Background: an optimization exercise with open tools, aiming at small area. Do not read the settings as production practice.
The RTL was checked by simulation tests, not by an equivalence proof against the original design.
The series may have gaps, and a smaller design here may also do less where the tests do not look.
The clock port is modelled as an ideal driver; clocking choices that lean on that would not hold on a real chip.

**flow/config.mk**
```make
export PLATFORM = sky130hd
export DESIGN_NAME = project2
export DESIGN_NICKNAME = project2
export VERILOG_FILES = /design/flow/design.v
export SDC_FILE = /design/flow/constraint.sdc
export NUM_CORES = 4
export LEC_CHECK = 0
export CAP_MARGIN = 20
export CORE_MARGIN = 2
export CORE_UTILIZATION = 40
export PLACE_DENSITY = 0.6
export SLEW_MARGIN = 20
```
**flow/constraint.sdc**
```tcl
create_clock -name core_clock -period 12.0 [get_ports {clk}]
set_input_delay 2.4000 -clock core_clock [delete_from_list [all_inputs] [get_ports {clk}]]
set_output_delay 2.4000 -clock core_clock [all_outputs]
set_load 0.01 [all_outputs]
```
**flow/design.v**
```verilog
`timescale 1ns / 1ps
module project2(dip,btn,clk,rst,anodes,cathodes,leds);
input [4:0] dip;
input [3:0] btn;
input clk;
input rst;
output [3:0] anodes;
output [6:0] cathodes;
output [7:0] leds;
reg [3:0] anodes;
reg [6:0] cathodes;
reg [7:0] leds;
reg slow_clk1,slow_clk2;
reg tick1,tick2;  
integer d0,d1,d2,d3;  
integer pushcount, clk_count1, clk_count2;
integer segment, delay;  
reg [1:0] status;  
reg[3:0] flag;  
reg firstpress;  
integer entrycount;  
always @(posedge clk)
begin
	tick1 = 0;
	tick2 = 0;
	if(rst)
	begin
		d0 = 0; d1 = 0; d2 = 0; d3 = 0;
		pushcount = 0; clk_count1 = 0; clk_count2 = 0;
		segment = 0; delay = 0;
		status = 2'b00;
		flag = 0;
		firstpress = 0;
		entrycount = 0;
		slow_clk1 = 0;
		slow_clk2 = 0;
		leds = 0;
		anodes = 4'b1111;
		cathodes = 7'b1111111;
	end
	else
	begin
	if(clk_count1 > 8000)
	begin
		clk_count1 = 0;
		slow_clk1 = ~slow_clk1;  
		tick1 = slow_clk1;
	end
	else clk_count1 = clk_count1 + 1;
	if(clk_count2 > 100)
	begin
		clk_count2 = 0;
		slow_clk2 = ~slow_clk2;  
		tick2 = slow_clk2;
	end
	else clk_count2 = clk_count2 + 1;
if(tick1)
begin
	if(status == 2'b01)
		leds = ~leds;
	else
		leds = 0;
end
if(tick2)
begin
	segment = (segment + 1)%4;
	if(status == 2'b00)  
	begin
		if(entrycount <= 5000)
		begin
			if(dip[3:0]==4'b0001)  
			begin
				if(btn[0] == 1 && flag[0] == 0)
					begin 
						d0 = d0 + 1;
						flag[0] = 1; 
						pushcount = pushcount + 1;
						if(firstpress == 0)	firstpress = 1;
					end
				else if(btn[0] == 0)	flag[0] = 0;
				if(btn[1] == 1 && flag[1] == 0)
					begin 
						d0 = d0 + 2;
						flag[1] = 1; 
						pushcount = pushcount + 1;
						if(firstpress == 0)	firstpress = 1;
					end
				else if(btn[1] == 0)	flag[1] = 0;
				if(btn[2] == 1 && flag[2] == 0)
					begin 
						d0 = d0 + 4;
						flag[2] = 1; 
						pushcount = pushcount + 1;
						if(firstpress == 0)	firstpress = 1;
					end
				else if(btn[2] == 0)	flag[2] = 0;
				if(btn[3] == 1 && flag[3] == 0)
					begin 
						d0 = d0 + 8;
						flag[3] = 1; 
						pushcount = pushcount + 1;
						if(firstpress == 0)	firstpress = 1;
					end
				else if(btn[3] == 0)	flag[3] = 0;
			end
			else if(dip[3:0]==4'b0010)  
			begin
				if(btn[0] == 1 && flag[0] == 0)
					begin 
						d1 = d1 + 1;
						flag[0] = 1; 
						pushcount = pushcount + 1;
						if(firstpress == 0)	firstpress = 1;
					end
				else if(btn[0] == 0)	flag[0] = 0;
				if(btn[1] == 1 && flag[1] == 0)
					begin 
						d1 = d1 + 2;
						flag[1] = 1; 
						pushcount = pushcount + 1;
						if(firstpress == 0)	firstpress = 1;
					end
				else if(btn[1] == 0)	flag[1] = 0;
				if(btn[2] == 1 && flag[2] == 0)
					begin 
						d1 = d1 + 4;
						flag[2] = 1; 
						pushcount = pushcount + 1;
						if(firstpress == 0)	firstpress = 1;
					end
				else if(btn[2] == 0)	flag[2] = 0;
				if(btn[3] == 1 && flag[3] == 0)
					begin 
						d1 = d1 + 8;
						flag[3] = 1; 
						pushcount = pushcount + 1;
						if(firstpress == 0)	firstpress = 1;
					end
				else if(btn[3] == 0)	flag[3] = 0;
			end
			else if(dip[3:0]==4'b0100)  
			begin
				if(btn[0] == 1 && flag[0] == 0)
					begin 
						d2 = d2 + 1;
						flag[0] = 1; 
						pushcount = pushcount + 1;
						if(firstpress == 0)	firstpress = 1;  
					end
				else if(btn[0] == 0)	flag[0] = 0;
				if(btn[1] == 1 && flag[1] == 0)
					begin 
						d2 = d2 + 2;
						flag[1] = 1; 
						pushcount = pushcount + 1;
						if(firstpress == 0)	firstpress = 1;
					end
				else if(btn[1] == 0)	flag[1] = 0;
				if(btn[2] == 1 && flag[2] == 0)
					begin 
						d2 = d2 + 4;
						flag[2] = 1; 
						pushcount = pushcount + 1;
						if(firstpress == 0)	firstpress = 1;
					end
				else if(btn[2] == 0)	flag[2] = 0;
				if(btn[3] == 1 && flag[3] == 0)
					begin 
						d2 = d2 + 8;
						flag[3] = 1; 
						pushcount = pushcount + 1;
						if(firstpress == 0)	firstpress = 1;
					end
				else if(btn[3] == 0)	flag[3] = 0;
			end
			else if(dip[3:0]==4'b1000)  
			begin
				if(btn[0] == 1 && flag[0] == 0)
					begin
						d3 = d3 + 1;
						flag[0] = 1; 
						pushcount = pushcount + 1;
						if(firstpress == 0)	firstpress = 1;
					end
				else if(btn[0] == 0)	flag[0] = 0;
				if(btn[1] == 1 && flag[1] == 0)
					begin 
						d3 = d3 + 2;
						flag[1] = 1; 
						pushcount = pushcount + 1;
						if(firstpress == 0)	firstpress = 1;
					end
				else if(btn[1] == 0)	flag[1] = 0;
				if(btn[2] == 1 && flag[2] == 0)
					begin 
						d3 = d3 + 4;
						flag[2] = 1; 
						pushcount = pushcount + 1;
						if(firstpress == 0)	firstpress = 1;
					end
				else if(btn[2] == 0)	flag[2] = 0;
				if(btn[3] == 1 && flag[3] == 0)
					begin 
						d3 = d3 + 8;
						flag[3] = 1; 
						pushcount = pushcount + 1;
						if(firstpress == 0)	firstpress = 1;
					end
				else if(btn[3] == 0)	flag[3] = 0;
			end
			if(pushcount > 20)  
			begin
				status = 2'b10;
				pushcount = 0;
				firstpress = 0;
				entrycount = 0;
			end
			else if(d0 == 9 && d1 == 8 && d2 == 8 && d3 == 3)  
			begin
				status = 2'b01;  
				pushcount = 0;
				firstpress = 0;
				entrycount = 0;
				flag = 0;
				d0 = 0;d1 = 0;d2 = 0;d3 = 0;
			end
			else
			begin
				case(segment)
					0: begin anodes = 4'b1111; cathodes = 7'b1111111; end 
					1: begin anodes = 4'b1101; cathodes = 7'b1000110; end	 
					2: begin anodes = 4'b1011; cathodes = 7'b1000000; end	 
					3: begin anodes = 4'b0111; cathodes = 7'b1000111; end	 
				endcase
			end
			if(firstpress == 1)
				entrycount = entrycount + 1;  
		end
		else
		begin
			status = 2'b10;  
			entrycount = 0;
			pushcount = 0;
			firstpress = 0;
		end
	end
	else if(status == 2'b01)  
	begin
		if(dip[4] == 1)  
		begin
			status = 2'b00;  
			pushcount = 0;
			flag = 0;
			d0 = 0;d1 = 0;d2 = 0;d3 = 0;
		end
		else
		begin
			case(segment)
				0: begin anodes = 4'b1110; cathodes = 7'b1000110; end  
				1: begin anodes = 4'b1101; cathodes = 7'b1000111; end  
				2: begin anodes = 4'b1011; cathodes = 7'b0101011; end  
				3: begin anodes = 4'b0111; cathodes = 7'b1000001; end  
			endcase
		end
	end
	else if(status == 2'b10)  
	begin
		if(delay > 2500)  
		begin
			delay = 0;
			status = 2'b00;
			pushcount = 0;
			flag = 0;
			d0 = 0;d1 = 0;d2 = 0;d3 = 0;
		end
		else
			delay = delay + 1;
		case(segment)
			0: begin anodes = 4'b1110; cathodes = 7'b0010010;end  
			1: begin anodes = 4'b1101; cathodes = 7'b1000001;end  
			2: begin anodes = 4'b1011; cathodes = 7'b0001000;end  
			3: begin anodes = 4'b0111; cathodes = 7'b0001100;end  
		endcase
	end
end
	end
end
endmodule
```
**flow/run.sh**
```bash
#!/bin/bash
# synth_recipe.tcl (not shown) runs the flow's synth.tcl, then flattens the netlist and writes it again
# the make line also repeats each setting of config.mk as NAME=value (left out here)
make -C /OpenROAD-flow-scripts/flow DESIGN_CONFIG=/design/flow/config.mk WORK_HOME=/design/flow/orfs CLKGATE_MAP_FILE= SYNTH_SCRIPT=/design/flow/synth_recipe.tcl finish
```
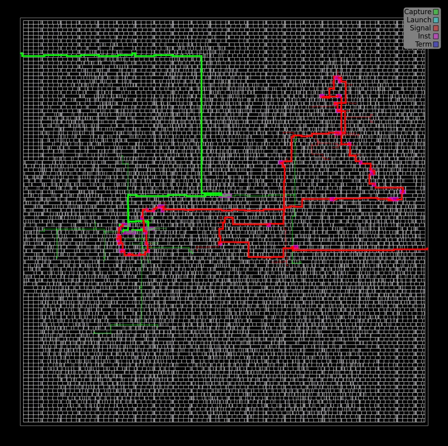
Run 1: the worst timing path
Tmin final: 11.47 ns
final sum of negative setup slack: 0 ns

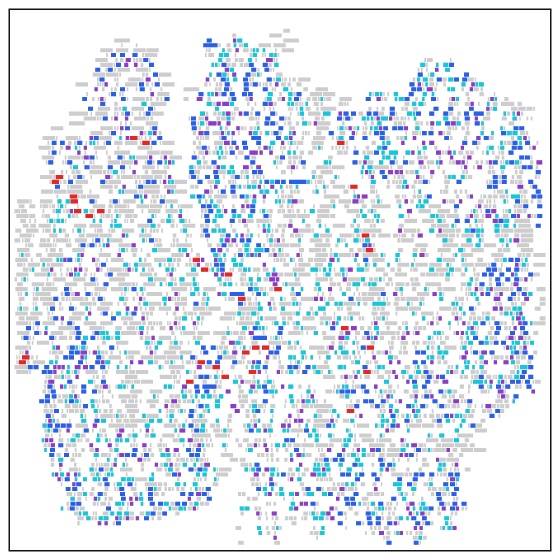
Run 1: gate families picked out
| colour | family | cells |
|---|---|---|
| cyan | aoi and oai cells | 907 |
| red | fa/ha/maj cells | 32 |
| blue | xor and xnor cells | 576 |
| purple | and/or cells | 439 |

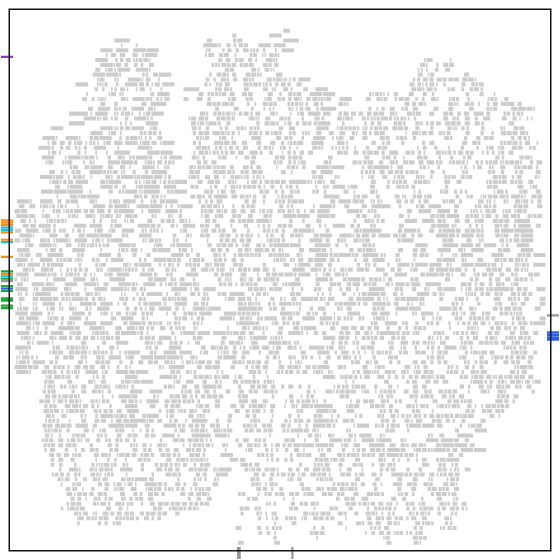
Run 1: pin placement
Pins as bars across the die edge, other pins in grey.
| colour | port | pins | direction | edge |
|---|---|---|---|---|
| purple | `clk` | 1 | input | left |
| green | `leds` | 8 | output | left |
| orange | `cathodes` | 7 | output | left |
| cyan | `anodes` | 4 | output | left |
| blue | `dip` | 5 | input | 4 right, 1 left |
height of the die: 301 um
number of port buffers: 29
Die X: 301 um

==> metrics.md, run 1 <==
| Metric | Value |
|---|---|
| Final antenna-violating net count | `0` |
| Number of DRC markers after the initial detailed-route iteration | `approximately 3800` |
| Minimum hold slack | `between 0.4 and 0.5 ns` |
| RSZ-0062 raised after global routing | `no` |
| Initial antenna violation count | `1` |
| Slew of the pin with the lowest slew margin | `1.15 ns` |
| Setup violations, final | `0` |
| Fraction of registers with async set or reset after synthesis | `0%` |
| FF-to-FF Start | `d2[0]` |
| Compound-Gate Fraction of Synth Area | `approximately a quarter` |
| Core region area | `approximately 88000 um2` |
| Adder and majority cell fraction of the synthesized area | `1.13%` |
| Final Cell Area | `around 39000 um2` |
| Most repeated cell in the gate-level netlist after synthesis | `sky130_fd_sc_hd__nand2_1` |
| CTS tree | `built` |
| Number of vias per cell | `roughly 6.3` |
| Setup Slack @ Placement | `roughly 0.22 ns` |
| Fin crit share | `95.6%` |
| Hold-critical path depth | `2` |
| FF-to-FF setup slack | `about 2.1 ns` |
| WP data required | `around 13 ns` |
| Most frequent cells in the layout | `446 x sky130_fd_sc_hd__nand2_1, 443 x sky130_fd_sc_hd__nor2_1, 383 x sky130_fd_sc_hd__xnor2_1` |
| Routed WL per cell | `~21 um` |
| Via count of the first global-routing pass | `around 35000` |
| Post-Synthesis Net Count | `slightly below 5000` |
| Total Routing Usage GR | `27.3%` |
| Cell count after synthesis | `4912` |
| Critical path data arrival time | `between 10 and 15 ns` |
| Synthesized-area fraction occupied by xor and xnor cells | `roughly 15%` |
| Total setup buffers inserted after CTS | `0` |
| Clock Root Buffer | `sky130_fd_sc_hd__clkbuf_16` |
| Vias | `about 38000` |
| Synth Register Bits | `around 320` |
| Number of nets in the layout | `just under 5000` |
| Pre-antenna DRT Iters | `6` |
| Detail Placement HPWL | `98500 um` |
| Simple-gate portion of the synthesized area | `35.8%` |
| Critical path class | `in2reg` |
| Maximum level of the CTS H-tree | `2` |
| Capturing instance or port of the critical path | `entrycount[28]` |
| Clock sink count | `around 320` |
| Mux contribution to synthesized area | `under 10%` |
| Nature of the critical path startpoint | `primary input` |
| Largest fanout on the critical path | `18` |
| Terminus of the critical flop-to-flop path | `entrycount[28]` |
| Boundary pin count | `30` |
| Inserted Clock Buffers | `40` |
| Synth Warn # | `1` |
| Critical Path Slowest Stage Cell | `sky130_fd_sc_hd__or4b_2` |
| Top-area cell type share of the netlist area | `18.1%` |
| Total detailed-routing wirelength | `between 100000 and 150000 um` |
| Number of violations of the max-capacitance limit | `0` |
| Avg Inst Size Synth | `about 7.2 um2` |
| Total placed instance area | `37100 um2` |
| Path category of the worst min-delay check | `reg2reg` |
| Congestion Overflow GR | `0` |
| Detailed-routing wirelength on met1 | `between 50000 and 60000 um` |
| Unique cell type count in the Yosys netlist | `113` |
| Synth top cells by count | `447 x sky130_fd_sc_hd__nand2_1, 445 x sky130_fd_sc_hd__nor2_1, 383 x sky130_fd_sc_hd__xnor2_1` |
| Maximum operating frequency | `87.1 MHz` |
| Weighted congestion reported at the end of routability-driven placement | `between 0.9 and 1` |
| Dominant combinational cell family by area after synthesis | `simple AND/OR/NAND/NOR gates` |
| Number of inserted filler cells in the final layout | `slightly above 9000` |
| Placement row count | `about 110` |
| Leading post-synthesis cells by cell area | `sky130_fd_sc_hd__dfxtp_1 18%, sky130_fd_sc_hd__xnor2_1 9.5%, sky130_fd_sc_hd__nand2_1 4.7%` |
| Hold path start | `slow_clk1` |
| Resize count post-CTS | `0` |
| Initial core utilization | `between 40% and 50%` |
| Clock tree skew after final layout | `0.0334 ns` |
| Critical path's most frequent cell | `sky130_fd_sc_hd__and3_1` |
| Hold Buf Count CTS | `0` |
| Clock transition at the register clock pins on the worst setup and hold paths after CTS | `0.06 ns` |
| Worst setup EP type | `flip-flop` |
| Clock latency on the worst-skew pair | `~0.6 ns` |
| Full die area | `a little over 90000 um2` |
| Final hold violation count | `0` |
| Status | `complete, no violations` |
| Combined area of all synthesized cells | `roughly 35000 um2` |
| Max incr delay on CP | `approximately 0.72 ns` |
| Seq/Total Area, Yosys | `18.1%` |
| Primary FF master, synth | `sky130_fd_sc_hd__dfxtp_1` |
| Capture endpoint of the worst hold path | `slow_clk1` |
| Layout cell share with drive strength beyond 1 | `between 7 and 8%` |
| Wire length of the first global-routing pass | `202000 um` |
| Max Root-Sink Buffers | `3` |
| Dominant cell type by area after synthesis | `sky130_fd_sc_hd__dfxtp_1` |
| Total DRC errors in the routed layout | `0` |
| Layout overhead on the synthesized area | `9.07%` |
| Pin count of the biggest net entering global routing | `52` |
| Worst reg-to-reg path cell count | `38` |
| Routed met3 length | `8390 um` |
| Post-layout utilization of the core | `around 44%` |
| Smallest setup slack after layout | `approximately 0.53 ns` |
| Number of enable-type register cells in the synthesized netlist | `0` |
| Wire length on met2 | `around 58000 um` |
| Launching instance or port of the critical path | `btn[0]` |
| Highest metal used | `met5` |
| Final max-slew violation count | `0` |
| Most common library cell in the layout ignoring fill and taps | `sky130_fd_sc_hd__nand2_1` |
| Relative max-transition margin | `approximately a quarter` |
[run 1: through the flow]
stage | std cells
6_report | 6026
5_1_grt | 6024
4_1_cts | 6024
3_5_place_dp | 5954
3_3_place_gp | 5954
2_1_floorplan | 4912
[run 1: critical path: cells and delay by family]
family,cells,cell delay (ns)
AND/OR/NAND/NOR,24,6.24
AO/OA/AOI/OAI,5,1.25
buffers and inverters,4,1.22
XOR/XNOR,2,0.61
adder cells (fa/ha/maj),1,0.22
[run 1: cell type report]
type,instances,area (um2),share of cell area (%)
Antenna cell,2,5.00,0.0130
Clock buffer,52,1140,2.95
Clock inverter,18,297,0.769
Inverter,99,372,0.964
Multi-Input combinational cell,4187,27400,71.2
Sequential cell,319,6390,16.6
Tap cell,1165,1460,3.78
Timing Repair Buffer,184,1460,3.79
[run 1: per-layer routing]
metal	GRT usage, %	vias to the layer above
met5	0	-
met4	9.59	2
met3	3.02	254
met2	45.1	1466
met1	36.6	18100
li1	-	18400
==> inputs of run 2 (changes only) <==
==> flow/design.v (replaced) <==
module project2(dip,btn,clk,rst,anodes,cathodes,leds);
input [4:0] dip;
input [3:0] btn;
input clk;
input rst;
output [3:0] anodes;
output [6:0] cathodes;
output [7:0] leds;
reg [12:0] c1;
reg [6:0] c2;
reg sc1, sc2;
wire w1 = (c1 == 13'd1354);
wire w2 = (c2 == 7'd45);
wire tick1 = w1 & ~sc1;   
wire tick2 = w2 & ~sc2;   
always @(posedge clk) begin
	if (rst | w1) c1 <= 13'd0;
	else c1 <= {c1[11:0], ~(c1[12] ^ c1[11] ^ c1[10])};
	if (rst | w2) c2 <= 7'd0;
	else c2 <= {c2[5:0], ~(c2[6] ^ c2[5])};
	if (rst) begin
		sc1 <= 1'b0; sc2 <= 1'b0;
	end else begin
		if (w1) sc1 <= ~sc1;
		if (w2) sc2 <= ~sc2;
	end
end
reg unl, pau;
reg [1:0] seg;               
reg [3:0] r0, r1, r2;        
reg [1:0] r3;
reg dead;                    
reg [3:0] flag;              
reg [4:0] rem;               
reg [12:0] t;                
reg led;
reg [1:0] dm;                
reg [1:0] ds;                
wire loc = ~unl & ~pau;
wire [1:0] segn = seg + 2'd1;
wire texp = t[12] & t[9] & t[8] & t[7] & t[3] & t[0];    
wire pexp = t[11] & t[8] & t[7] & t[6] & t[2] & t[0];    
wire valid = (dip[3:0] == 4'b0001) | (dip[3:0] == 4'b0010) |
             (dip[3:0] == 4'b0100) | (dip[3:0] == 4'b1000);
wire [3:0] nw = valid ? (btn & ~flag) : 4'd0;
wire [2:0] np = nw[0] + nw[1] + nw[2] + nw[3];
wire [5:0] remd = {1'b0, rem} - {3'b000, np};
wire over = remd[5];
wire [3:0] rsel = ({4{dip[0]}} & r0) | ({4{dip[1]}} & r1) |
                  ({4{dip[2]}} & r2) | ({4{dip[3]}} & {2'b00, r3});
wire [4:0] diff = {1'b0, rsel} - {1'b0, nw};
wire deadn = dead | diff[4];
wire unlock = ~deadn & (diff[3:0] == 4'd0) &
              (dip[0] | (r0 == 4'd0)) & (dip[1] | (r1 == 4'd0)) &
              (dip[2] | (r2 == 4'd0)) & (dip[3] | (r3 == 2'd0));
wire fpn = (t != 13'd0) | (nw != 4'd0);
always @(posedge clk) begin
	if (rst | ~loc) begin
		r0 <= 4'd9; r1 <= 4'd8; r2 <= 4'd8; r3 <= 2'd3;
		dead <= 1'b0;
		flag <= 4'd0;
		rem <= 5'd20;
	end else if (tick2 & valid) begin
		if (dip[0]) r0 <= diff[3:0];
		if (dip[1]) r1 <= diff[3:0];
		if (dip[2]) r2 <= diff[3:0];
		if (dip[3]) r3 <= diff[1:0];
		dead <= deadn;
		flag <= btn;
		rem <= remd[4:0];
	end
end
always @(posedge clk) begin
	if (rst) begin
		unl <= 1'b0; pau <= 1'b0;
		seg <= 2'd0;
		t <= 13'd0;
		led <= 1'b0;
		dm <= 2'd0; ds <= 2'd0;
	end else begin
		if (tick1)
			led <= unl & ~led;
		if (tick2) begin
			seg <= segn;
			if (loc) begin
				if (texp | over) begin
					pau <= 1'b1; t <= 13'd0;
				end else if (unlock) begin
					unl <= 1'b1; t <= 13'd0;
				end else begin
					dm <= 2'd0; ds <= segn;
					if (fpn) t <= t + 13'd1;
				end
			end else if (unl) begin
				if (dip[4]) unl <= 1'b0;
				else begin dm <= 2'd1; ds <= segn; end
			end else begin
				dm <= 2'd2; ds <= segn;
				if (pexp) begin
					pau <= 1'b0; t <= 13'd0;
				end else
					t <= t + 13'd1;
			end
		end
	end
end
wire [3:0] dc = {dm, ds};
wire [10:0] disp =
	(dc == 4'b00_01) ? {4'b1101, 7'b1000110} :  
	(dc == 4'b00_10) ? {4'b1011, 7'b1000000} :  
	(dc == 4'b00_11) ? {4'b0111, 7'b1000111} :  
	(dc == 4'b01_00) ? {4'b1110, 7'b1000110} :  
	(dc == 4'b01_01) ? {4'b1101, 7'b1000111} :  
	(dc == 4'b01_10) ? {4'b1011, 7'b0101011} :  
	(dc == 4'b01_11) ? {4'b0111, 7'b1000001} :  
	(dc == 4'b10_00) ? {4'b1110, 7'b0010010} :  
	(dc == 4'b10_01) ? {4'b1101, 7'b1000001} :  
	(dc == 4'b10_10) ? {4'b1011, 7'b0001000} :  
	(dc == 4'b10_11) ? {4'b0111, 7'b0001100} :  
	                   {4'b1111, 7'b1111111};   
assign anodes = disp[10:7];
assign cathodes = disp[6:0];
assign leds = {8{led}};
endmodule
--- a/flow/config.mk
+++ b/flow/config.mk
@@ -7,6 +7,6 @@
 export LEC_CHECK = 0
 export CAP_MARGIN = 20
 export CORE_MARGIN = 2
-export CORE_UTILIZATION = 40
-export PLACE_DENSITY = 0.6
+export CORE_UTILIZATION = 70
+export PLACE_DENSITY = 0.8
 export SLEW_MARGIN = 20
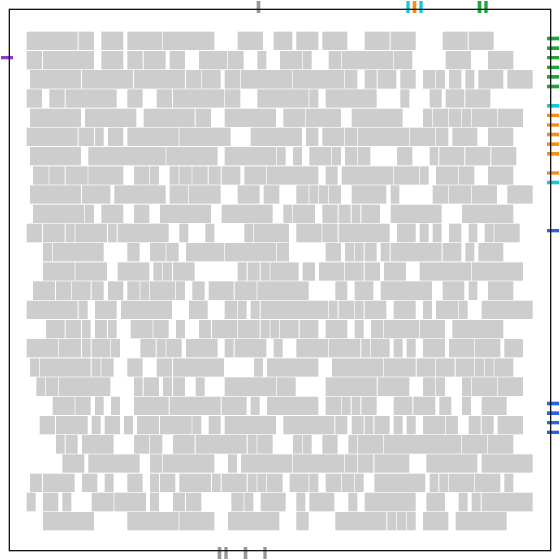
Run 2: pin placement
Pins as bars across the die edge, other pins in grey.
| colour | port | pins | direction | edge |
|---|---|---|---|---|
| blue | `dip` | 5 | input | right |
| cyan | `anodes` | 4 | output | 2 right, 2 top |
| orange | `cathodes` | 7 | output | 6 right, 1 top |
| purple | `clk` | 1 | input | left |
| green | `leds` | 8 | output | 6 right, 2 top |
all pins by edge: 19 right, 6 top, 4 bottom, 1 left

==> run 2 against run 1 <==
Effect of this change:
- still clean on timing, DRC and antenna
- die area down 94%
- area after synthesis shrank 90%
- count of clock-buffer cells in the layout down 43
- synthesized cell count down 91%
- setup slack improved by 4.5 ns
- flip-flop and latch count shrank 251
- cell area fell by 89%
- critical path depth is 21 lower
- register-to-register slack improved by 5.9 ns
- critical path type unchanged
==> metrics.md, run 2 <==
| Metric | Value |
|---|---|
| Post-Synthesis Net Count | `452` |
| Adder and majority cell fraction of the synthesized area | `5.65%` |
| Nature of the critical path startpoint | `primary input` |
| Unique cell type count in the Yosys netlist | `just over 60` |
| Critical path data arrival time | `7.27 ns` |
| Number of nets in the layout | `approximately 470` |
| Fraction of registers with async set or reset after synthesis | `0%` |
| Clock Root Buffer | `sky130_fd_sc_hd__clkbuf_8` |
| Bufs w/o clock | `31` |
| Tmin final | `roughly 7.0 ns` |
| Hold path start | `c1[2]` |
| Setup violations, final | `0` |
| Leading post-synthesis cells by cell area | `sky130_fd_sc_hd__dfxtp_1 37%, sky130_fd_sc_hd__nand2_1 4.7%, sky130_fd_sc_hd__nor2_1 3.7%` |
| Global-route met3 utilization | `6.40%` |
| Hold-critical path depth | `1` |
| Met2 capacity usage during global routing | `49.9%` |
| Layout overhead on the synthesized area | `12.4%` |
| Top cell category | `multi-input gates` |
| Boundary pin count | `30` |
| Initial antenna violation count | `0` |
| Most repeated cell in the gate-level netlist after synthesis | `sky130_fd_sc_hd__dfxtp_1` |
| Number of port buffers | `29` |
| Synthesized-area fraction occupied by xor and xnor cells | `around 3.3%` |
| Placement row count | `26` |
| Total setup buffers inserted after CTS | `0` |
| Max Root-Sink Buffers | `2` |
| Total DRC errors in the routed layout | `0` |
| Total detailed-routing wirelength | `8060 um` |
| Fin crit share | `a little under 60%` |
| Combined area of all synthesized cells | `around 3700 um2` |
| Area of all sequential standard cells | `approximately 1400 um2` |
| Total Routing Usage GR | `approximately 30%` |
| Most frequent cells in the layout | `68 x sky130_fd_sc_hd__dfxtp_1, 46 x sky130_fd_sc_hd__nand2_1, 36 x sky130_fd_sc_hd__nor2_1` |
| Final Cell Area | `a little over 4000 um2` |
| Dominant cell type by area after synthesis | `sky130_fd_sc_hd__dfxtp_1` |
| Detail Placement HPWL | `about 5600 um` |
| Multi-input gate area | `~2000 um2` |
| Top-area cell type share of the netlist area | `approximately 37%` |
| Maximum operating frequency | `around 140 MHz` |
| Relative max-transition margin | `~44%` |
| Layout clock buffer count | `9` |
| Slew of the pin with the lowest slew margin | `0.839 ns` |
| Status | `complete, no violations` |
| Wire length on met2 | `roughly 4000 um` |
| Number of violations of the max-capacitance limit | `0` |
| Total placed instance area | `between 3000 and 4000 um2` |
| Clock latency on the worst-skew pair | `around 0.36 ns` |
| Capturing instance or port of the critical path | `t[9]` |
| Wire length of the first global-routing pass | `14100 um` |
| Compound-Gate Fraction of Synth Area | `between 10% and 20%` |
| FF-to-FF setup slack | `about 8 ns` |
| Launching instance or port of the critical path | `dip[2]` |
| Mux contribution to synthesized area | `~1.9%` |
| RSZ-0062 raised after global routing | `no` |
| Most used routing layer in global routing | `met2` |
| Simple-gate portion of the synthesized area | `between 20% and 30%` |
| Global-route track usage on met1 | `a little under two fifths` |
| Path category of the worst min-delay check | `reg2reg` |
| Detailed-routing wirelength on met1 | `around 3500 um` |
| Inserted Clock Buffers | `9` |
| Seq/Total Area, Yosys | `roughly 37%` |
| Data buffer area share | `about 7.4%` |
| Initial core utilization | `approximately 72%` |
| Synth top cells by count | `68 x sky130_fd_sc_hd__dfxtp_1, 46 x sky130_fd_sc_hd__nand2_1, 36 x sky130_fd_sc_hd__nor2_1` |
| Number of DRC markers after the initial detailed-route iteration | `about 190` |
| Pre-antenna DRT Iters | `6` |
| Via count of the first global-routing pass | `between 2000 and 3000` |
| Cell count after synthesis | `~430` |
| Worst setup EP type | `flip-flop` |
| Number of placed instances with taps included | `between 500 and 600` |
| Congestion Overflow GR | `0` |
| Highest metal used | `met4` |
| Routed met3 length | `around 430 um` |
| Weighted congestion reported at the end of routability-driven placement | `0.895` |
| Final antenna-violating net count | `0` |
| Worst reg-to-reg path cell count | `14` |
| Core region area | `roughly 5100 um2` |
| Number of vias per cell | `between 6 and 7` |
| Maximum level of the CTS H-tree | `3` |
| Layout Cells excl Fill | `around 520` |
| Resize count post-CTS | `0` |
| Largest fanout on the critical path | `12` |
| CTS tree | `built` |
| N_diodes | `0` |
| Vias | `between 3000 and 4000` |
| Minimum hold slack | `approximately 0.46 ns` |
| Die X | `about 76 um` |
| Clock tree skew after final layout | `around 0.006 ns` |
| Clock network share of area | `about 5.4%` |
| Share of cell area taken by multi-input logic gates | `slightly below 50%` |
| Most common library cell in the layout ignoring fill and taps | `sky130_fd_sc_hd__dfxtp_1` |
| FF-to-FF Start | `flag[1]` |
| Final hold violation count | `0` |
| Avg Inst Size Synth | `8.59 um2` |
| Multi-input gates | `300` |
| Number of enable-type register cells in the synthesized netlist | `0` |
| Routed WL per cell | `approximately 16 um` |
| Number of well taps | `70` |
| Critical path class | `in2reg` |
| Number of inserted filler cells in the final layout | `367` |
| Full die area | `just under 6000 um2` |
| Dominant combinational cell family by area after synthesis | `simple AND/OR/NAND/NOR gates` |
| Final sum of negative setup slack | `0 ns` |
| Pin count of the biggest net entering global routing | `30` |
| Synth Warn # | `1` |
| Smallest setup slack after layout | `between 5 and 6 ns` |
| Primary FF master, synth | `sky130_fd_sc_hd__dfxtp_1` |
| Synth Register Bits | `68` |
| Terminus of the critical flop-to-flop path | `t[9]` |
| Height of the die | `between 70 and 80 um` |
| Clock transition at the register clock pins on the worst setup and hold paths after CTS | `~0.08 ns` |
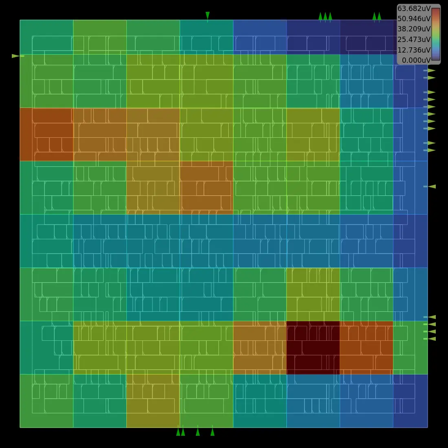
Run 2: IR drop map

[run 2: cells by family (layout without fill, tap and decap cells)]
| kind of cell | count (synthesis) | after routing |
|---|---|---|
| multiplexers | 7 | 7 |
| XOR/XNOR | 14 | 14 |
| buffers and inverters | 60 | 79 |
| adder cells (fa/ha/maj) | 13 | 13 |
| AO/OA/AOI/OAI | 71 | 71 |
| AND/OR/NAND/NOR | 195 | 195 |
| flip-flops | 68 | 68 |
[run 2: critical path, stage by stage]
cell,delay (ns)
sky130_fd_sc_hd__clkdlybuf4s50_1,0.57
sky130_fd_sc_hd__o31ai_1,0.72
sky130_fd_sc_hd__nand3_1,0.22
sky130_fd_sc_hd__inv_1,0.17
sky130_fd_sc_hd__fa_1,0.45
sky130_fd_sc_hd__fa_1,0.39
sky130_fd_sc_hd__fa_1,0.55
sky130_fd_sc_hd__inv_1,0.06
sky130_fd_sc_hd__ha_1,0.27
sky130_fd_sc_hd__nand2_1,0.06
sky130_fd_sc_hd__and4b_1,0.20
sky130_fd_sc_hd__o21ai_0,0.34
sky130_fd_sc_hd__o2111a_1,0.56
sky130_fd_sc_hd__nand4_1,0.19
sky130_fd_sc_hd__o211ai_2,0.11
==> inputs of run 3 (changes only) <==
==> flow/flow/run.sh (new file) <==
#!/bin/bash
# Own layout flow: the standard ORFS flow (standard.sh) with
#  - an area-oriented ABC script in synthesis (flow/area.abc) and no
#    separate full/half-adder cell mapping; registers are mapped by the
#    standard synthesis exactly as before, only the logic between them changes;
#  - minimum-size buffers on the input and output ports;
#  - a clock tree without dummy balancing loads.
# Each tool's output goes to the ORFS logs under orfs/logs; make's own output
# goes to flow_make.log here.
set -euo pipefail
here=$(pwd)
flowdir=$here/flow
cat > "$here/own_synth.tcl" <<EOT
proc abc {args} {
  set i [lsearch \$args -script]
  if {\$i >= 0} { set args [lreplace \$args \$i [expr {\$i+1}] -script $flowdir/area.abc] }
  set j [lsearch \$args -D]
  if {\$j >= 0} { set args [lreplace \$args \$j [expr {\$j+1}]] }
  yosys abc {*}\$args
}
source $here/synth_recipe.tcl
EOT
sed "s#SYNTH_SCRIPT=[^ ]*#SYNTH_SCRIPT=$here/own_synth.tcl#" standard.sh > own_standard.sh
bash own_standard.sh ADDER_MAP_FILE= \
  "BUFFER_PORTS_ARGS=-buffer_cell sky130_fd_sc_hd__buf_1" \
  "CTS_ARGS=-sink_clustering_enable -repair_clock_nets -dont_use_dummy_load -buf_list {sky130_fd_sc_hd__clkbuf_4 sky130_fd_sc_hd__clkbuf_8}" \
  finish > flow_make.log 2>&1
mkdir -p logs_copy
cp -r orfs/logs/* logs_copy/ 2>/dev/null || true
==> flow/flow/area.abc (new file) <==
strash
dc2
dch -f
amap
topo
==> flow/standard.sh (new file) <==
#!/bin/bash
# synth_recipe.tcl (not shown) runs the flow's synth.tcl, then flattens the netlist and writes it again
# the make line also repeats each setting of config.mk as NAME=value (left out here)
make -C /OpenROAD-flow-scripts/flow DESIGN_CONFIG=/design/flow/config.mk WORK_HOME=/design/flow/orfs CLKGATE_MAP_FILE= SYNTH_SCRIPT=/design/flow/synth_recipe.tcl "${@:-finish}"
removed: flow/run.sh
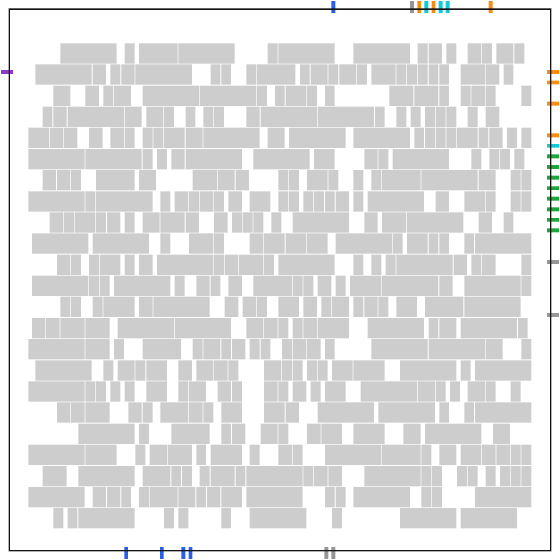
Run 3: pin placement
Pins as bars across the die edge, other pins in grey.
| colour | port | pins | direction | edge |
|---|---|---|---|---|
| orange | `cathodes` | 7 | output | 4 right, 3 top |
| green | `leds` | 8 | output | right |
| blue | `dip` | 5 | input | 4 bottom, 1 top |
| cyan | `anodes` | 4 | output | 3 top, 1 right |
| purple | `clk` | 1 | input | left |
all pins by edge: 15 right, 8 top, 6 bottom, 1 left
height of the die: 69.5 um
Die X: 69.5 um

==> run 3 against run 2 <==
Effect of this change:
- area after synthesis is 18% lower
- register-to-register slack worse by 1.1 ns
- critical path depth is 18 higher
- cell area is 21% lower
- non-clock buffer count is 1 lower
- count of clock-buffer cells in the layout stayed put
- first-iteration DRC count is 35% higher
- largest cell class unchanged
- setup slack worse by 0.64 ns
- via count is 9.8% lower
==> metrics.md, run 3 <==
| Metric | Value |
|---|---|
| Status | `complete, no violations` |
| Total detailed-routing wirelength | `6520 um` |
| Worst reg-to-reg path cell count | `29` |
| Vias | `2810` |
| Routed met3 length | `375 um` |
| Wire length of the first global-routing pass | `11200 um` |
| Most frequent cells in the layout | `79 x sky130_fd_sc_hd__nor2_1, 68 x sky130_fd_sc_hd__dfxtp_1, 56 x sky130_fd_sc_hd__clkinv_1` |
| Final max-slew violation count | `0` |
| Leading post-synthesis cells by cell area | `sky130_fd_sc_hd__dfxtp_1 45%, sky130_fd_sc_hd__nor2_1 9.9%, sky130_fd_sc_hd__clkinv_1 7.0%` |
| Dominant cell type by area after synthesis | `sky130_fd_sc_hd__dfxtp_1` |
| Max incr delay on CP | `about 0.49 ns` |
| Clock transition at the register clock pins on the worst setup and hold paths after CTS | `approximately 0.06 ns` |
| Layout overhead on the synthesized area | `8.08%` |
| Met2 capacity usage during global routing | `45.7%` |
| Worst setup EP type | `flip-flop` |
| Post-Synthesis Net Count | `400` |
| Maximum level of the CTS H-tree | `3` |
| Layout cell share with drive strength beyond 1 | `~2.4%` |
| Maximum operating frequency | `131 MHz` |
| Hold Buf Count CTS | `0` |
| CTS tree | `built` |
| Congestion Overflow GR | `0` |
| Multi-input gate area | `about 1400 um2` |
| Hold-critical path depth | `2` |
| Global-route met3 utilization | `under 10%` |
| Number of DRC markers after the initial detailed-route iteration | `257` |
| Pin count of the biggest net entering global routing | `18` |
| Most common library cell in the layout ignoring fill and taps | `sky130_fd_sc_hd__nor2_1` |
| Total placed instance area | `3120 um2` |
| Clock Root Buffer | `sky130_fd_sc_hd__clkbuf_8` |
| Number of port buffers | `29` |
| Terminus of the critical flop-to-flop path | `t[11]` |
| Layout Cells excl Fill | `470` |
| Critical path data arrival time | `about 7.9 ns` |
| Boundary pin count | `30` |
| Final antenna-violating net count | `0` |
| Total setup buffers inserted after CTS | `0` |
| Total Routing Usage GR | `between 20 and 30%` |
| Fraction of registers with async set or reset after synthesis | `0%` |
| FF-to-FF Start | `flag[1]` |
| Hold path start | `c1[8]` |
| Number of vias per cell | `~6.0` |
| Critical Path Slowest Stage Cell | `sky130_fd_sc_hd__nor3b_1` |
| Synth top cells by count | `79 x sky130_fd_sc_hd__nor2_1, 68 x sky130_fd_sc_hd__dfxtp_1, 56 x sky130_fd_sc_hd__clkinv_1` |
| Seq cells | `between 60 and 70` |
| Tmin final | `about 7.6 ns` |
| Layout clock buffer count | `9` |
| Clock sink count | `68` |
| Core region area | `4060 um2` |
| Full die area | `approximately 4800 um2` |
| Combined area of all synthesized cells | `between 3000 and 4000 um2` |
| Number of nets in the layout | `roughly 430` |
| Final Cell Area | `roughly 3200 um2` |
| RSZ-0062 raised after global routing | `no` |
| Global-route track usage on met1 | `between 30 and 40%` |
| Top cell category | `multi-input gates` |
| Data buffer area share | `under 10%` |
| Primary FF master, synth | `sky130_fd_sc_hd__dfxtp_1` |
| Inserted Clock Buffers | `9` |
| Share of cell area taken by multi-input logic gates | `~42%` |
| CP bufs+invs | `2` |
| Clock tree skew after final layout | `around 0.021 ns` |
| Clock network share of area | `around 3.8%` |
| Number of violations of the max-capacitance limit | `0` |
| Non-clock inverters | `56` |
| Slew of the pin with the lowest slew margin | `~0.77 ns` |
| Max Root-Sink Buffers | `2` |
| Routed WL per cell | `13.9 um` |
| Number of inserted filler cells in the final layout | `roughly 300` |
| Detailed-routing wirelength on met1 | `between 2000 and 3000 um` |
| N_diodes | `0` |
| Minimum hold slack | `roughly 0.42 ns` |
| Relative max-transition margin | `slightly below 50%` |
| Detail Placement HPWL | `roughly 4600 um` |
| WP data required | `roughly 12 ns` |
| Setup violations, final | `0` |
| Launching instance or port of the critical path | `dip[2]` |
| Initial antenna violation count | `0` |
| Total DRC errors in the routed layout | `0` |
| Fin crit share | `around 64%` |
| Area of all sequential standard cells | `1360 um2` |
| Initial core utilization | `between 70% and 80%` |
| Pre-antenna DRT Iters | `6` |
| Smallest setup slack after layout | `between 4 and 5 ns` |
| Number of enable-type register cells in the synthesized netlist | `0` |
| Synth Register Bits | `68` |
| Synth Warn # | `1` |
| Avg Inst Size Synth | `7.72 um2` |
| Top-area cell type share of the netlist area | `between 40 and 50%` |
| Seq/Total Area, Yosys | `45.3%` |
| Via count of the first global-routing pass | `about 2600` |
| Most used routing layer in global routing | `met2` |
| Final hold violation count | `0` |
| Highest metal used | `met4` |
| Bufs w/o clock | `30` |
| Fraction of standard cell area that is sequential | `41.9%` |
| Setup Slack @ Placement | `4.30 ns` |
| Final sum of negative setup slack | `0 ns` |
| Most repeated cell in the gate-level netlist after synthesis | `sky130_fd_sc_hd__nor2_1` |
| Post-layout utilization of the core | `about four fifths` |
| Cell count after synthesis | `between 300 and 400` |
| Largest fanout on the critical path | `8` |
| FF-to-FF setup slack | `a little under 7 ns` |
| Placement row count | `23` |
| Unique cell type count in the Yosys netlist | `31` |
| Resize count post-CTS | `0` |
| Multi-input gates | `~260` |
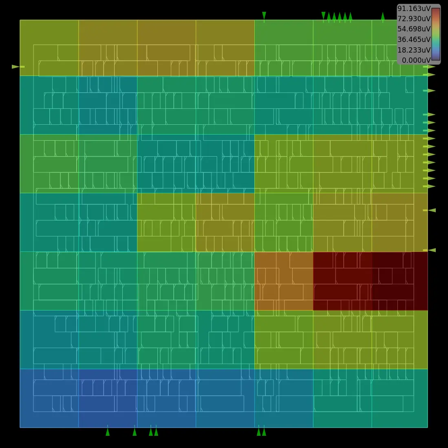
Run 3: IR drop map

-- run 3: cell types whose count changed after synthesis, moves of 10 or more --
cell and delta:
sky130_fd_sc_hd__clkinv_1 +56, sky130_fd_sc_hd__nor2_1 +43, sky130_fd_sc_hd__inv_1 -32, sky130_fd_sc_hd__nand2_1 -21, sky130_fd_sc_hd__o21ai_0 +15, sky130_fd_sc_hd__clkbuf_1 -13, sky130_fd_sc_hd__nand3_1 -13, sky130_fd_sc_hd__nor2b_1 -13
sky130_fd_sc_hd__a21oi_1 +12, sky130_fd_sc_hd__and2_1 -12, sky130_fd_sc_hd__nand4_1 -10, sky130_fd_sc_hd__o211ai_2 -10, sky130_fd_sc_hd__xnor2_1 -10
-- run 3: cells by family (layout without fill, tap and decap cells) --
family / after synthesis / after routing / synth area share (%)
AO/OA/AOI/OAI: 103 / 103 / 22.9
buffers and inverters: 64 / 95 / 9.00
AND/OR/NAND/NOR: 154 / 154 / 22.8
flip-flops: 68 / 68 / 45.3
-- run 3: tightest hold or removal path, stage by stage (launching register included) --
cell,delay [ns]
sky130_fd_sc_hd__dfxtp_1,0.30
sky130_fd_sc_hd__clkinv_1,0.05
sky130_fd_sc_hd__nor2_1,0.04
==> inputs of run 4 (changes only) <==
--- a/flow/flow/run.sh
+++ b/flow/flow/run.sh
@@ -23,7 +23,7 @@
 sed "s#SYNTH_SCRIPT=[^ ]*#SYNTH_SCRIPT=$here/own_synth.tcl#" standard.sh > own_standard.sh
 bash own_standard.sh ADDER_MAP_FILE= \
   "BUFFER_PORTS_ARGS=-buffer_cell sky130_fd_sc_hd__buf_1" \
-  "CTS_ARGS=-sink_clustering_enable -repair_clock_nets -dont_use_dummy_load -buf_list {sky130_fd_sc_hd__clkbuf_4 sky130_fd_sc_hd__clkbuf_8}" \
+  "CTS_ARGS=-sink_clustering_enable -repair_clock_nets -dont_use_dummy_load -buf_list {sky130_fd_sc_hd__clkbuf_4}" \
   finish > flow_make.log 2>&1
 mkdir -p logs_copy
 cp -r orfs/logs/* logs_copy/ 2>/dev/null || true
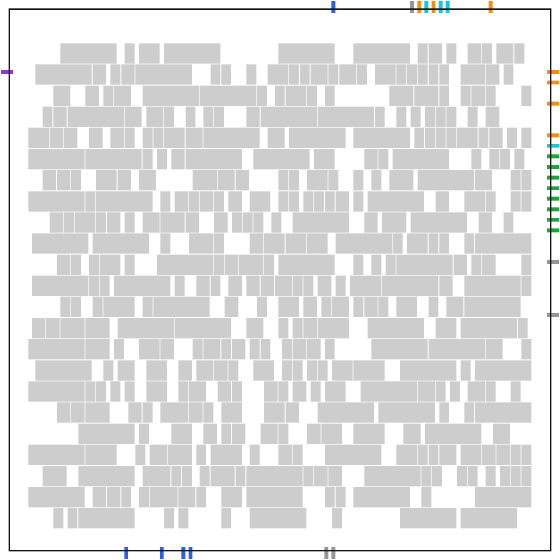
Run 4: pin placement
Pins as bars across the die edge, other pins in grey.
| colour | port | pins | direction | edge |
|---|---|---|---|---|
| cyan | `anodes` | 4 | output | 3 top, 1 right |
| purple | `clk` | 1 | input | left |
| blue | `dip` | 5 | input | 4 bottom, 1 top |
| orange | `cathodes` | 7 | output | 4 right, 3 top |
| green | `leds` | 8 | output | right |
all pins by edge: 15 right, 8 top, 6 bottom, 1 left

==> run 4 against run 3 <==
Effect of this change:
- still clean on timing, DRC and antenna
- critical path depth is the same
- first-iteration DRC count shrank 6.2%
- die area is the same
- clock skew grew 0.015 ns
- critical endpoint is now t[12]
- largest cell class unchanged
- highest routed layer unchanged
==> metrics.md, run 4 <==
| Metric | Value |
|---|---|
| Status | `complete, no violations` |
| Largest fanout on the critical path | `8` |
| Max Root-Sink Buffers | `2` |
| Number of vias per cell | `a little under 6` |
| Most repeated cell in the gate-level netlist after synthesis | `sky130_fd_sc_hd__nor2_1` |
| Number of violations of the max-capacitance limit | `0` |
| Multi-input gates | `257` |
| Minimum hold slack | `about 0.41 ns` |
| Post-Synthesis Net Count | `400` |
| Congestion Overflow GR | `0` |
| Combined area of all synthesized cells | `around 3000 um2` |
| Detail Placement HPWL | `between 4000 and 5000 um` |
| Dominant cell type by area after synthesis | `sky130_fd_sc_hd__dfxtp_1` |
| Boundary pin count | `30` |
| Wire length of the first global-routing pass | `around 11000 um` |
| Number of nets in the layout | `approximately 430` |
| Placement row count | `23` |
| Core region area | `a little over 4000 um2` |
| Multi-input gate area | `1370 um2` |
| Seq/Total Area, Yosys | `roughly 45%` |
| Layout cell share with drive strength beyond 1 | `under 10%` |
| Share of cell area taken by multi-input logic gates | `between 40 and 50%` |
| Layout Cells excl Fill | `470` |
| Worst setup EP type | `flip-flop` |
| Number of port buffers | `29` |
| Max incr delay on CP | `roughly 0.47 ns` |
| Slew of the pin with the lowest slew margin | `~0.76 ns` |
| CTS tree | `built` |
| Number of enable-type register cells in the synthesized netlist | `0` |
| Full die area | `4830 um2` |
| Pin count of the biggest net entering global routing | `18` |
| Critical Path Slowest Stage Cell | `sky130_fd_sc_hd__nor3b_1` |
| Clock Root Buffer | `sky130_fd_sc_hd__clkbuf_4` |
| Final hold violation count | `0` |
| Total detailed-routing wirelength | `around 6300 um` |
| Final Cell Area | `about 3200 um2` |
| Total placed instance area | `about 3100 um2` |
| Layout overhead on the synthesized area | `6.21%` |
| Initial antenna violation count | `0` |
| WP data required | `12.34 ns` |
| Synth Register Bits | `slightly below 70` |
| Nature of the critical path startpoint | `primary input` |
| Fin crit share | `62.0%` |
| Routed WL per cell | `roughly 13 um` |
| N_diodes | `0` |
| Top-area cell type share of the netlist area | `between 40% and 50%` |
| Unique cell type count in the Yosys netlist | `31` |
| Primary FF master, synth | `sky130_fd_sc_hd__dfxtp_1` |
| Via count of the first global-routing pass | `around 2600` |
| Resize count post-CTS | `0` |
| Height of the die | `roughly 70 um` |
| Path category of the worst min-delay check | `reg2reg` |
| Total Routing Usage GR | `between 20% and 30%` |
| Clock tree skew after final layout | `between 0.03 and 0.04 ns` |
| Number of well taps | `50` |
| Avg Inst Size Synth | `a little under 8 um2` |
| Bufs w/o clock | `30` |
| Fraction of standard cell area that is sequential | `a little over two fifths` |
| Critical path's most frequent cell | `sky130_fd_sc_hd__nor2_1` |
| RSZ-0062 raised after global routing | `no` |
| Number of DRC markers after the initial detailed-route iteration | `between 200 and 250` |
| Clock latency on the worst-skew pair | `~0.41 ns` |
| Top cell category | `multi-input gates` |
| Most frequent cells in the layout | `79 x sky130_fd_sc_hd__nor2_1, 68 x sky130_fd_sc_hd__dfxtp_1, 56 x sky130_fd_sc_hd__clkinv_1` |
| Clock sink count | `68` |
| Total setup buffers inserted after CTS | `0` |
| Critical path class | `in2reg` |
| Inserted Clock Buffers | `9` |
| Die X | `between 60 and 70 um` |
| Synth Warn # | `1` |
| Total DRC errors in the routed layout | `0` |
| Maximum operating frequency | `about 130 MHz` |
| Layout clock buffer count | `9` |
| Non-clock inverters | `between 50 and 60` |
| Final antenna-violating net count | `0` |
| Number of placed instances with taps included | `about 460` |
| Seq cells | `68` |
| Data buffer area share | `under 10%` |
| Area of all sequential standard cells | `between 1000 and 1500 um2` |
| Final sum of negative setup slack | `0 ns` |
| Cell count after synthesis | `389` |
| Fraction of registers with async set or reset after synthesis | `0%` |
| Vias | `2796` |
| Maximum level of the CTS H-tree | `3` |
| Hold Buf Count CTS | `0` |
| Clock transition at the register clock pins on the worst setup and hold paths after CTS | `0.10 ns` |
| Setup Slack @ Placement | `about 4.3 ns` |
| Critical path data arrival time | `7.78 ns` |
| Most common library cell in the layout ignoring fill and taps | `sky130_fd_sc_hd__nor2_1` |
| Clock network share of area | `2.12%` |
| Leading post-synthesis cells by cell area | `sky130_fd_sc_hd__dfxtp_1 45%, sky130_fd_sc_hd__nor2_1 9.9%, sky130_fd_sc_hd__clkinv_1 7.0%` |
| Pre-antenna DRT Iters | `4` |
| Synth top cells by count | `79 x sky130_fd_sc_hd__nor2_1, 68 x sky130_fd_sc_hd__dfxtp_1, 56 x sky130_fd_sc_hd__clkinv_1` |
| Initial core utilization | `between 70% and 80%` |
| Setup violations, final | `0` |
| Relative max-transition margin | `between 40% and 50%` |
| Final max-slew violation count | `0` |
| Weighted congestion reported at the end of routability-driven placement | `about 0.9` |
| Number of inserted filler cells in the final layout | `329` |
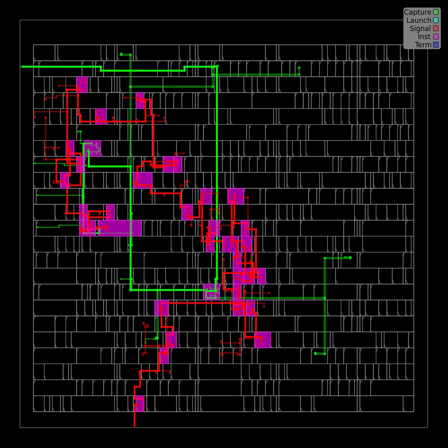
Run 4: the worst timing path
smallest setup slack after layout: 4.56 ns
post-layout utilization of the core: 78.6%
Tmin final: 7.44 ns

==> run 4: worst paths after layout <==
kind | start | to | slack, ns | cells past startpoint
worst max register to register | flag[1] | t[12] | 6.89 | 29
worst max-delay path | dip[2] | t[12] | 4.56 | 33
worst min-delay path | c2[1] | c2[2] | 0.41 | 2
worst min register to register | c2[1] | c2[2] | 0.41 | 2
==> run 4: logic make-up after synthesis <==
logic type	share of synthesized area (%)
buffers and inverters	9.00
flip-flops	45.3
AO/OA/AOI/OAI	22.9
AND/OR/NAND/NOR	22.8
==> run 4: layer usage <==
layer	wire [um]	part of all wire, %	GRT usage [%]	vias up
met4	100	1.6	10.5	0
met5	0	0	0	-
met1	2930	46	37.5	1271
met2	2890	46	44.3	80
li1	-	-	-	1434
met3	382	6.1	6.69	11
==> run 4: critical path: cells and delay by family <==
| kind | cells | cell delay, ns |
|---|---|---|
| AO/OA/AOI/OAI | 12 | 2.05 |
| AND/OR/NAND/NOR | 19 | 2.87 |
| buffers and inverters | 2 | 0.45 |
==> inputs of run 5 (changes only) <==
--- a/flow/design.v
+++ b/flow/design.v
@@ -9,15 +9,15 @@
 reg [12:0] c1;
 reg [6:0] c2;
 reg sc1, sc2;
-wire w1 = (c1 == 13'd1354);
-wire w2 = (c2 == 7'd45);
+wire w1 = ((c1 & 13'b1111011111111) == (13'd3083 & 13'b1111011111111));
+wire w2 = ((c2 & 7'b1011110) == (7'd116 & 7'b1011110));
 wire tick1 = w1 & ~sc1;   
 wire tick2 = w2 & ~sc2;   
+wire clr1 = rst | w1;
+wire clr2 = rst | w2;
 always @(posedge clk) begin
-	if (rst | w1) c1 <= 13'd0;
-	else c1 <= {c1[11:0], ~(c1[12] ^ c1[11] ^ c1[10])};
-	if (rst | w2) c2 <= 7'd0;
-	else c2 <= {c2[5:0], ~(c2[6] ^ c2[5])};
+	c1 <= ~({13{clr1}} | {c1[11:0], ~(c1[12] ^ c1[7] ^ c1[6])});
+	c2 <= ~({7{clr2}} | {c2[5:0], c2[6] ^ c2[0]});
 	if (rst) begin
 		sc1 <= 1'b0; sc2 <= 1'b0;
 	end else begin
==> flow/flow/area.abc (replaced) <==
strash
&get -n
&deepsyn -T 60
&put
dc2
dch -f
amap
topo
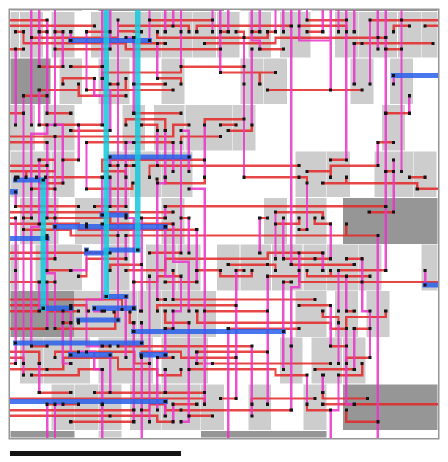
Run 5: a small window of the routed layout
The bar under the picture is 10 um long. Region (39, 5) to (64, 30) um. Cells in grey, sequential cells in the stronger grey; small squares are vias.
| colour | layer |
|---|---|
| red | metal 1 |
| cyan | metal 4 |
| magenta | metal 2 |
| blue | metal 3 |
sequential cells in the window: 3
cells with their middle in the window: 76
most frequent: nor2_1 (21), clkinv_1 (11), a21oi_1 (8)

==> run 5 against run 4 <==
Effect of this change:
- clock skew is 0.0078 ns lower
- maximum frequency is 33% higher
- critical path depth is 11 lower
- setup slack better by 1.8 ns
- first-iteration DRC count is 35% lower
- sequential share of layout area is 1.9 points higher
- flip-flop and latch count stayed put
- count of clock-buffer cells in the layout stayed put
- utilization is 1.7 points lower
- global-route usage is 0.49 points higher
- largest cell class is now sequential cells
==> metrics.md, run 5 <==
| Metric | Value |
|---|---|
| Status | `complete, no violations` |
| Total DRC errors in the routed layout | `0` |
| Clock latency on the worst-skew pair | `roughly 0.42 ns` |
| Boundary pin count | `30` |
| Initial antenna violation count | `0` |
| Routed met3 length | `263 um` |
| Wire length on met2 | `around 2800 um` |
| Setup violations, final | `0` |
| Routed WL per cell | `roughly 13 um` |
| Worst reg-to-reg path cell count | `25` |
| Hold Buf Count CTS | `0` |
| Final sum of negative setup slack | `0 ns` |
| Detail Placement HPWL | `~4400 um` |
| CP bufs+invs | `2` |
| Setup Slack @ Placement | `between 6 and 7 ns` |
| Unique cell type count in the Yosys netlist | `35` |
| Inserted Clock Buffers | `9` |
| Resize count post-CTS | `0` |
| Tmin final | `5.62 ns` |
| Dominant delay contributor by cell family on the critical path | `compound AO/OA/AOI/OAI gates` |
| Seq/Total Area, Yosys | `a little under half` |
| Hold path start | `c2[5]` |
| Total Routing Usage GR | `28.6%` |
| Pin count of the biggest net entering global routing | `18` |
| FF-to-FF setup slack | `around 8 ns` |
| Maximum level of the CTS H-tree | `3` |
| Clock transition at the register clock pins on the worst setup and hold paths after CTS | `around 0.10 ns` |
| Most frequent cells in the layout | `97 x sky130_fd_sc_hd__nor2_1, 68 x sky130_fd_sc_hd__dfxtp_1, 61 x sky130_fd_sc_hd__clkinv_1` |
| RSZ-0062 raised after global routing | `no` |
| Leading post-synthesis cells by cell area | `sky130_fd_sc_hd__dfxtp_1 47%, sky130_fd_sc_hd__nor2_1 13%, sky130_fd_sc_hd__clkinv_1 8.0%` |
| Clock sink count | `roughly 70` |
| Capture endpoint of the worst hold path | `c2[6]` |
| Largest fanout on the critical path | `13` |
| WP data required | `between 10 and 15 ns` |
| Number of inserted filler cells in the final layout | `around 310` |
| Fin crit share | `a little under half` |
| Minimum hold slack | `0.382 ns` |
| Critical path's most frequent cell | `sky130_fd_sc_hd__o21ai_0` |
| Terminus of the critical flop-to-flop path | `t[11]` |
| Final Cell Area | `around 3100 um2` |
| Congestion Overflow GR | `0` |
| Critical path class | `in2reg` |
| Total detailed-routing wirelength | `~6000 um` |
| FF-to-FF Start | `c2[3]` |
| Wire length of the first global-routing pass | `just under 10000 um` |
| Path category of the worst min-delay check | `reg2reg` |
| Post-layout utilization of the core | `between 70% and 80%` |
| Highest metal used | `met4` |
| Via count of the first global-routing pass | `2285` |
| Initial core utilization | `just over 70%` |
| Most used routing layer in global routing | `met2` |
| Maximum operating frequency | `~180 MHz` |
| Fraction of registers with async set or reset after synthesis | `0%` |
| Met2 capacity usage during global routing | `between 40% and 50%` |
| Vias | `2577` |
| Core region area | `3970 um2` |
| Weighted congestion reported at the end of routability-driven placement | `0.964` |
| Final max-slew violation count | `0` |
| Final antenna-violating net count | `0` |
| Number of enable-type register cells in the synthesized netlist | `0` |
| Hold-critical path depth | `1` |
| Global-route met3 utilization | `between 7 and 8%` |
| Most common library cell in the layout ignoring fill and taps | `sky130_fd_sc_hd__nor2_1` |
| Nature of the critical path startpoint | `primary input` |
| Top-area cell type share of the netlist area | `between 40% and 50%` |
| Max Root-Sink Buffers | `2` |
| N_diodes | `0` |
| Clock Root Buffer | `sky130_fd_sc_hd__clkbuf_4` |
| CTS tree | `built` |
| Combined area of all synthesized cells | `around 2900 um2` |
| Avg Inst Size Synth | `7.59 um2` |
| Critical path data arrival time | `slightly below 6 ns` |
| Clock tree skew after final layout | `around 0.028 ns` |
| Global-route track usage on met1 | `around a third` |
| Number of DRC markers after the initial detailed-route iteration | `approximately 160` |
| Post-Synthesis Net Count | `between 300 and 400` |
| Number of cells on the critical path | `22` |
| Primary FF master, synth | `sky130_fd_sc_hd__dfxtp_1` |
| Placement row count | `23` |
| Capturing instance or port of the critical path | `t[3]` |
| Synth Warn # | `1` |
| Total setup buffers inserted after CTS | `0` |
| Pre-antenna DRT Iters | `5` |
| Worst setup EP type | `flip-flop` |
| Cell count after synthesis | `378` |
| Die X | `68.0 um` |
| Dominant cell type by area after synthesis | `sky130_fd_sc_hd__dfxtp_1` |
| Max incr delay on CP | `between 0.3 and 0.4 ns` |
| Full die area | `approximately 4600 um2` |
| Relative max-transition margin | `between 40 and 50%` |
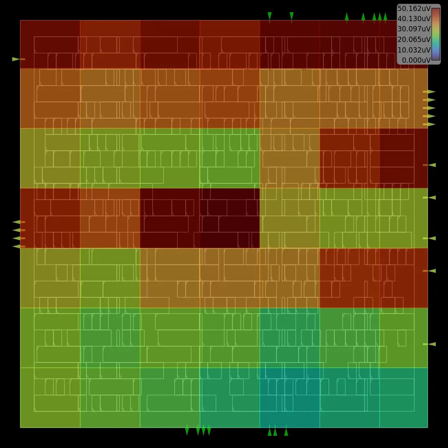
Run 5: IR drop map

[run 5: cell count changes after synthesis, sizes merged, moves of 4 or more]
| cell | change |
|---|---|
| nor2 | +18 |
| o221a | -7 |
| o22ai | +8 |
| a21oi | -10 |
| clkinv | +5 |
| and3 | -8 |
| nor3 | -5 |
| a211oi | +5 |
| nand3 | -4 |
| o221ai | -6 |
| nor3b | -4 |
[run 5: cells by family after synthesis]
group	synth area share, %
buffers and inverters	10.1
flip-flops	47.4
AND/OR/NAND/NOR	21.8
AO/OA/AOI/OAI	20.6
[run 5: area by class of cell]
| class | count | area (um2) | area share (%) |
|---|---|---|---|
| clock buffer | 9 | 67.6 | 2.21 |
| tap | 50 | 62.6 | 2.05 |
| inverter | 61 | 229 | 7.49 |
| timing repair buffer | 30 | 116 | 3.81 |
| sequential | 68 | 1360 | 44.6 |
| multi-input combinational | 241 | 1220 | 39.9 |
--- run 6 (changed files replaced; the others as in run 5) ---
removed: flow/flow/run.sh
removed: flow/flow/area.abc
removed: flow/standard.sh
==> flow/design.v <==
module project2(dip,btn,clk,rst,anodes,cathodes,leds);
input [4:0] dip;
input [3:0] btn;
input clk;
input rst;
output [3:0] anodes;
output [6:0] cathodes;
output [7:0] leds;
reg [1:0] p;
reg [11:0] x;
reg [5:0] y;
wire xt = x[11] & x[10] & x[9] & x[8] & x[7] & x[5];   
wire yt = y[5] & y[4] & y[1];                           
wire ph1 = ~p[1] & p[0];
wire ph3 = p[1] & p[0];
wire tick1 = ph1 & xt;    
wire tick2 = ph1 & yt;    
always @(posedge clk) begin
	if (rst) begin
		p <= 2'd0;
		x <= 12'd2000;
		y <= 6'd25;
	end else begin
		p <= p + 2'd1;
		if (ph3) begin
			x <= xt ? 12'd0 : x + 12'd1;
			y <= yt ? 6'd0 : y + 6'd1;
		end
	end
end
reg unl, pau;
reg [1:0] seg;          
reg [3:0] d0, d1, d2;   
reg [1:0] d3;
reg dead;               
reg [3:0] flag;         
reg [4:0] pc;           
reg [12:0] t;           
reg led;
reg [1:0] dm;           
reg [1:0] ds;           
wire loc = ~unl & ~pau;
wire [1:0] segn = seg + 2'd1;
wire texp = t[12] & t[9] & t[8] & t[7] & t[3] & t[0];    
wire pexp = t[11] & t[8] & t[7] & t[6] & t[2] & t[0];    
wire valid = (dip[3:0] == 4'b0001) | (dip[3:0] == 4'b0010) |
             (dip[3:0] == 4'b0100) | (dip[3:0] == 4'b1000);
wire [3:0] nw = valid ? (btn & ~flag) : 4'd0;
wire [4:0] pcn = pc + nw[0] + nw[1] + nw[2] + nw[3];
wire over = pcn > 5'd20;
wire [4:0] s0 = d0 + nw;
wire [4:0] s1 = d1 + nw;
wire [4:0] s2 = d2 + nw;
wire [4:0] s3 = d3 + nw;
wire [3:0] d0n = dip[0] ? s0[3:0] : d0;
wire [3:0] d1n = dip[1] ? s1[3:0] : d1;
wire [3:0] d2n = dip[2] ? s2[3:0] : d2;
wire [1:0] d3n = dip[3] ? s3[1:0] : d3;
wire deadn = dead | (dip[0] & (s0 > 5'd9)) | (dip[1] & (s1 > 5'd8)) |
                    (dip[2] & (s2 > 5'd8)) | (dip[3] & (s3 > 5'd3));
wire unlock = ~deadn & (d0n == 4'd9) & (d1n == 4'd8) & (d2n == 4'd8) & (d3n == 2'd3);
wire fpn = (t != 13'd0) | (nw != 4'd0);
wire clr = rst | ~loc;
always @(posedge clk) begin
	if (clr) begin
		d0 <= 4'd0; d1 <= 4'd0; d2 <= 4'd0; d3 <= 2'd0;
		dead <= 1'b0;
		flag <= 4'd0;
		pc <= 5'd0;
	end else if (tick2) begin
		if (valid) begin
			d0 <= d0n; d1 <= d1n; d2 <= d2n; d3 <= d3n;
			dead <= deadn;
			flag <= btn;
			pc <= pcn;
		end
	end
end
always @(posedge clk) begin
	if (rst) begin
		unl <= 1'b0; pau <= 1'b0;
		seg <= 2'd0;
		t <= 13'd0;
		led <= 1'b0;
		dm <= 2'd0; ds <= 2'd0;
	end else begin
		if (tick1)
			led <= unl & ~led;
		if (tick2) begin
			seg <= segn;
			if (loc) begin
				if (texp) begin
					pau <= 1'b1; t <= 13'd0;
				end else if (over) begin
					pau <= 1'b1; t <= 13'd0;
				end else if (unlock) begin
					unl <= 1'b1; t <= 13'd0;
				end else begin
					dm <= 2'd0; ds <= segn;
					if (fpn) t <= t + 13'd1;
				end
			end else if (unl) begin
				if (dip[4]) unl <= 1'b0;
				else begin dm <= 2'd1; ds <= segn; end
			end else begin
				dm <= 2'd2; ds <= segn;
				if (pexp) begin
					pau <= 1'b0; t <= 13'd0;
				end else
					t <= t + 13'd1;
			end
		end
	end
end
reg [3:0] an;
reg [6:0] ca;
always @* begin
	case ({dm, ds})
	4'b00_00: begin an = 4'b1111; ca = 7'b1111111; end
	4'b00_01: begin an = 4'b1101; ca = 7'b1000110; end  
	4'b00_10: begin an = 4'b1011; ca = 7'b1000000; end  
	4'b00_11: begin an = 4'b0111; ca = 7'b1000111; end  
	4'b01_00: begin an = 4'b1110; ca = 7'b1000110; end  
	4'b01_01: begin an = 4'b1101; ca = 7'b1000111; end  
	4'b01_10: begin an = 4'b1011; ca = 7'b0101011; end  
	4'b01_11: begin an = 4'b0111; ca = 7'b1000001; end  
	4'b10_00: begin an = 4'b1110; ca = 7'b0010010; end  
	4'b10_01: begin an = 4'b1101; ca = 7'b1000001; end  
	4'b10_10: begin an = 4'b1011; ca = 7'b0001000; end  
	4'b10_11: begin an = 4'b0111; ca = 7'b0001100; end  
	default:  begin an = 4'b1111; ca = 7'b1111111; end
	endcase
end
assign anodes = an;
assign cathodes = ca;
assign leds = {8{led}};
endmodule
==> flow/run.sh <==
#!/bin/bash
# synth_recipe.tcl (not shown) runs the flow's synth.tcl, then flattens the netlist and writes it again
# the make line also repeats each setting of config.mk as NAME=value (left out here)
make -C /OpenROAD-flow-scripts/flow DESIGN_CONFIG=/design/flow/config.mk WORK_HOME=/design/flow/orfs CLKGATE_MAP_FILE= SYNTH_SCRIPT=/design/flow/synth_recipe.tcl finish
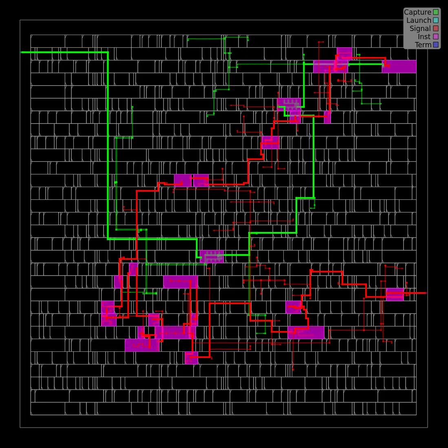
Run 6: the worst timing path
post-layout utilization of the core: 78.0%
Tmin final: 8.75 ns
smallest setup slack after layout: 3.25 ns
Layout Cells excl Fill: 690

==> run 6 against run 5 <==
Effect of this change:
- sequential share of layout area shrank 15 points
- setup slack worse by 3.1 ns
- synthesized cell count increased by 59%
- hold slack improved by 0.063 ns
- maximum frequency is 36% lower
==> metrics.md, run 6 <==
| Metric | Value |
|---|---|
| Wire length of the first global-routing pass | `~18000 um` |
| Adder and majority cell fraction of the synthesized area | `under 10%` |
| Critical path's most frequent cell | `sky130_fd_sc_hd__inv_1` |
| Simple-gate portion of the synthesized area | `27.6%` |
| Vias | `approximately 4300` |
| Initial core utilization | `between 70% and 80%` |
| Initial antenna violation count | `0` |
| FF-to-FF Start | `flag[2]` |
| Status | `complete, no violations` |
| Setup violations, final | `0` |
| Largest fanout on the critical path | `18` |
| FF-to-FF setup slack | `around 6.4 ns` |
| Synth Warn # | `1` |
| CP bufs+invs | `5` |
| CTS tree | `built` |
| Pre-antenna DRT Iters | `5` |
| Mux contribution to synthesized area | `roughly 1.6%` |
| Maximum level of the CTS H-tree | `3` |
| Max incr delay on CP | `between 0.8 and 0.9 ns` |
| Dominant combinational cell family by area after synthesis | `simple AND/OR/NAND/NOR gates` |
| Dominant delay contributor by cell family on the critical path | `compound AO/OA/AOI/OAI gates` |
| Final antenna-violating net count | `0` |
| Clock Root Buffer | `sky130_fd_sc_hd__clkbuf_8` |
| Pin count of the biggest net entering global routing | `28` |
| Routed WL per cell | `about 16 um` |
| Capture endpoint of the worst hold path | `p[0]` |
| Synth top cells by count | `77 x sky130_fd_sc_hd__dfxtp_1, 58 x sky130_fd_sc_hd__nor2_1, 54 x sky130_fd_sc_hd__nand2_1` |
| Hold-critical path depth | `1` |
| Maximum operating frequency | `around 110 MHz` |
| Cell count after synthesis | `600` |
| Seq/Total Area, Yosys | `31.6%` |
| Number of cells on the critical path | `23` |
| Critical path cell sequence | `clkdlybuf4s50_1 > xor2_1 > a22oi_4 > nor3b_1 > inv_1 > fa_1 > inv_1 > fa_1 > inv_1 > fa_1 > nand2b_1 > a21oi_1 > o221ai_1 > a22oi_1 > o21ai_0 > a221o_1 > a21oi_2 > mux2i_1 > and2_1 > inv_1 > ha_1 > nor3b_1 > a221oi_1` |
| Critical Path Slowest Stage Cell | `sky130_fd_sc_hd__clkdlybuf4s50_1` |
| Post-Synthesis Net Count | `640` |
| Clock tree skew after final layout | `about 0.010 ns` |
| Slew of the pin with the lowest slew margin | `between 0.8 and 0.9 ns` |
| Unique cell type count in the Yosys netlist | `between 70 and 80` |
| Layout cell share with drive strength beyond 1 | `about 5.9%` |
| Terminus of the critical flop-to-flop path | `cathodes[2]` |
| Total Routing Usage GR | `29.6%` |
| Capturing instance or port of the critical path | `cathodes[2]` |
| Path category of the worst min-delay check | `reg2reg` |
| Congestion Overflow GR | `0` |
| Number of port buffers | `29` |
| Placement row count | `30` |
| Critical path class | `in2reg` |
| Compound-Gate Fraction of Synth Area | `17.4%` |
| Max Root-Sink Buffers | `2` |
| Total DRC errors in the routed layout | `0` |
| Inserted Clock Buffers | `9` |
| Final hold violation count | `0` |
| Top-area cell type share of the netlist area | `about a third` |
| Primary FF master, synth | `sky130_fd_sc_hd__dfxtp_1` |
| Critical path data arrival time | `between 9 and 10 ns` |
| Total placed instance area | `roughly 5100 um2` |
| Combined area of all synthesized cells | `approximately 4900 um2` |
| Worst reg-to-reg path cell count | `21` |
| Final max-slew violation count | `0` |
| Total setup buffers inserted after CTS | `0` |
| Synth Register Bits | `77` |
| Number of placed instances with taps included | `between 600 and 700` |
| Layout overhead on the synthesized area | `7.92%` |
| Nature of the critical path startpoint | `primary input` |
| Number of enable-type register cells in the synthesized netlist | `0` |
| Leading post-synthesis cells by cell area | `sky130_fd_sc_hd__dfxtp_1 32%, sky130_fd_sc_hd__ha_1 5.6%, sky130_fd_sc_hd__nor2_1 4.5%` |
| Height of the die | `87.5 um` |
| Hold path start | `p[0]` |
| Worst setup EP type | `flip-flop` |
| Weighted congestion reported at the end of routability-driven placement | `0.929` |
| Full die area | `roughly 7700 um2` |
| Fin crit share | `approximately 73%` |
| Fraction of registers with async set or reset after synthesis | `0%` |
| Clock transition at the register clock pins on the worst setup and hold paths after CTS | `roughly 0.08 ns` |
| Most common library cell in the layout ignoring fill and taps | `sky130_fd_sc_hd__dfxtp_1` |
| RSZ-0062 raised after global routing | `no` |
| N_diodes | `0` |
| Synthesized-area fraction occupied by xor and xnor cells | `between 6 and 7%` |
| Avg Inst Size Synth | `8.14 um2` |
| Most frequent cells in the layout | `77 x sky130_fd_sc_hd__dfxtp_1, 58 x sky130_fd_sc_hd__nor2_1, 54 x sky130_fd_sc_hd__nand2_1` |
| Most repeated cell in the gate-level netlist after synthesis | `sky130_fd_sc_hd__dfxtp_1` |
| Detail Placement HPWL | `7810 um` |
| Number of violations of the max-capacitance limit | `0` |
| Number of inserted filler cells in the final layout | `498` |
| Number of nets in the layout | `646` |
| Hold Buf Count CTS | `0` |
| Dominant cell type by area after synthesis | `sky130_fd_sc_hd__dfxtp_1` |
| Setup Slack @ Placement | `between 2 and 3 ns` |
| Number of DRC markers after the initial detailed-route iteration | `approximately 420` |
| Via count of the first global-routing pass | `approximately 4000` |
| Die X | `around 90 um` |
| Boundary pin count | `30` |
| Final sum of negative setup slack | `0 ns` |
| Total detailed-routing wirelength | `about 11000 um` |
| Number of vias per cell | `between 6 and 7` |
| Core region area | `approximately 6800 um2` |
| Final Cell Area | `about 5300 um2` |
| WP data required | `12.25 ns` |
| Clock latency on the worst-skew pair | `between 0.3 and 0.4 ns` |
| Launching instance or port of the critical path | `dip[1]` |
| Resize count post-CTS | `0` |
| Clock sink count | `between 70 and 80` |
| Relative max-transition margin | `between 30% and 40%` |
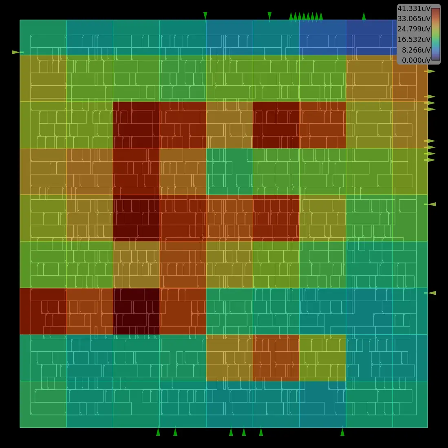
Run 6: IR drop map

-- run 6: routing by layer --
metal / up-vias / global-route usage, % / wire (um)
met4: 0 / 11.3 / 227
met1: 2007 / 39.5 / 4720
met5: - / 0 / 0
met2: 131 / 49.0 / 5250
li1: 2125 / - / -
met3: 33 / 3.98 / 561
-- run 6: stage by stage --
step	hold WS (ns)	util (%)
floorplan	0.406	-
global placement	0.421	75.4
detailed placement	0.429	75.4
CTS	0.446	78.0
global route	0.466	78.0
finish	0.445	78.0
-- run 6: layout make-up --
cell class	instances	area, um2	area share [%]
timing repair buffer	32	313	5.94
inverter	34	129	2.45
clock inverter	5	35.0	0.665
clock buffer	10	138	2.61
sequential	77	1540	29.3
tap	80	100	1.90
multi-input combinational	452	3010	57.2
--- run 7 (changed files replaced; the others as in run 6) ---
removed: flow/run.sh
==> flow/design.v <==
module project2(dip,btn,clk,rst,anodes,cathodes,leds);
input [4:0] dip;
input [3:0] btn;
input clk;
input rst;
output [3:0] anodes;
output [6:0] cathodes;
output [7:0] leds;
localparam [12:0] P_C1 = 13'd0;
reg [12:0] s_c1;
wire [12:0] c1 = s_c1 ^ P_C1;
wire [12:0] c1_d;
localparam [6:0] P_C2 = 7'd0;
reg [6:0] s_c2;
wire [6:0] c2 = s_c2 ^ P_C2;
wire [6:0] c2_d;
localparam [0:0] P_SC1 = 1'd0;
reg [0:0] s_sc1;
wire [0:0] sc1 = s_sc1 ^ P_SC1;
wire [0:0] sc1_d;
localparam [0:0] P_SC2 = 1'd0;
reg [0:0] s_sc2;
wire [0:0] sc2 = s_sc2 ^ P_SC2;
wire [0:0] sc2_d;
localparam [0:0] P_UNL = 1'd0;
reg [0:0] s_unl;
wire [0:0] unl = s_unl ^ P_UNL;
wire [0:0] unl_d;
localparam [0:0] P_PAU = 1'd0;
reg [0:0] s_pau;
wire [0:0] pau = s_pau ^ P_PAU;
wire [0:0] pau_d;
localparam [1:0] P_SEG = 2'd0;
reg [1:0] s_seg;
wire [1:0] seg = s_seg ^ P_SEG;
wire [1:0] seg_d;
localparam [3:0] P_R0 = 4'd0;
reg [3:0] s_r0;
wire [3:0] r0 = s_r0 ^ P_R0;
wire [3:0] r0_d;
localparam [3:0] P_R1 = 4'd0;
reg [3:0] s_r1;
wire [3:0] r1 = s_r1 ^ P_R1;
wire [3:0] r1_d;
localparam [3:0] P_R2 = 4'd0;
reg [3:0] s_r2;
wire [3:0] r2 = s_r2 ^ P_R2;
wire [3:0] r2_d;
localparam [1:0] P_R3 = 2'd0;
reg [1:0] s_r3;
wire [1:0] r3 = s_r3 ^ P_R3;
wire [1:0] r3_d;
localparam [0:0] P_DEAD = 1'd0;
reg [0:0] s_dead;
wire [0:0] dead = s_dead ^ P_DEAD;
wire [0:0] dead_d;
localparam [3:0] P_FLAG = 4'd0;
reg [3:0] s_flag;
wire [3:0] flag = s_flag ^ P_FLAG;
wire [3:0] flag_d;
localparam [4:0] P_REM = 5'd0;
reg [4:0] s_rem;
wire [4:0] rem = s_rem ^ P_REM;
wire [4:0] rem_d;
localparam [12:0] P_T = 13'd0;
reg [12:0] s_t;
wire [12:0] t = s_t ^ P_T;
wire [12:0] t_d;
localparam [0:0] P_LED = 1'd0;
reg [0:0] s_led;
wire [0:0] led = s_led ^ P_LED;
wire [0:0] led_d;
localparam [1:0] P_DM = 2'd0;
reg [1:0] s_dm;
wire [1:0] dm = s_dm ^ P_DM;
wire [1:0] dm_d;
localparam [1:0] P_DS = 2'd0;
reg [1:0] s_ds;
wire [1:0] ds = s_ds ^ P_DS;
wire [1:0] ds_d;
always @(posedge clk) begin
	s_c1 <= c1_d ^ P_C1;
	s_c2 <= c2_d ^ P_C2;
	s_sc1 <= sc1_d ^ P_SC1;
	s_sc2 <= sc2_d ^ P_SC2;
	s_unl <= unl_d ^ P_UNL;
	s_pau <= pau_d ^ P_PAU;
	s_seg <= seg_d ^ P_SEG;
	s_r0 <= r0_d ^ P_R0;
	s_r1 <= r1_d ^ P_R1;
	s_r2 <= r2_d ^ P_R2;
	s_r3 <= r3_d ^ P_R3;
	s_dead <= dead_d ^ P_DEAD;
	s_flag <= flag_d ^ P_FLAG;
	s_rem <= rem_d ^ P_REM;
	s_t <= t_d ^ P_T;
	s_led <= led_d ^ P_LED;
	s_dm <= dm_d ^ P_DM;
	s_ds <= ds_d ^ P_DS;
end
wire w1 = ((c1 & 13'b1111011111111) == (13'd3083 & 13'b1111011111111));
wire w2 = ((c2 & 7'b1011110) == (7'd116 & 7'b1011110));
wire tick1 = w1 & ~sc1;   
wire tick2 = w2 & ~sc2;   
wire clr1 = rst | w1;
wire clr2 = rst | w2;
assign c1_d = ~({13{clr1}} | {c1[11:0], ~(c1[12] ^ c1[7] ^ c1[6])});
assign c2_d = ~({7{clr2}} | {c2[5:0], c2[6] ^ c2[0]});
assign sc1_d = ~rst & (sc1 ^ w1);
assign sc2_d = ~rst & (sc2 ^ w2);
wire loc = ~unl & ~pau;
wire [1:0] segn = seg + 2'd1;
wire texp = t[12] & t[9] & t[8] & t[7] & t[3] & t[0];    
wire pexp = t[11] & t[8] & t[7] & t[6] & t[2] & t[0];    
wire valid = (dip[3:0] == 4'b0001) | (dip[3:0] == 4'b0010) |
             (dip[3:0] == 4'b0100) | (dip[3:0] == 4'b1000);
wire [3:0] nw = valid ? (btn & ~flag) : 4'd0;
wire [2:0] np = nw[0] + nw[1] + nw[2] + nw[3];
wire [5:0] remd = {1'b0, rem} - {3'b000, np};
wire over = remd[5];
wire [3:0] rsel = ({4{dip[0]}} & r0) | ({4{dip[1]}} & r1) |
                  ({4{dip[2]}} & r2) | ({4{dip[3]}} & {2'b00, r3});
wire [4:0] diff = {1'b0, rsel} - {1'b0, nw};
wire deadn = dead | diff[4];
wire unlock = ~deadn & (diff[3:0] == 4'd0) &
              (dip[0] | (r0 == 4'd0)) & (dip[1] | (r1 == 4'd0)) &
              (dip[2] | (r2 == 4'd0)) & (dip[3] | (r3 == 2'd0));
wire fpn = (t != 13'd0) | (nw != 4'd0);
wire lt = tick2 & loc;
wire lstay = lt & ~texp & ~over & ~unlock;
wire uu = tick2 & unl;
wire pt = tick2 & pau;
wire clrd = rst | ~loc;
wire upd = tick2 & valid;
assign r0_d = clrd ? 4'd9 : (upd & dip[0]) ? diff[3:0] : r0;
assign r1_d = clrd ? 4'd8 : (upd & dip[1]) ? diff[3:0] : r1;
assign r2_d = clrd ? 4'd8 : (upd & dip[2]) ? diff[3:0] : r2;
assign r3_d = clrd ? 2'd3 : (upd & dip[3]) ? diff[1:0] : r3;
assign dead_d = clrd ? 1'b0 : upd ? deadn : dead;
assign flag_d = clrd ? 4'd0 : upd ? btn : flag;
assign rem_d = clrd ? 5'd20 : upd ? remd[4:0] : rem;
assign unl_d = ~rst & ((unl & ~(uu & dip[4])) | (lt & ~texp & ~over & unlock));
assign pau_d = ~rst & ((pau & ~(pt & pexp)) | (lt & (texp | over)));
assign seg_d = rst ? 2'd0 : tick2 ? segn : seg;
assign t_d = rst ? 13'd0 :
             lt ? ((texp | over | unlock) ? 13'd0 : fpn ? t + 13'd1 : t) :
             pt ? (pexp ? 13'd0 : t + 13'd1) : t;
assign led_d = rst ? 1'b0 : tick1 ? (unl & ~led) : led;
assign dm_d = rst ? 2'd0 : lstay ? 2'd0 : (uu & ~dip[4]) ? 2'd1 : pt ? 2'd2 : dm;
assign ds_d = rst ? 2'd0 : (lstay | (uu & ~dip[4]) | pt) ? segn : ds;
wire [10:0] dl = (ds == 2'd0) ? {4'b1111, 7'b1111111} :   
                 (ds == 2'd1) ? {4'b1101, 7'b1000110} :   
                 (ds == 2'd2) ? {4'b1011, 7'b1000000} :   
                                {4'b0111, 7'b1000111};    
wire [10:0] du = (ds == 2'd0) ? {4'b1110, 7'b1000110} :   
                 (ds == 2'd1) ? {4'b1101, 7'b1000111} :   
                 (ds == 2'd2) ? {4'b1011, 7'b0101011} :   
                                {4'b0111, 7'b1000001};    
wire [10:0] dp = (ds == 2'd0) ? {4'b1110, 7'b0010010} :   
                 (ds == 2'd1) ? {4'b1101, 7'b1000001} :   
                 (ds == 2'd2) ? {4'b1011, 7'b0001000} :   
                                {4'b0111, 7'b0001100};    
wire [10:0] disp = dm[1] ? dp : dm[0] ? du : dl;
assign anodes = disp[10:7];
assign cathodes = disp[6:0];
assign leds = {8{led}};
endmodule
==> flow/flow/run.sh <==
#!/bin/bash
# Own layout flow: the standard ORFS flow (standard.sh) with
#  - the logic between the registers mapped by area-oriented ABC scripts
#    (flow/area*.abc, the smallest result kept, flow/own_abc.tcl) and no
#    separate full/half-adder cell mapping; the registers come out of the
#    standard synthesis unchanged;
#  - minimum-size buffers on the input and output ports;
#  - a clock tree of clkbuf_4 cells without dummy balancing loads, with any
#    leaf that drives its flip-flops too slowly made a clkbuf_8
#    (flow/post_cts.tcl).
# The ORFS logs stay under orfs/logs; make's own output goes to flow_make.log.
set -euo pipefail
here=$(pwd)
flowdir=$here/flow
export OWN_ABC_SCRIPTS="$(ls "$flowdir"/area*.abc | tr '\n' ' ')"
export OWN_LOG_DIR="$here"
cat > "$here/own_synth.tcl" <<EOT
source $flowdir/own_abc.tcl
source $here/synth_recipe.tcl
EOT
sed "s#SYNTH_SCRIPT=[^ ]*#SYNTH_SCRIPT=$here/own_synth.tcl#" standard.sh > own_standard.sh
bash own_standard.sh ADDER_MAP_FILE= \
  "BUFFER_PORTS_ARGS=-buffer_cell sky130_fd_sc_hd__buf_1" \
  "CTS_ARGS=-sink_clustering_enable -repair_clock_nets -dont_use_dummy_load -buf_list {sky130_fd_sc_hd__clkbuf_4}" \
  "POST_CTS_TCL=$flowdir/post_cts.tcl" \
  finish > flow_make.log 2>&1
==> flow/flow/area0.abc <==
strash
&get -n
&deepsyn -T 60 -S 0
&put
dc2
dch -f
amap
topo
==> flow/flow/area1.abc <==
strash
&get -n
&deepsyn -T 60 -S 1
&put
dc2
dch -f
amap
topo
==> flow/flow/area2.abc <==
strash
&get -n
&deepsyn -T 60 -S 2
&put
dc2
dch -f
amap
topo
==> flow/flow/area3.abc <==
strash
&get -n
&deepsyn -T 60 -S 3
&put
dc2
dch -f
amap
topo
==> flow/flow/area4.abc <==
strash
&get -n
&deepsyn -T 60 -S 4
&put
dc2
dch -f
amap
topo
==> flow/flow/area5.abc <==
strash
&get -n
&deepsyn -T 60 -S 5
&put
dc2
dch -f
amap
topo
==> flow/flow/own_abc.tcl <==
# Loaded before synth_recipe.tcl: replaces Yosys's abc command so that the
# logic between the registers (which synthesis has already mapped) is mapped
# by each of the area-oriented ABC scripts in OWN_ABC_SCRIPTS, keeping the
# result with the smallest cell area.
proc abc {args} {
  set rest {}
  set skip 0
  foreach a $args {
    if {$skip} { set skip 0; continue }
    if {$a eq "-script" || $a eq "-D"} { set skip 1; continue }
    lappend rest $a
  }
  set lib [lindex $args [expr {[lsearch $args -liberty] + 1}]]
  yosys design -save own_abc_in
  set best_area 1e18
  set best ""
  set k 0
  foreach s $::env(OWN_ABC_SCRIPTS) {
    yosys design -load own_abc_in
    yosys abc -script $s {*}$rest
    set f $::env(OWN_LOG_DIR)/own_abc_stat_$k.txt
    yosys tee -q -o $f stat -liberty $lib
    set fh [open $f r]; set txt [read $fh]; close $fh
    if {[regexp {Chip area for module[^:]*:\s*([0-9.]+)} $txt -> a]} {
      puts "own abc: $s area $a"
      if {$a < $best_area} {
        set best_area $a
        set best $s
        yosys design -save own_abc_best
      }
    }
    incr k
  }
  yosys design -load own_abc_best
  puts "own abc: kept $best area $best_area"
}
==> flow/flow/post_cts.tcl <==
# POST_CTS_TCL hook: clkbuf_4 leaves of the clock tree that drive their
# flip-flops too slowly become clkbuf_8.
source [file dirname [info script]]/upsize_clk.tcl
own_upsize_clock_buffers 0.095
==> flow/flow/upsize_clk.tcl <==
# Upsize any clock tree buffer whose flip-flop clock pins see a slew above
# OWN_CLK_SLEW (ns, placement parasitics) to clkbuf_8, then re-legalize.
proc own_upsize_clock_buffers { limit } {
  set_propagated_clock [all_clocks]
  estimate_parasitics -placement
  set worst [dict create]
  foreach p [get_pins -hierarchical */CLK] {
    set s [get_property $p slew_max]
    set net [get_nets -of_objects $p]
    foreach d [get_pins -of_objects $net -filter "direction == output"] {
      set inst [get_cells -of_objects $d]
      set n [get_full_name $inst]
      if {![dict exists $worst $n] || [dict get $worst $n] < $s} { dict set worst $n $s }
    }
  }
  set changed 0
  dict for {n s} $worst {
    set inst [get_cells $n]
    set m [get_property $inst ref_name]
    puts "clock driver $n ($m): worst clock pin slew $s"
    if {$s > $limit && $m eq "sky130_fd_sc_hd__clkbuf_4"} {
      replace_cell $inst sky130_fd_sc_hd__clkbuf_8
      puts "  upsized to clkbuf_8"
      incr changed
    }
  }
  if {$changed} { detailed_placement }
  estimate_parasitics -placement
}
==> flow/standard.sh <==
#!/bin/bash
# synth_recipe.tcl (not shown) runs the flow's synth.tcl, then flattens the netlist and writes it again
# the make line also repeats each setting of config.mk as NAME=value (left out here)
make -C /OpenROAD-flow-scripts/flow DESIGN_CONFIG=/design/flow/config.mk WORK_HOME=/design/flow/orfs CLKGATE_MAP_FILE= SYNTH_SCRIPT=/design/flow/synth_recipe.tcl "${@:-finish}"
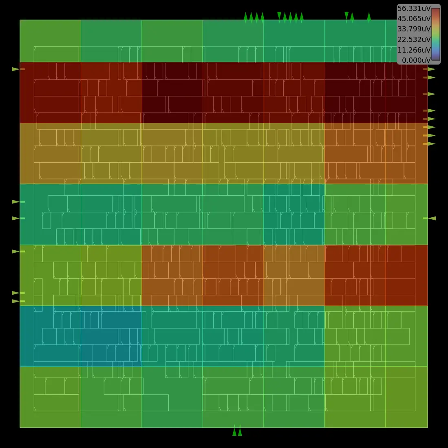
Run 7: IR drop map

==> run 7 against run 6 <==
Effect of this change:
- via count shrank 41%
- clock skew grew 0.0072 ns
- critical path depth grew 2
- synthesized cell count shrank 43%
- utilization grew 1.3 points
- global-route usage grew 0.94 points
- die area shrank 42%
==> metrics.md, run 7 <==
| Metric | Value |
|---|---|
| Height of the die | `66.9 um` |
| Critical path data arrival time | `6.60 ns` |
| Total detailed-routing wirelength | `6150 um` |
| Minimum hold slack | `~0.39 ns` |
| Number of cells on the critical path | `25` |
| Total placed instance area | `~2900 um2` |
| N_diodes | `0` |
| Clock tree skew after final layout | `between 0.015 and 0.02 ns` |
| Weighted congestion reported at the end of routability-driven placement | `0.881` |
| Clock transition at the register clock pins on the worst setup and hold paths after CTS | `0.09 ns` |
| Pre-antenna DRT Iters | `5` |
| Unique cell type count in the Yosys netlist | `32` |
| Total Routing Usage GR | `between 30% and 40%` |
| Most repeated cell in the gate-level netlist after synthesis | `sky130_fd_sc_hd__nor2_1` |
| Core region area | `3740 um2` |
| Wire length on met2 | `a little under 3000 um` |
| Cell count after synthesis | `~340` |
| Number of vias per cell | `between 5 and 6` |
| Final Cell Area | `between 2000 and 3000 um2` |
| Setup Slack @ Placement | `around 5.4 ns` |
| Routed met3 length | `~350 um` |
| Clock sink count | `68` |
| Primary FF master, synth | `sky130_fd_sc_hd__dfxtp_1` |
| Compound-Gate Fraction of Synth Area | `approximately a fifth` |
| Nature of the critical path startpoint | `primary input` |
| Fraction of registers with async set or reset after synthesis | `0%` |
| Largest fanout on the critical path | `8` |
| Synth top cells by count | `75 x sky130_fd_sc_hd__nor2_1, 68 x sky130_fd_sc_hd__dfxtp_1, 37 x sky130_fd_sc_hd__clkinv_1` |
| Vias | `around 2500` |
| Top-area cell type share of the netlist area | `between 40% and 50%` |
| Max incr delay on CP | `around 0.55 ns` |
| Layout overhead on the synthesized area | `7.14%` |
| Avg Inst Size Synth | `8.07 um2` |
| Slew of the pin with the lowest slew margin | `a little over 0.7 ns` |
| RSZ-0062 raised after global routing | `no` |
| FF-to-FF Start | `s_flag[1]` |
| Critical path class | `in2reg` |
| Final hold violation count | `0` |
| Congestion Overflow GR | `0` |
| Routed WL per cell | `~15 um` |
| Worst reg-to-reg path cell count | `21` |
| Highest metal used | `met4` |
| Post-layout utilization of the core | `79.2%` |
| Clock latency on the worst-skew pair | `around 0.41 ns` |
| Layout Cells excl Fill | `around 420` |
| Combined area of all synthesized cells | `2770 um2` |
| WP data required | `~12 ns` |
| CTS tree | `built` |
| Capturing instance or port of the critical path | `s_t[12]` |
| Mux contribution to synthesized area | `0%` |
| Via count of the first global-routing pass | `roughly 2300` |
| Detailed-routing wirelength on met1 | `approximately 2600 um` |
| Tmin final | `6.31 ns` |
| Placement row count | `22` |
| Number of violations of the max-capacitance limit | `0` |
| Relative max-transition margin | `approximately 53%` |
| Final antenna-violating net count | `0` |
| Number of placed instances with taps included | `approximately 410` |
| Dominant combinational cell family by area after synthesis | `simple AND/OR/NAND/NOR gates` |
| Worst setup EP type | `flip-flop` |
| Most common library cell in the layout ignoring fill and taps | `sky130_fd_sc_hd__nor2_1` |
| Number of nets in the layout | `~390` |
| Setup violations, final | `0` |
| Leading post-synthesis cells by cell area | `sky130_fd_sc_hd__dfxtp_1 49%, sky130_fd_sc_hd__nor2_1 10%, sky130_fd_sc_hd__clkinv_1 5.0%` |
| Critical Path Slowest Stage Cell | `sky130_fd_sc_hd__nor3b_1` |
| Synth Warn # | `1` |
| Dominant cell type by area after synthesis | `sky130_fd_sc_hd__dfxtp_1` |
| Terminus of the critical flop-to-flop path | `s_t[12]` |
| Hold-critical path depth | `1` |
| Global-route met3 utilization | `10.3%` |
| Capture endpoint of the worst hold path | `s_c1[9]` |
| Simple-gate portion of the synthesized area | `between 20% and 30%` |
| Wire length of the first global-routing pass | `roughly 10000 um` |
| Smallest setup slack after layout | `5.69 ns` |
| Synth Register Bits | `slightly below 70` |
| Most used routing layer in global routing | `met2` |
| Dominant delay contributor by cell family on the critical path | `simple AND/OR/NAND/NOR gates` |
| Maximum operating frequency | `~160 MHz` |
| Number of port buffers | `29` |
| FF-to-FF setup slack | `slightly above 8 ns` |
| Hold path start | `s_c1[8]` |
| Detail Placement HPWL | `~4400 um` |
| Number of enable-type register cells in the synthesized netlist | `0` |
| Full die area | `4470 um2` |
| Total DRC errors in the routed layout | `0` |
| Status | `complete, no violations` |
| Fin crit share | `52.5%` |
| Post-Synthesis Net Count | `roughly 350` |
| Initial core utilization | `about 74%` |
| Path category of the worst min-delay check | `reg2reg` |
| Global-route track usage on met1 | `a little over a third` |
| Critical path's most frequent cell | `sky130_fd_sc_hd__nor2_1` |
| Adder and majority cell fraction of the synthesized area | `0%` |
| Met2 capacity usage during global routing | `between 40 and 50%` |
| Layout cell share with drive strength beyond 1 | `between 2 and 3%` |
| Seq/Total Area, Yosys | `between 40 and 50%` |
| Launching instance or port of the critical path | `dip[1]` |
| Final sum of negative setup slack | `0 ns` |
| Most frequent cells in the layout | `75 x sky130_fd_sc_hd__nor2_1, 68 x sky130_fd_sc_hd__dfxtp_1, 37 x sky130_fd_sc_hd__clkinv_1` |
| Die X | `between 60 and 70 um` |
| Boundary pin count | `30` |
| Pin count of the biggest net entering global routing | `17` |
| CP bufs+invs | `1` |
| Final max-slew violation count | `0` |
| Initial antenna violation count | `0` |
| Number of DRC markers after the initial detailed-route iteration | `roughly 220` |
| Synthesized-area fraction occupied by xor and xnor cells | `less than 1%` |
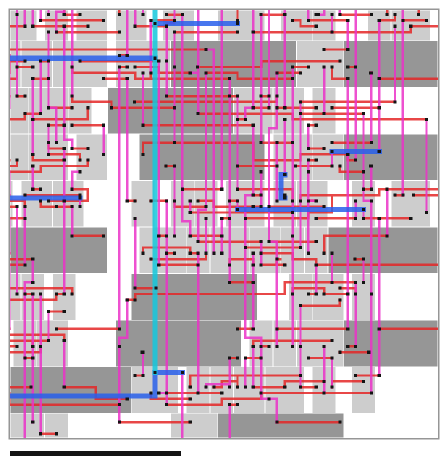
Run 7: a small window of the routed layout
The bar under the picture is 10 um long. Region (38, 4) to (63, 29) um. Cells in grey, sequential cells in the stronger grey; small squares are vias.
| colour | layer |
|---|---|
| magenta | metal 2 |
| red | metal 1 |
| blue | metal 3 |
| cyan | metal 4 |
sequential cells in the window: 12
netlist names of flops here include: `s_t` (10), `s_rem` (2)
cells with their middle in the window: 72
most frequent: nor2_1 (16), dfxtp_1 (12), nor3_1 (9)

[run 7: changes by cell type in the layout (fill, tap and decap cells not counted), moves of 15 or more]
| cell | delta |
|---|---|
| sky130_fd_sc_hd__clkinv_1 | +37 |
| sky130_fd_sc_hd__o21ai_0 | -15 |
| sky130_fd_sc_hd__nand2_1 | -28 |
| sky130_fd_sc_hd__xnor2_1 | -20 |
| sky130_fd_sc_hd__inv_1 | -33 |
| sky130_fd_sc_hd__buf_1 | +29 |
| sky130_fd_sc_hd__nand3_1 | -25 |
| sky130_fd_sc_hd__clkdlybuf4s50_1 | -29 |
| sky130_fd_sc_hd__ha_1 | -22 |
| sky130_fd_sc_hd__nor2_1 | +17 |
| sky130_fd_sc_hd__a21oi_1 | -17 |
[run 7: layout make-up]
| cell class | count | area [um2] |
|---|---|---|
| repair buffers | 31 | 124 |
| well taps | 48 | 60.1 |
| fillers | 274 | 777 |
| flip-flops and latches | 68 | 1360 |
| multi-input cells | 230 | 1210 |
| clock buffers | 9 | 73.8 |
| inverters | 37 | 139 |
==> inputs of run 8 (changes only) <==
==> flow/design.v (replaced) <==
module project2(dip,btn,clk,rst,anodes,cathodes,leds);
input [4:0] dip;
input [3:0] btn;
input clk;
input rst;
output [3:0] anodes;
output [6:0] cathodes;
output [7:0] leds;
reg [12:0] c1;     
reg [6:0] c2;      
reg sc1, sc2;      
reg unl, pau;      
reg [1:0] seg;     
reg [3:0] r0, r1, r2;   
reg [1:0] r3;
reg [3:0] flag;    
reg [4:0] rem;     
reg [12:0] t;      
reg led;           
reg [1:0] dm;      
reg [1:0] ds;      
wire [12:0] c1_d, t_d;
wire [6:0] c2_d;
wire sc1_d, sc2_d, unl_d, pau_d, led_d;
wire [1:0] seg_d, r3_d, dm_d, ds_d;
wire [3:0] r0_d, r1_d, r2_d, flag_d;
wire [4:0] rem_d;
always @(posedge clk) begin
	c1 <= c1_d;
	c2 <= c2_d;
	sc1 <= sc1_d;
	sc2 <= sc2_d;
	unl <= unl_d;
	pau <= pau_d;
	seg <= seg_d;
	r0 <= r0_d;
	r1 <= r1_d;
	r2 <= r2_d;
	r3 <= r3_d;
	flag <= flag_d;
	rem <= rem_d;
	t <= t_d;
	led <= led_d;
	dm <= dm_d;
	ds <= ds_d;
end
wire w1 = ((c1 & 13'b1111011111111) == (13'd3083 & 13'b1111011111111));
wire w2 = ((c2 & 7'b1011110) == (7'd116 & 7'b1011110));
wire tick1 = w1 & ~sc1;   
wire tick2 = w2 & ~sc2;   
wire clr1 = rst | w1;
wire clr2 = rst | w2;
assign c1_d = ~({13{clr1}} | {c1[11:0], ~(c1[12] ^ c1[7] ^ c1[6])});
assign c2_d = ~({7{clr2}} | {c2[5:0], c2[6] ^ c2[0]});
assign sc1_d = ~rst & (sc1 ^ w1);
assign sc2_d = ~rst & (sc2 ^ w2);
wire loc = ~unl & ~pau;
wire [1:0] segn = seg + 2'd1;
wire texp = ((t & 13'b1101111011101) == (13'd2528 & 13'b1101111011101));
wire pexp = ((t & 13'b0001101111111) == (13'd3764 & 13'b0001101111111));
wire [12:0] tstep = ~{t[11:0], t[12] ^ t[5]};
wire valid = (dip[3:0] == 4'b0001) | (dip[3:0] == 4'b0010) |
             (dip[3:0] == 4'b0100) | (dip[3:0] == 4'b1000);
wire [3:0] nw = valid ? (btn & ~flag) : 4'd0;
wire [2:0] np = nw[0] + nw[1] + nw[2] + nw[3];
wire [5:0] remd = {1'b0, rem} - {3'b000, np};
wire over = remd[5];
wire [3:0] rsel = ({4{dip[0]}} & r0) | ({4{dip[1]}} & r1) |
                  ({4{dip[2]}} & r2) | ({4{dip[3]}} & {2'b00, r3});
wire [4:0] diff = {1'b0, rsel} - {1'b0, nw};
wire dead = r0[3] & (r0[2] | r0[1]);
wire deadn = dead | diff[4];
wire unlock = ~deadn & (diff[3:0] == 4'd0) &
              (dip[0] | (r0 == 4'd0)) & (dip[1] | (r1 == 4'd0)) &
              (dip[2] | (r2 == 4'd0)) & (dip[3] | (r3 == 2'd0));
wire fpn = (t != 13'd0) | (nw != 4'd0);
wire lt = tick2 & loc;
wire lstay = lt & ~texp & ~over & ~unlock;
wire uu = tick2 & unl;
wire pt = tick2 & pau;
wire clrd = rst | ~loc;
wire upd = tick2 & valid;
assign r0_d = clrd ? 4'd9 : (upd & deadn) ? 4'd15 : (upd & dip[0]) ? diff[3:0] : r0;
assign r1_d = clrd ? 4'd8 : (upd & dip[1]) ? diff[3:0] : r1;
assign r2_d = clrd ? 4'd8 : (upd & dip[2]) ? diff[3:0] : r2;
assign r3_d = clrd ? 2'd3 : (upd & dip[3]) ? diff[1:0] : r3;
assign flag_d = clrd ? 4'd0 : upd ? btn : flag;
assign rem_d = clrd ? 5'd20 : upd ? remd[4:0] : rem;
assign unl_d = ~rst & ((unl & ~(uu & dip[4])) | (lt & ~texp & ~over & unlock));
assign pau_d = ~rst & ((pau & ~(pt & pexp)) | (lt & (texp | over)));
assign seg_d = rst ? 2'd0 : tick2 ? segn : seg;
assign t_d = rst ? 13'd0 :
             lt ? ((texp | over | unlock) ? 13'd0 : fpn ? tstep : t) :
             pt ? (pexp ? 13'd0 : tstep) : t;
assign led_d = rst ? 1'b0 : tick1 ? (unl & ~led) : led;
assign dm_d = rst ? 2'd0 : lstay ? 2'd0 : (uu & ~dip[4]) ? 2'd1 : pt ? 2'd2 : dm;
assign ds_d = rst ? 2'd0 : (lstay | (uu & ~dip[4]) | pt) ? segn : ds;
wire [10:0] dl = (ds == 2'd0) ? {4'b1111, 7'b1111111} :   
                 (ds == 2'd1) ? {4'b1101, 7'b1000110} :   
                 (ds == 2'd2) ? {4'b1011, 7'b1000000} :   
                                {4'b0111, 7'b1000111};    
wire [10:0] du = (ds == 2'd0) ? {4'b1110, 7'b1000110} :   
                 (ds == 2'd1) ? {4'b1101, 7'b1000111} :   
                 (ds == 2'd2) ? {4'b1011, 7'b0101011} :   
                                {4'b0111, 7'b1000001};    
wire [10:0] dp = (ds == 2'd0) ? {4'b1110, 7'b0010010} :   
                 (ds == 2'd1) ? {4'b1101, 7'b1000001} :   
                 (ds == 2'd2) ? {4'b1011, 7'b0001000} :   
                                {4'b0111, 7'b0001100};    
wire [10:0] disp = dm[1] ? dp : dm[0] ? du : dl;
assign anodes = disp[10:7];
assign cathodes = disp[6:0];
assign leds = {8{led}};
endmodule
==> flow/flow/area6.abc (new file) <==
strash
&get -n
&deepsyn -T 60
&dch -f
&nf -a -R 1000
&put
topo
==> flow/flow/area7.abc (new file) <==
strash
&get -n
&deepsyn -T 60
&put
dc2
dch -f
amap
mfs -a -W 4
strash
dch -f
amap
topo
--- a/flow/flow/upsize_clk.tcl
+++ b/flow/flow/upsize_clk.tcl
@@ -1,5 +1,5 @@
 # Upsize any clock tree buffer whose flip-flop clock pins see a slew above
-# OWN_CLK_SLEW (ns, placement parasitics) to clkbuf_8, then re-legalize.
+# limit (ns, with placement parasitics) to clkbuf_8, then re-legalize.
 proc own_upsize_clock_buffers { limit } {
   set_propagated_clock [all_clocks]
   estimate_parasitics -placement
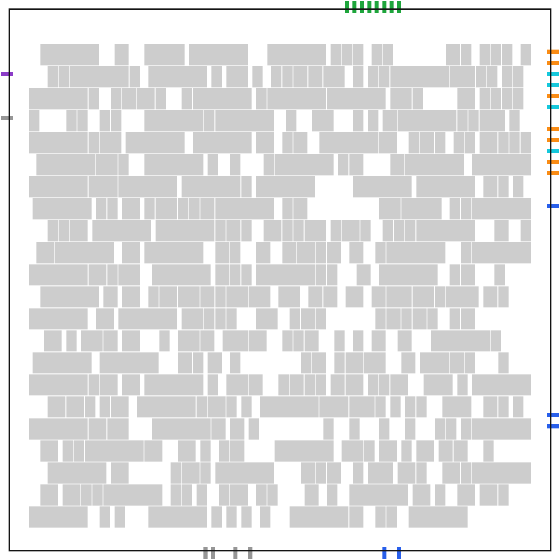
Run 8: pin placement
Pins as bars across the die edge, other pins in grey.
| colour | port | pins | direction | edge |
|---|---|---|---|---|
| orange | `cathodes` | 7 | output | right |
| cyan | `anodes` | 4 | output | right |
| blue | `dip` | 5 | input | 3 right, 2 bottom |
| purple | `clk` | 1 | input | left |
| green | `leds` | 8 | output | top |
height of the die: 66.7 um
Die X: 66.7 um

==> run 8 against run 7 <==
Effect of this change:
- synthesized cell count increased by 2.9%
- sequential share of layout area decreased by 0.41 points
- maximum frequency increased by 11%
- global-route usage increased by 0.28 points
- via count increased by 0.79%
- cell area decreased by 0.59%
- clock skew increased by 0.014 ns
- final cell count increased by 2.1%
- flip-flop and latch count decreased by 1
- highest routed layer unchanged
==> metrics.md, run 8 <==
| Metric | Value |
|---|---|
| Fraction of standard cell area that is sequential | `a little under half` |
| Dominant delay contributor by cell family on the critical path | `compound AO/OA/AOI/OAI gates` |
| Launching instance or port of the critical path | `dip[0]` |
| Fraction of registers with async set or reset after synthesis | `0%` |
| Worst reg-to-reg path cell count | `16` |
| Tmin final | `~5.7 ns` |
| Layout cell share with drive strength beyond 1 | `2.60%` |
| Layout Cells excl Fill | `~430` |
| Path category of the worst min-delay check | `reg2reg` |
| N_diodes | `0` |
| Initial antenna violation count | `0` |
| Multi-input gate area | `~1200 um2` |
| Synth Register Bits | `67` |
| Top-area cell type share of the netlist area | `between 40 and 50%` |
| CP bufs+invs | `1` |
| Pin count of the biggest net entering global routing | `17` |
| Number of well taps | `48` |
| Fin crit share | `a little under half` |
| Largest fanout on the critical path | `9` |
| Most frequent cells in the layout | `74 x sky130_fd_sc_hd__nor2_1, 67 x sky130_fd_sc_hd__dfxtp_1, 52 x sky130_fd_sc_hd__clkinv_1` |
| Clock network share of area | `2.72%` |
| Leading post-synthesis cells by cell area | `sky130_fd_sc_hd__dfxtp_1 49%, sky130_fd_sc_hd__nor2_1 10%, sky130_fd_sc_hd__clkinv_1 7.1%` |
| Number of nets in the layout | `just under 400` |
| Minimum hold slack | `0.387 ns` |
| Number of cells on the critical path | `18` |
| Setup Slack @ Placement | `6.02 ns` |
| FF-to-FF setup slack | `about 8.6 ns` |
| Final sum of negative setup slack | `0 ns` |
| Number of port buffers | `29` |
| Synth Warn # | `1` |
| Number of DRC markers after the initial detailed-route iteration | `305` |
| Total DRC errors in the routed layout | `0` |
| Hold path start | `c1[8]` |
| Status | `complete, no violations` |
| Critical path's most frequent cell | `sky130_fd_sc_hd__nor2_1` |
| Cell count after synthesis | `about 350` |
| Boundary pin count | `30` |
| Clock tree skew after final layout | `0.0309 ns` |
| Relative max-transition margin | `a little over half` |
| Final antenna-violating net count | `0` |
| Total placed instance area | `roughly 2900 um2` |
| Nature of the critical path startpoint | `primary input` |
| Number of enable-type register cells in the synthesized netlist | `0` |
| RSZ-0062 raised after global routing | `no` |
| Multi-input gates | `between 200 and 250` |
| Most repeated cell in the gate-level netlist after synthesis | `sky130_fd_sc_hd__nor2_1` |
| FF-to-FF Start | `r0[1]` |
| Slew of the pin with the lowest slew margin | `0.693 ns` |
| Hold-critical path depth | `1` |
| Combined area of all synthesized cells | `between 2000 and 3000 um2` |
| Top cell category | `sequential cells` |
| Bufs w/o clock | `30` |
| Via count of the first global-routing pass | `approximately 2400` |
| Maximum operating frequency | `about 180 MHz` |
| Vias | `between 2000 and 3000` |
| Post-Synthesis Net Count | `between 300 and 400` |
| Unique cell type count in the Yosys netlist | `32` |
| Data buffer area share | `3.95%` |
| Congestion Overflow GR | `0` |
| Weighted congestion reported at the end of routability-driven placement | `around 0.98` |
| Number of placed instances with taps included | `423` |
| Number of violations of the max-capacitance limit | `0` |
| Routed WL per cell | `about 14 um` |
| CTS tree | `built` |
| Avg Inst Size Synth | `approximately 7.8 um2` |
| Total detailed-routing wirelength | `6100 um` |
| Final max-slew violation count | `0` |
| Terminus of the critical flop-to-flop path | `ds[1]` |
| Number of vias per cell | `between 5 and 6` |
| Setup violations, final | `0` |
| Placement row count | `22` |
| Max incr delay on CP | `approximately 0.52 ns` |
| Seq cells | `between 60 and 70` |
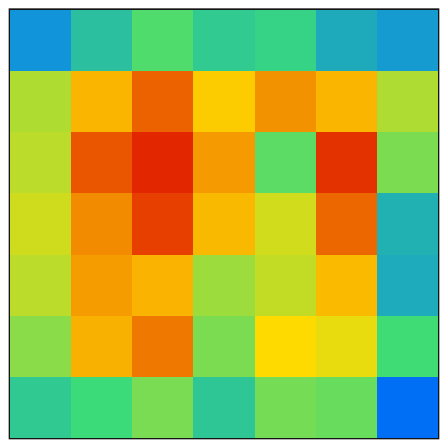
Run 8: cell area per tile
The die is cut into 7 by 7 equal tiles; dark blue is low, red is high, 0 to 100% covered.
fullest tile: 96%
tiles over 75% full: 39%
mean over tiles: 65%
initial core utilization: 74.1%
core region area: 3720 um2
post-layout utilization of the core: 79.4%

[run 8: changes by cell type after synthesis, moves of 4 or more]
cell                       previous run  this run
sky130_fd_sc_hd__clkinv_1            37        52
sky130_fd_sc_hd__a21oi_1             20        25
sky130_fd_sc_hd__o22ai_1             15        25
sky130_fd_sc_hd__and2_0               5         1
sky130_fd_sc_hd__o21ai_0             13        18
sky130_fd_sc_hd__nor3_1              15         8
sky130_fd_sc_hd__a211oi_1            12         8
sky130_fd_sc_hd__o22a_1               5         0
sky130_fd_sc_hd__nor3b_1              5         0
[run 8: routing by layer]
metal / track usage [%] / vias up / wire [um]
met5: 0 / - / 0
met4: 12.2 / 0 / 70
met2: 53.8 / 97 / 3000
li1: - / 1285 / -
met1: 37.2 / 1162 / 2640
met3: 6.08 / 9 / 395
[run 8: logic make-up after synthesis]
group / after synthesis / share of synthesized area [%]
AND/OR/NAND/NOR: 130 / 20.3
buffers and inverters: 60 / 9.27
flip-flops: 67 / 48.7
AO/OA/AOI/OAI: 96 / 21.7
==> inputs of run 9 (changes only) <==
==> flow/flow/run.sh (replaced) <==
#!/bin/bash
# Own layout flow: the standard ORFS flow (standard.sh) with
#  - the logic between the registers mapped by area-oriented ABC scripts
#    (flow/area*.abc): four synthesis runs in parallel, each trying its share
#    of the scripts and keeping its smallest result (flow/own_abc.tcl); the
#    smallest of the four goes on to the layout. No separate full/half-adder
#    cell mapping. The registers come out of the standard synthesis unchanged;
#  - minimum-size buffers on the input and output ports;
#  - a clock tree of clkbuf_4 cells without dummy balancing loads, with any
#    leaf that drives its flip-flops too slowly made a clkbuf_8
#    (flow/post_cts.tcl).
# The ORFS logs stay under orfs/logs (and orfs_N/logs for the synthesis
# runs); make's own output goes to synth_N.log and flow_make.log.
set -euo pipefail
here=$(pwd)
flowdir=$here/flow
cat > "$here/own_synth.tcl" <<EOT
source $flowdir/own_abc.tcl
source $here/synth_recipe.tcl
EOT
sed "s#SYNTH_SCRIPT=[^ ]*#SYNTH_SCRIPT=$here/own_synth.tcl#" standard.sh > own_standard.sh
args=(ADDER_MAP_FILE=
  "BUFFER_PORTS_ARGS=-buffer_cell sky130_fd_sc_hd__buf_1"
  "CTS_ARGS=-sink_clustering_enable -repair_clock_nets -dont_use_dummy_load -buf_list {sky130_fd_sc_hd__clkbuf_4}"
  "POST_CTS_TCL=$flowdir/post_cts.tcl")
scripts=("$flowdir"/area*.abc)
pids=()
for k in 0 1 2 3; do
  mine=""
  for i in "${!scripts[@]}"; do
    if (( i % 4 == k )); then mine="$mine ${scripts[$i]}"; fi
  done
  mkdir -p "$here/synth_$k"
  sed "s#WORK_HOME=[^ ]*#WORK_HOME=$here/orfs_$k#" own_standard.sh > "own_standard_$k.sh"
  OWN_ABC_SCRIPTS="$mine" OWN_LOG_DIR="$here/synth_$k" \
    bash "own_standard_$k.sh" "${args[@]}" synth > "synth_$k.log" 2>&1 &
  pids+=($!)
done
for p in "${pids[@]}"; do wait "$p" || true; done
best=""; best_area=""
for k in 0 1 2 3; do
  f="$here/orfs_$k/reports/sky130hd/project2/base/synth_stat.txt"
  [[ -f $f ]] || continue
  a=$(sed -n 's/.*Chip area for module[^:]*: *\([0-9.]*\).*/\1/p' "$f" | head -1)
  echo "synthesis run $k: area $a"
  if [[ -z $best ]] || awk -v a="$a" -v b="$best_area" 'BEGIN{exit !(a < b)}'; then
    best=$k; best_area=$a
  fi
done
echo "using synthesis run $best (area $best_area)"
if [[ -n $best ]]; then
  mkdir -p orfs
  cp -a "orfs_$best"/. orfs/
fi
export OWN_ABC_SCRIPTS="${scripts[*]}"
export OWN_LOG_DIR="$here"
bash own_standard.sh "${args[@]}" finish > flow_make.log 2>&1
==> flow/flow/area10.abc (new file) <==
strash
&get -n
&deepsyn -T 60 -S 10
&put
dc2
dch -f
amap
topo
==> flow/flow/area11.abc (new file) <==
strash
&get -n
&deepsyn -T 60 -S 11
&put
dc2
dch -f
amap
topo
==> flow/flow/area12.abc (new file) <==
strash
&get -n
&deepsyn -T 60 -S 2
&dch -f
&nf -a -R 1000
&put
topo
==> flow/flow/area13.abc (new file) <==
strash
&get -n
&deepsyn -T 60 -S 2
&put
dc2
dch -f
amap
mfs -a -W 4
strash
dch -f
amap
topo
==> flow/flow/area6.abc (replaced) <==
strash
&get -n
&deepsyn -T 60 -S 6
&put
dc2
dch -f
amap
topo
==> flow/flow/area7.abc (replaced) <==
strash
&get -n
&deepsyn -T 60 -S 7
&put
dc2
dch -f
amap
topo
==> flow/flow/area8.abc (new file) <==
strash
&get -n
&deepsyn -T 60 -S 8
&put
dc2
dch -f
amap
topo
==> flow/flow/area9.abc (new file) <==
strash
&get -n
&deepsyn -T 60 -S 9
&put
dc2
dch -f
amap
topo
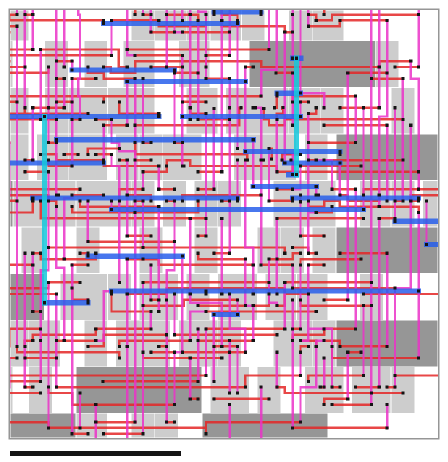
Run 9: a small window of the routed layout
The bar under the picture is 10 um long. Region (38, 4) to (63, 29) um. Cells in grey, sequential cells in the stronger grey; small squares are vias.
| colour | layer |
|---|---|
| red | metal 1 |
| magenta | metal 2 |
| cyan | metal 4 |
| blue | metal 3 |
cells with their middle in the window: 79
sequential cells in the window: 7
most frequent: nor2_1 (19), clkinv_1 (12)
netlist names of flops here include: `r2` (4), `r1` (2)

==> run 9 against run 8 <==
Effect of this change:
- still clean
- non-clock buffer count is the same
- cell area is the same
- flip-flop and latch count is the same
- largest cell class unchanged
- highest routed layer unchanged
==> metrics.md, run 9 <==
| Metric | Value |
|---|---|
| Status | `complete, no violations` |
| Cell count after synthesis | `353` |
| Synth Register Bits | `67` |
| Leading post-synthesis cells by cell area | `sky130_fd_sc_hd__dfxtp_1 49%, sky130_fd_sc_hd__nor2_1 10%, sky130_fd_sc_hd__clkinv_1 7.1%` |
| Core region area | `3720 um2` |
| Number of placed instances with taps included | `~420` |
| Avg Inst Size Synth | `approximately 8 um2` |
| Pin count of the biggest net entering global routing | `17` |
| Routed WL per cell | `between 10 and 15 um` |
| Fraction of registers with async set or reset after synthesis | `0%` |
| Primary FF master, synth | `sky130_fd_sc_hd__dfxtp_1` |
| Seq/Total Area, Yosys | `around half` |
| Nature of the critical path startpoint | `primary input` |
| Die X | `around 67 um` |
| Most used routing layer in global routing | `met2` |
| Number of vias per cell | `~5.9` |
| Layout cell share with drive strength beyond 1 | `approximately 2.6%` |
| Synth Warn # | `1` |
| Total DRC errors in the routed layout | `0` |
| Hold-critical path depth | `1` |
| Via count of the first global-routing pass | `approximately 2400` |
| Clock transition at the register clock pins on the worst setup and hold paths after CTS | `around 0.07 ns` |
| Area of all sequential standard cells | `1340 um2` |
| Terminus of the critical flop-to-flop path | `ds[1]` |
| Most common library cell in the layout ignoring fill and taps | `sky130_fd_sc_hd__nor2_1` |
| Multi-input gate area | `1160 um2` |
| Data buffer area share | `under 10%` |
| Path category of the worst min-delay check | `reg2reg` |
| Post-Synthesis Net Count | `between 300 and 400` |
| Congestion Overflow GR | `0` |
| Hold path start | `c1[8]` |
| Number of enable-type register cells in the synthesized netlist | `0` |
| Weighted congestion reported at the end of routability-driven placement | `about 0.98` |
| Slew of the pin with the lowest slew margin | `0.693 ns` |
| Boundary pin count | `30` |
| Fin crit share | `between 40% and 50%` |
| Total Routing Usage GR | `between 30% and 40%` |
| Number of DRC markers after the initial detailed-route iteration | `305` |
| Met2 capacity usage during global routing | `~54%` |
| N_diodes | `0` |
| Number of inserted filler cells in the final layout | `between 200 and 300` |
| Tmin final | `5.67 ns` |
| Clock network share of area | `roughly 2.7%` |
| Detail Placement HPWL | `approximately 4500 um` |
| Critical Path Slowest Stage Cell | `sky130_fd_sc_hd__o21ai_0` |
| Wire length on met2 | `~3000 um` |
| Top-area cell type share of the netlist area | `~50%` |
| Number of violations of the max-capacitance limit | `0` |
| Final max-slew violation count | `0` |
| Share of cell area taken by multi-input logic gates | `between 30 and 40%` |
| Layout Cells excl Fill | `around 430` |
| Relative max-transition margin | `53.8%` |
| Most repeated cell in the gate-level netlist after synthesis | `sky130_fd_sc_hd__nor2_1` |
| Height of the die | `approximately 67 um` |
| Unique cell type count in the Yosys netlist | `32` |
| Worst setup EP type | `flip-flop` |
| Dominant cell type by area after synthesis | `sky130_fd_sc_hd__dfxtp_1` |
| Dominant delay contributor by cell family on the critical path | `compound AO/OA/AOI/OAI gates` |
| Largest fanout on the critical path | `9` |
| Non-clock inverters | `52` |
| Total detailed-routing wirelength | `a little over 6000 um` |
| RSZ-0062 raised after global routing | `no` |
| CP bufs+invs | `1` |
| WP data required | `between 10 and 15 ns` |
| Full die area | `between 4000 and 5000 um2` |
| Layout clock buffer count | `9` |
| Placement row count | `22` |
| Number of well taps | `48` |
| Fraction of standard cell area that is sequential | `about 45%` |
| Combined area of all synthesized cells | `between 2000 and 3000 um2` |
| Clock sink count | `67` |
| Detailed-routing wirelength on met1 | `about 2600 um` |
| Critical path cell sequence | `buf_1 > nor2_1 > o21ai_0 > nor2_1 > nand2_1 > o21ai_0 > o21ai_0 > nor2_1 > a21oi_1 > nand2_1 > o21ai_0 > nor2_1 > a21oi_1 > a31oi_1 > or2_0 > a211oi_1 > nor2_1 > a21oi_1` |
| Maximum operating frequency | `176 MHz` |
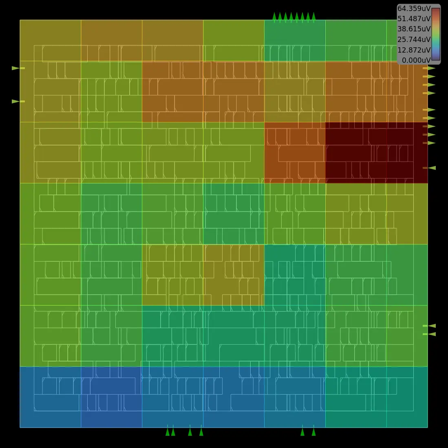
Run 9: IR drop map

-- run 9: worst max-delay path by stage --
stage	slack, ns	cells after the start	end
floorplan	6.92	17	ds[0]
global placement	6.29	18	ds[0]
detailed placement	6.02	18	ds[0]
global route	5.92	18	ds[1]
finish	6.33	18	ds[1]
-- run 9: stage by stage --
| stage | hold slack [ns] | setup WS [ns] | cell area (um2) | utilization [%] |
|---|---|---|---|---|
| 5_1_grt | 0.406 | 5.92 | 2950 | 79.4 |
| 3_5_place_dp | 0.383 | 6.02 | 2870 | 77.2 |
| 6_report | 0.387 | 6.33 | 2950 | 79.4 |
| 3_3_place_gp | 0.369 | 6.29 | 2870 | 77.2 |
| 2_1_floorplan | 0.368 | 6.92 | 2750 | - |
-- run 9: cell families (layout without fill, tap and decap cells) --
kind of cell / count (synthesis) / count (layout) / synth area share, %
flip-flops: 67 / 67 / 48.7
AND/OR/NAND/NOR: 130 / 130 / 20.3
buffers and inverters: 60 / 91 / 9.27
AO/OA/AOI/OAI: 96 / 96 / 21.7
==> inputs of run 10 (changes only) <==
--- a/flow/design.v
+++ b/flow/design.v
@@ -13,7 +13,7 @@
 reg [1:0] seg;     
 reg [3:0] r0, r1, r2;   
 reg [1:0] r3;
-reg [3:0] flag;    
+reg [3:0] rel;     
 reg [4:0] rem;     
 reg [12:0] t;      
 reg led;           
@@ -23,7 +23,7 @@
 wire [6:0] c2_d;
 wire sc1_d, sc2_d, unl_d, pau_d, led_d;
 wire [1:0] seg_d, r3_d, dm_d, ds_d;
-wire [3:0] r0_d, r1_d, r2_d, flag_d;
+wire [3:0] r0_d, r1_d, r2_d, rel_d;
 wire [4:0] rem_d;
 always @(posedge clk) begin
 	c1 <= c1_d;
@@ -37,7 +37,7 @@
 	r1 <= r1_d;
 	r2 <= r2_d;
 	r3 <= r3_d;
-	flag <= flag_d;
+	rel <= rel_d;
 	rem <= rem_d;
 	t <= t_d;
 	led <= led_d;
@@ -56,12 +56,12 @@
 assign sc2_d = ~rst & (sc2 ^ w2);
 wire loc = ~unl & ~pau;
 wire [1:0] segn = seg + 2'd1;
-wire texp = ((t & 13'b1101111011101) == (13'd2528 & 13'b1101111011101));
-wire pexp = ((t & 13'b0001101111111) == (13'd3764 & 13'b0001101111111));
-wire [12:0] tstep = ~{t[11:0], t[12] ^ t[5]};
+wire texp = ((t & 13'b1110111111001) == (13'd2367 & 13'b1110111111001));
+wire pexp = ((t & 13'b0011101101111) == (13'd1824 & 13'b0011101101111));
+wire [12:0] tstep = {t[11:0], ~(t[12] ^ t[8])};
 wire valid = (dip[3:0] == 4'b0001) | (dip[3:0] == 4'b0010) |
              (dip[3:0] == 4'b0100) | (dip[3:0] == 4'b1000);
-wire [3:0] nw = valid ? (btn & ~flag) : 4'd0;
+wire [3:0] nw = valid ? (btn & rel) : 4'd0;
 wire [2:0] np = nw[0] + nw[1] + nw[2] + nw[3];
 wire [5:0] remd = {1'b0, rem} - {3'b000, np};
 wire over = remd[5];
@@ -84,7 +84,7 @@
 assign r1_d = clrd ? 4'd8 : (upd & dip[1]) ? diff[3:0] : r1;
 assign r2_d = clrd ? 4'd8 : (upd & dip[2]) ? diff[3:0] : r2;
 assign r3_d = clrd ? 2'd3 : (upd & dip[3]) ? diff[1:0] : r3;
-assign flag_d = clrd ? 4'd0 : upd ? btn : flag;
+assign rel_d = clrd ? 4'b1111 : upd ? ~btn : rel;
 assign rem_d = clrd ? 5'd20 : upd ? remd[4:0] : rem;
 assign unl_d = ~rst & ((unl & ~(uu & dip[4])) | (lt & ~texp & ~over & unlock));
 assign pau_d = ~rst & ((pau & ~(pt & pexp)) | (lt & (texp | over)));
--- a/flow/config.mk
+++ b/flow/config.mk
@@ -7,6 +7,6 @@
 export LEC_CHECK = 0
 export CAP_MARGIN = 20
 export CORE_MARGIN = 2
-export CORE_UTILIZATION = 70
-export PLACE_DENSITY = 0.8
+export CORE_UTILIZATION = 85
+export PLACE_DENSITY = 0.9
 export SLEW_MARGIN = 20
==> run 10 against run 9 <==
Effect of this change:
- the run now fails in global placement without I/O
- synthesized cell count is 0.85% lower
- area after synthesis shrank 0.59%
==> metrics.md, run 10 <==
| Metric | Value |
|---|---|
| Status | `stopped before the end` |
| Failing step | `global placement without I/O` |
| Error that ended the run | `[ERROR GPL-0301] Utilization 103.341 % exceeds 100%.` |
| Unique cell type count in the Yosys netlist | `30` |
| Number of enable-type register cells in the synthesized netlist | `0` |
| Leading post-synthesis cells by cell area | `sky130_fd_sc_hd__dfxtp_1 49%, sky130_fd_sc_hd__nor2_1 10%, sky130_fd_sc_hd__clkinv_1 6.3%` |
| Post-Synthesis Net Count | `between 300 and 400` |
| Combined area of all synthesized cells | `2740 um2` |
| Fraction of registers with async set or reset after synthesis | `0%` |
| Synth Register Bits | `between 60 and 70` |
| Avg Inst Size Synth | `7.82 um2` |
| Die X | `~61 um` |
| Placement row count | `20` |
| Cell count after synthesis | `350` |
| Top-area cell type share of the netlist area | `roughly 50%` |
| Height of the die | `around 61 um` |
| Dominant cell type by area after synthesis | `sky130_fd_sc_hd__dfxtp_1` |
| Most repeated cell in the gate-level netlist after synthesis | `sky130_fd_sc_hd__nor2_1` |
| Seq/Total Area, Yosys | `approximately 50%` |
| Synth Warn # | `1` |
| Primary FF master, synth | `sky130_fd_sc_hd__dfxtp_1` |
| Synth top cells by count | `75 x sky130_fd_sc_hd__nor2_1, 67 x sky130_fd_sc_hd__dfxtp_1, 46 x sky130_fd_sc_hd__clkinv_1` |
| Initial core utilization | `approximately nine tenths` |
## run 10: cells by family after synthesis
kind of cell | after synthesis | synth area share [%]
simple gates | 135 | 20.9
compound gates | 94 | 21.6
buf+inv | 54 | 8.51
flops | 67 | 49.0

-- what the ideal ports hide --
No port has a modelled driver above. Below, the same layouts with a new extraction and two added sets of constraints. Step 1, drivers: a clkbuf_16 drives clk and a buf_2 each remaining input, both assumed. Step 2 also shifts input and output timing later by t, the mid clock arrival at the registers, as if the neighbouring blocks saw the same clock. Slacks: ideal / step 1 / step 2; pairs: ideal / step 1.
run | t (ns) | setup slack, ns | worst setup path at the end
run 1 | 0.646 | 0.525 / 0.477 / -0.169 | input to register
run 2 | 0.384 | 5.019 / 5.024 / 4.640 | input to register
run 3 | 0.358 | 4.377 / 4.382 / 4.023 | input to register
run 4 | 0.422 | 4.557 / 4.564 / 4.142 | input to register
run 5 | 0.428 | 6.382 / 6.381 / 5.953 | input to register
run 6 | 0.379 | 3.250 / 3.255 / 2.876 | input to register
run 7 | 0.427 | 5.694 / 5.701 / 5.273 | input to register
run 8 | 0.421 | 6.331 / 6.334 / 5.913 | input to register
run 9 | 0.421 | 6.331 / 6.334 / 5.913 | input to register
Met with ideal ports but missed after step 2: setup timing in run 1. For run 1, which loses most, drivers alone change the setup slack by -0.048 ns; drivers and shift together by -0.694 ns.
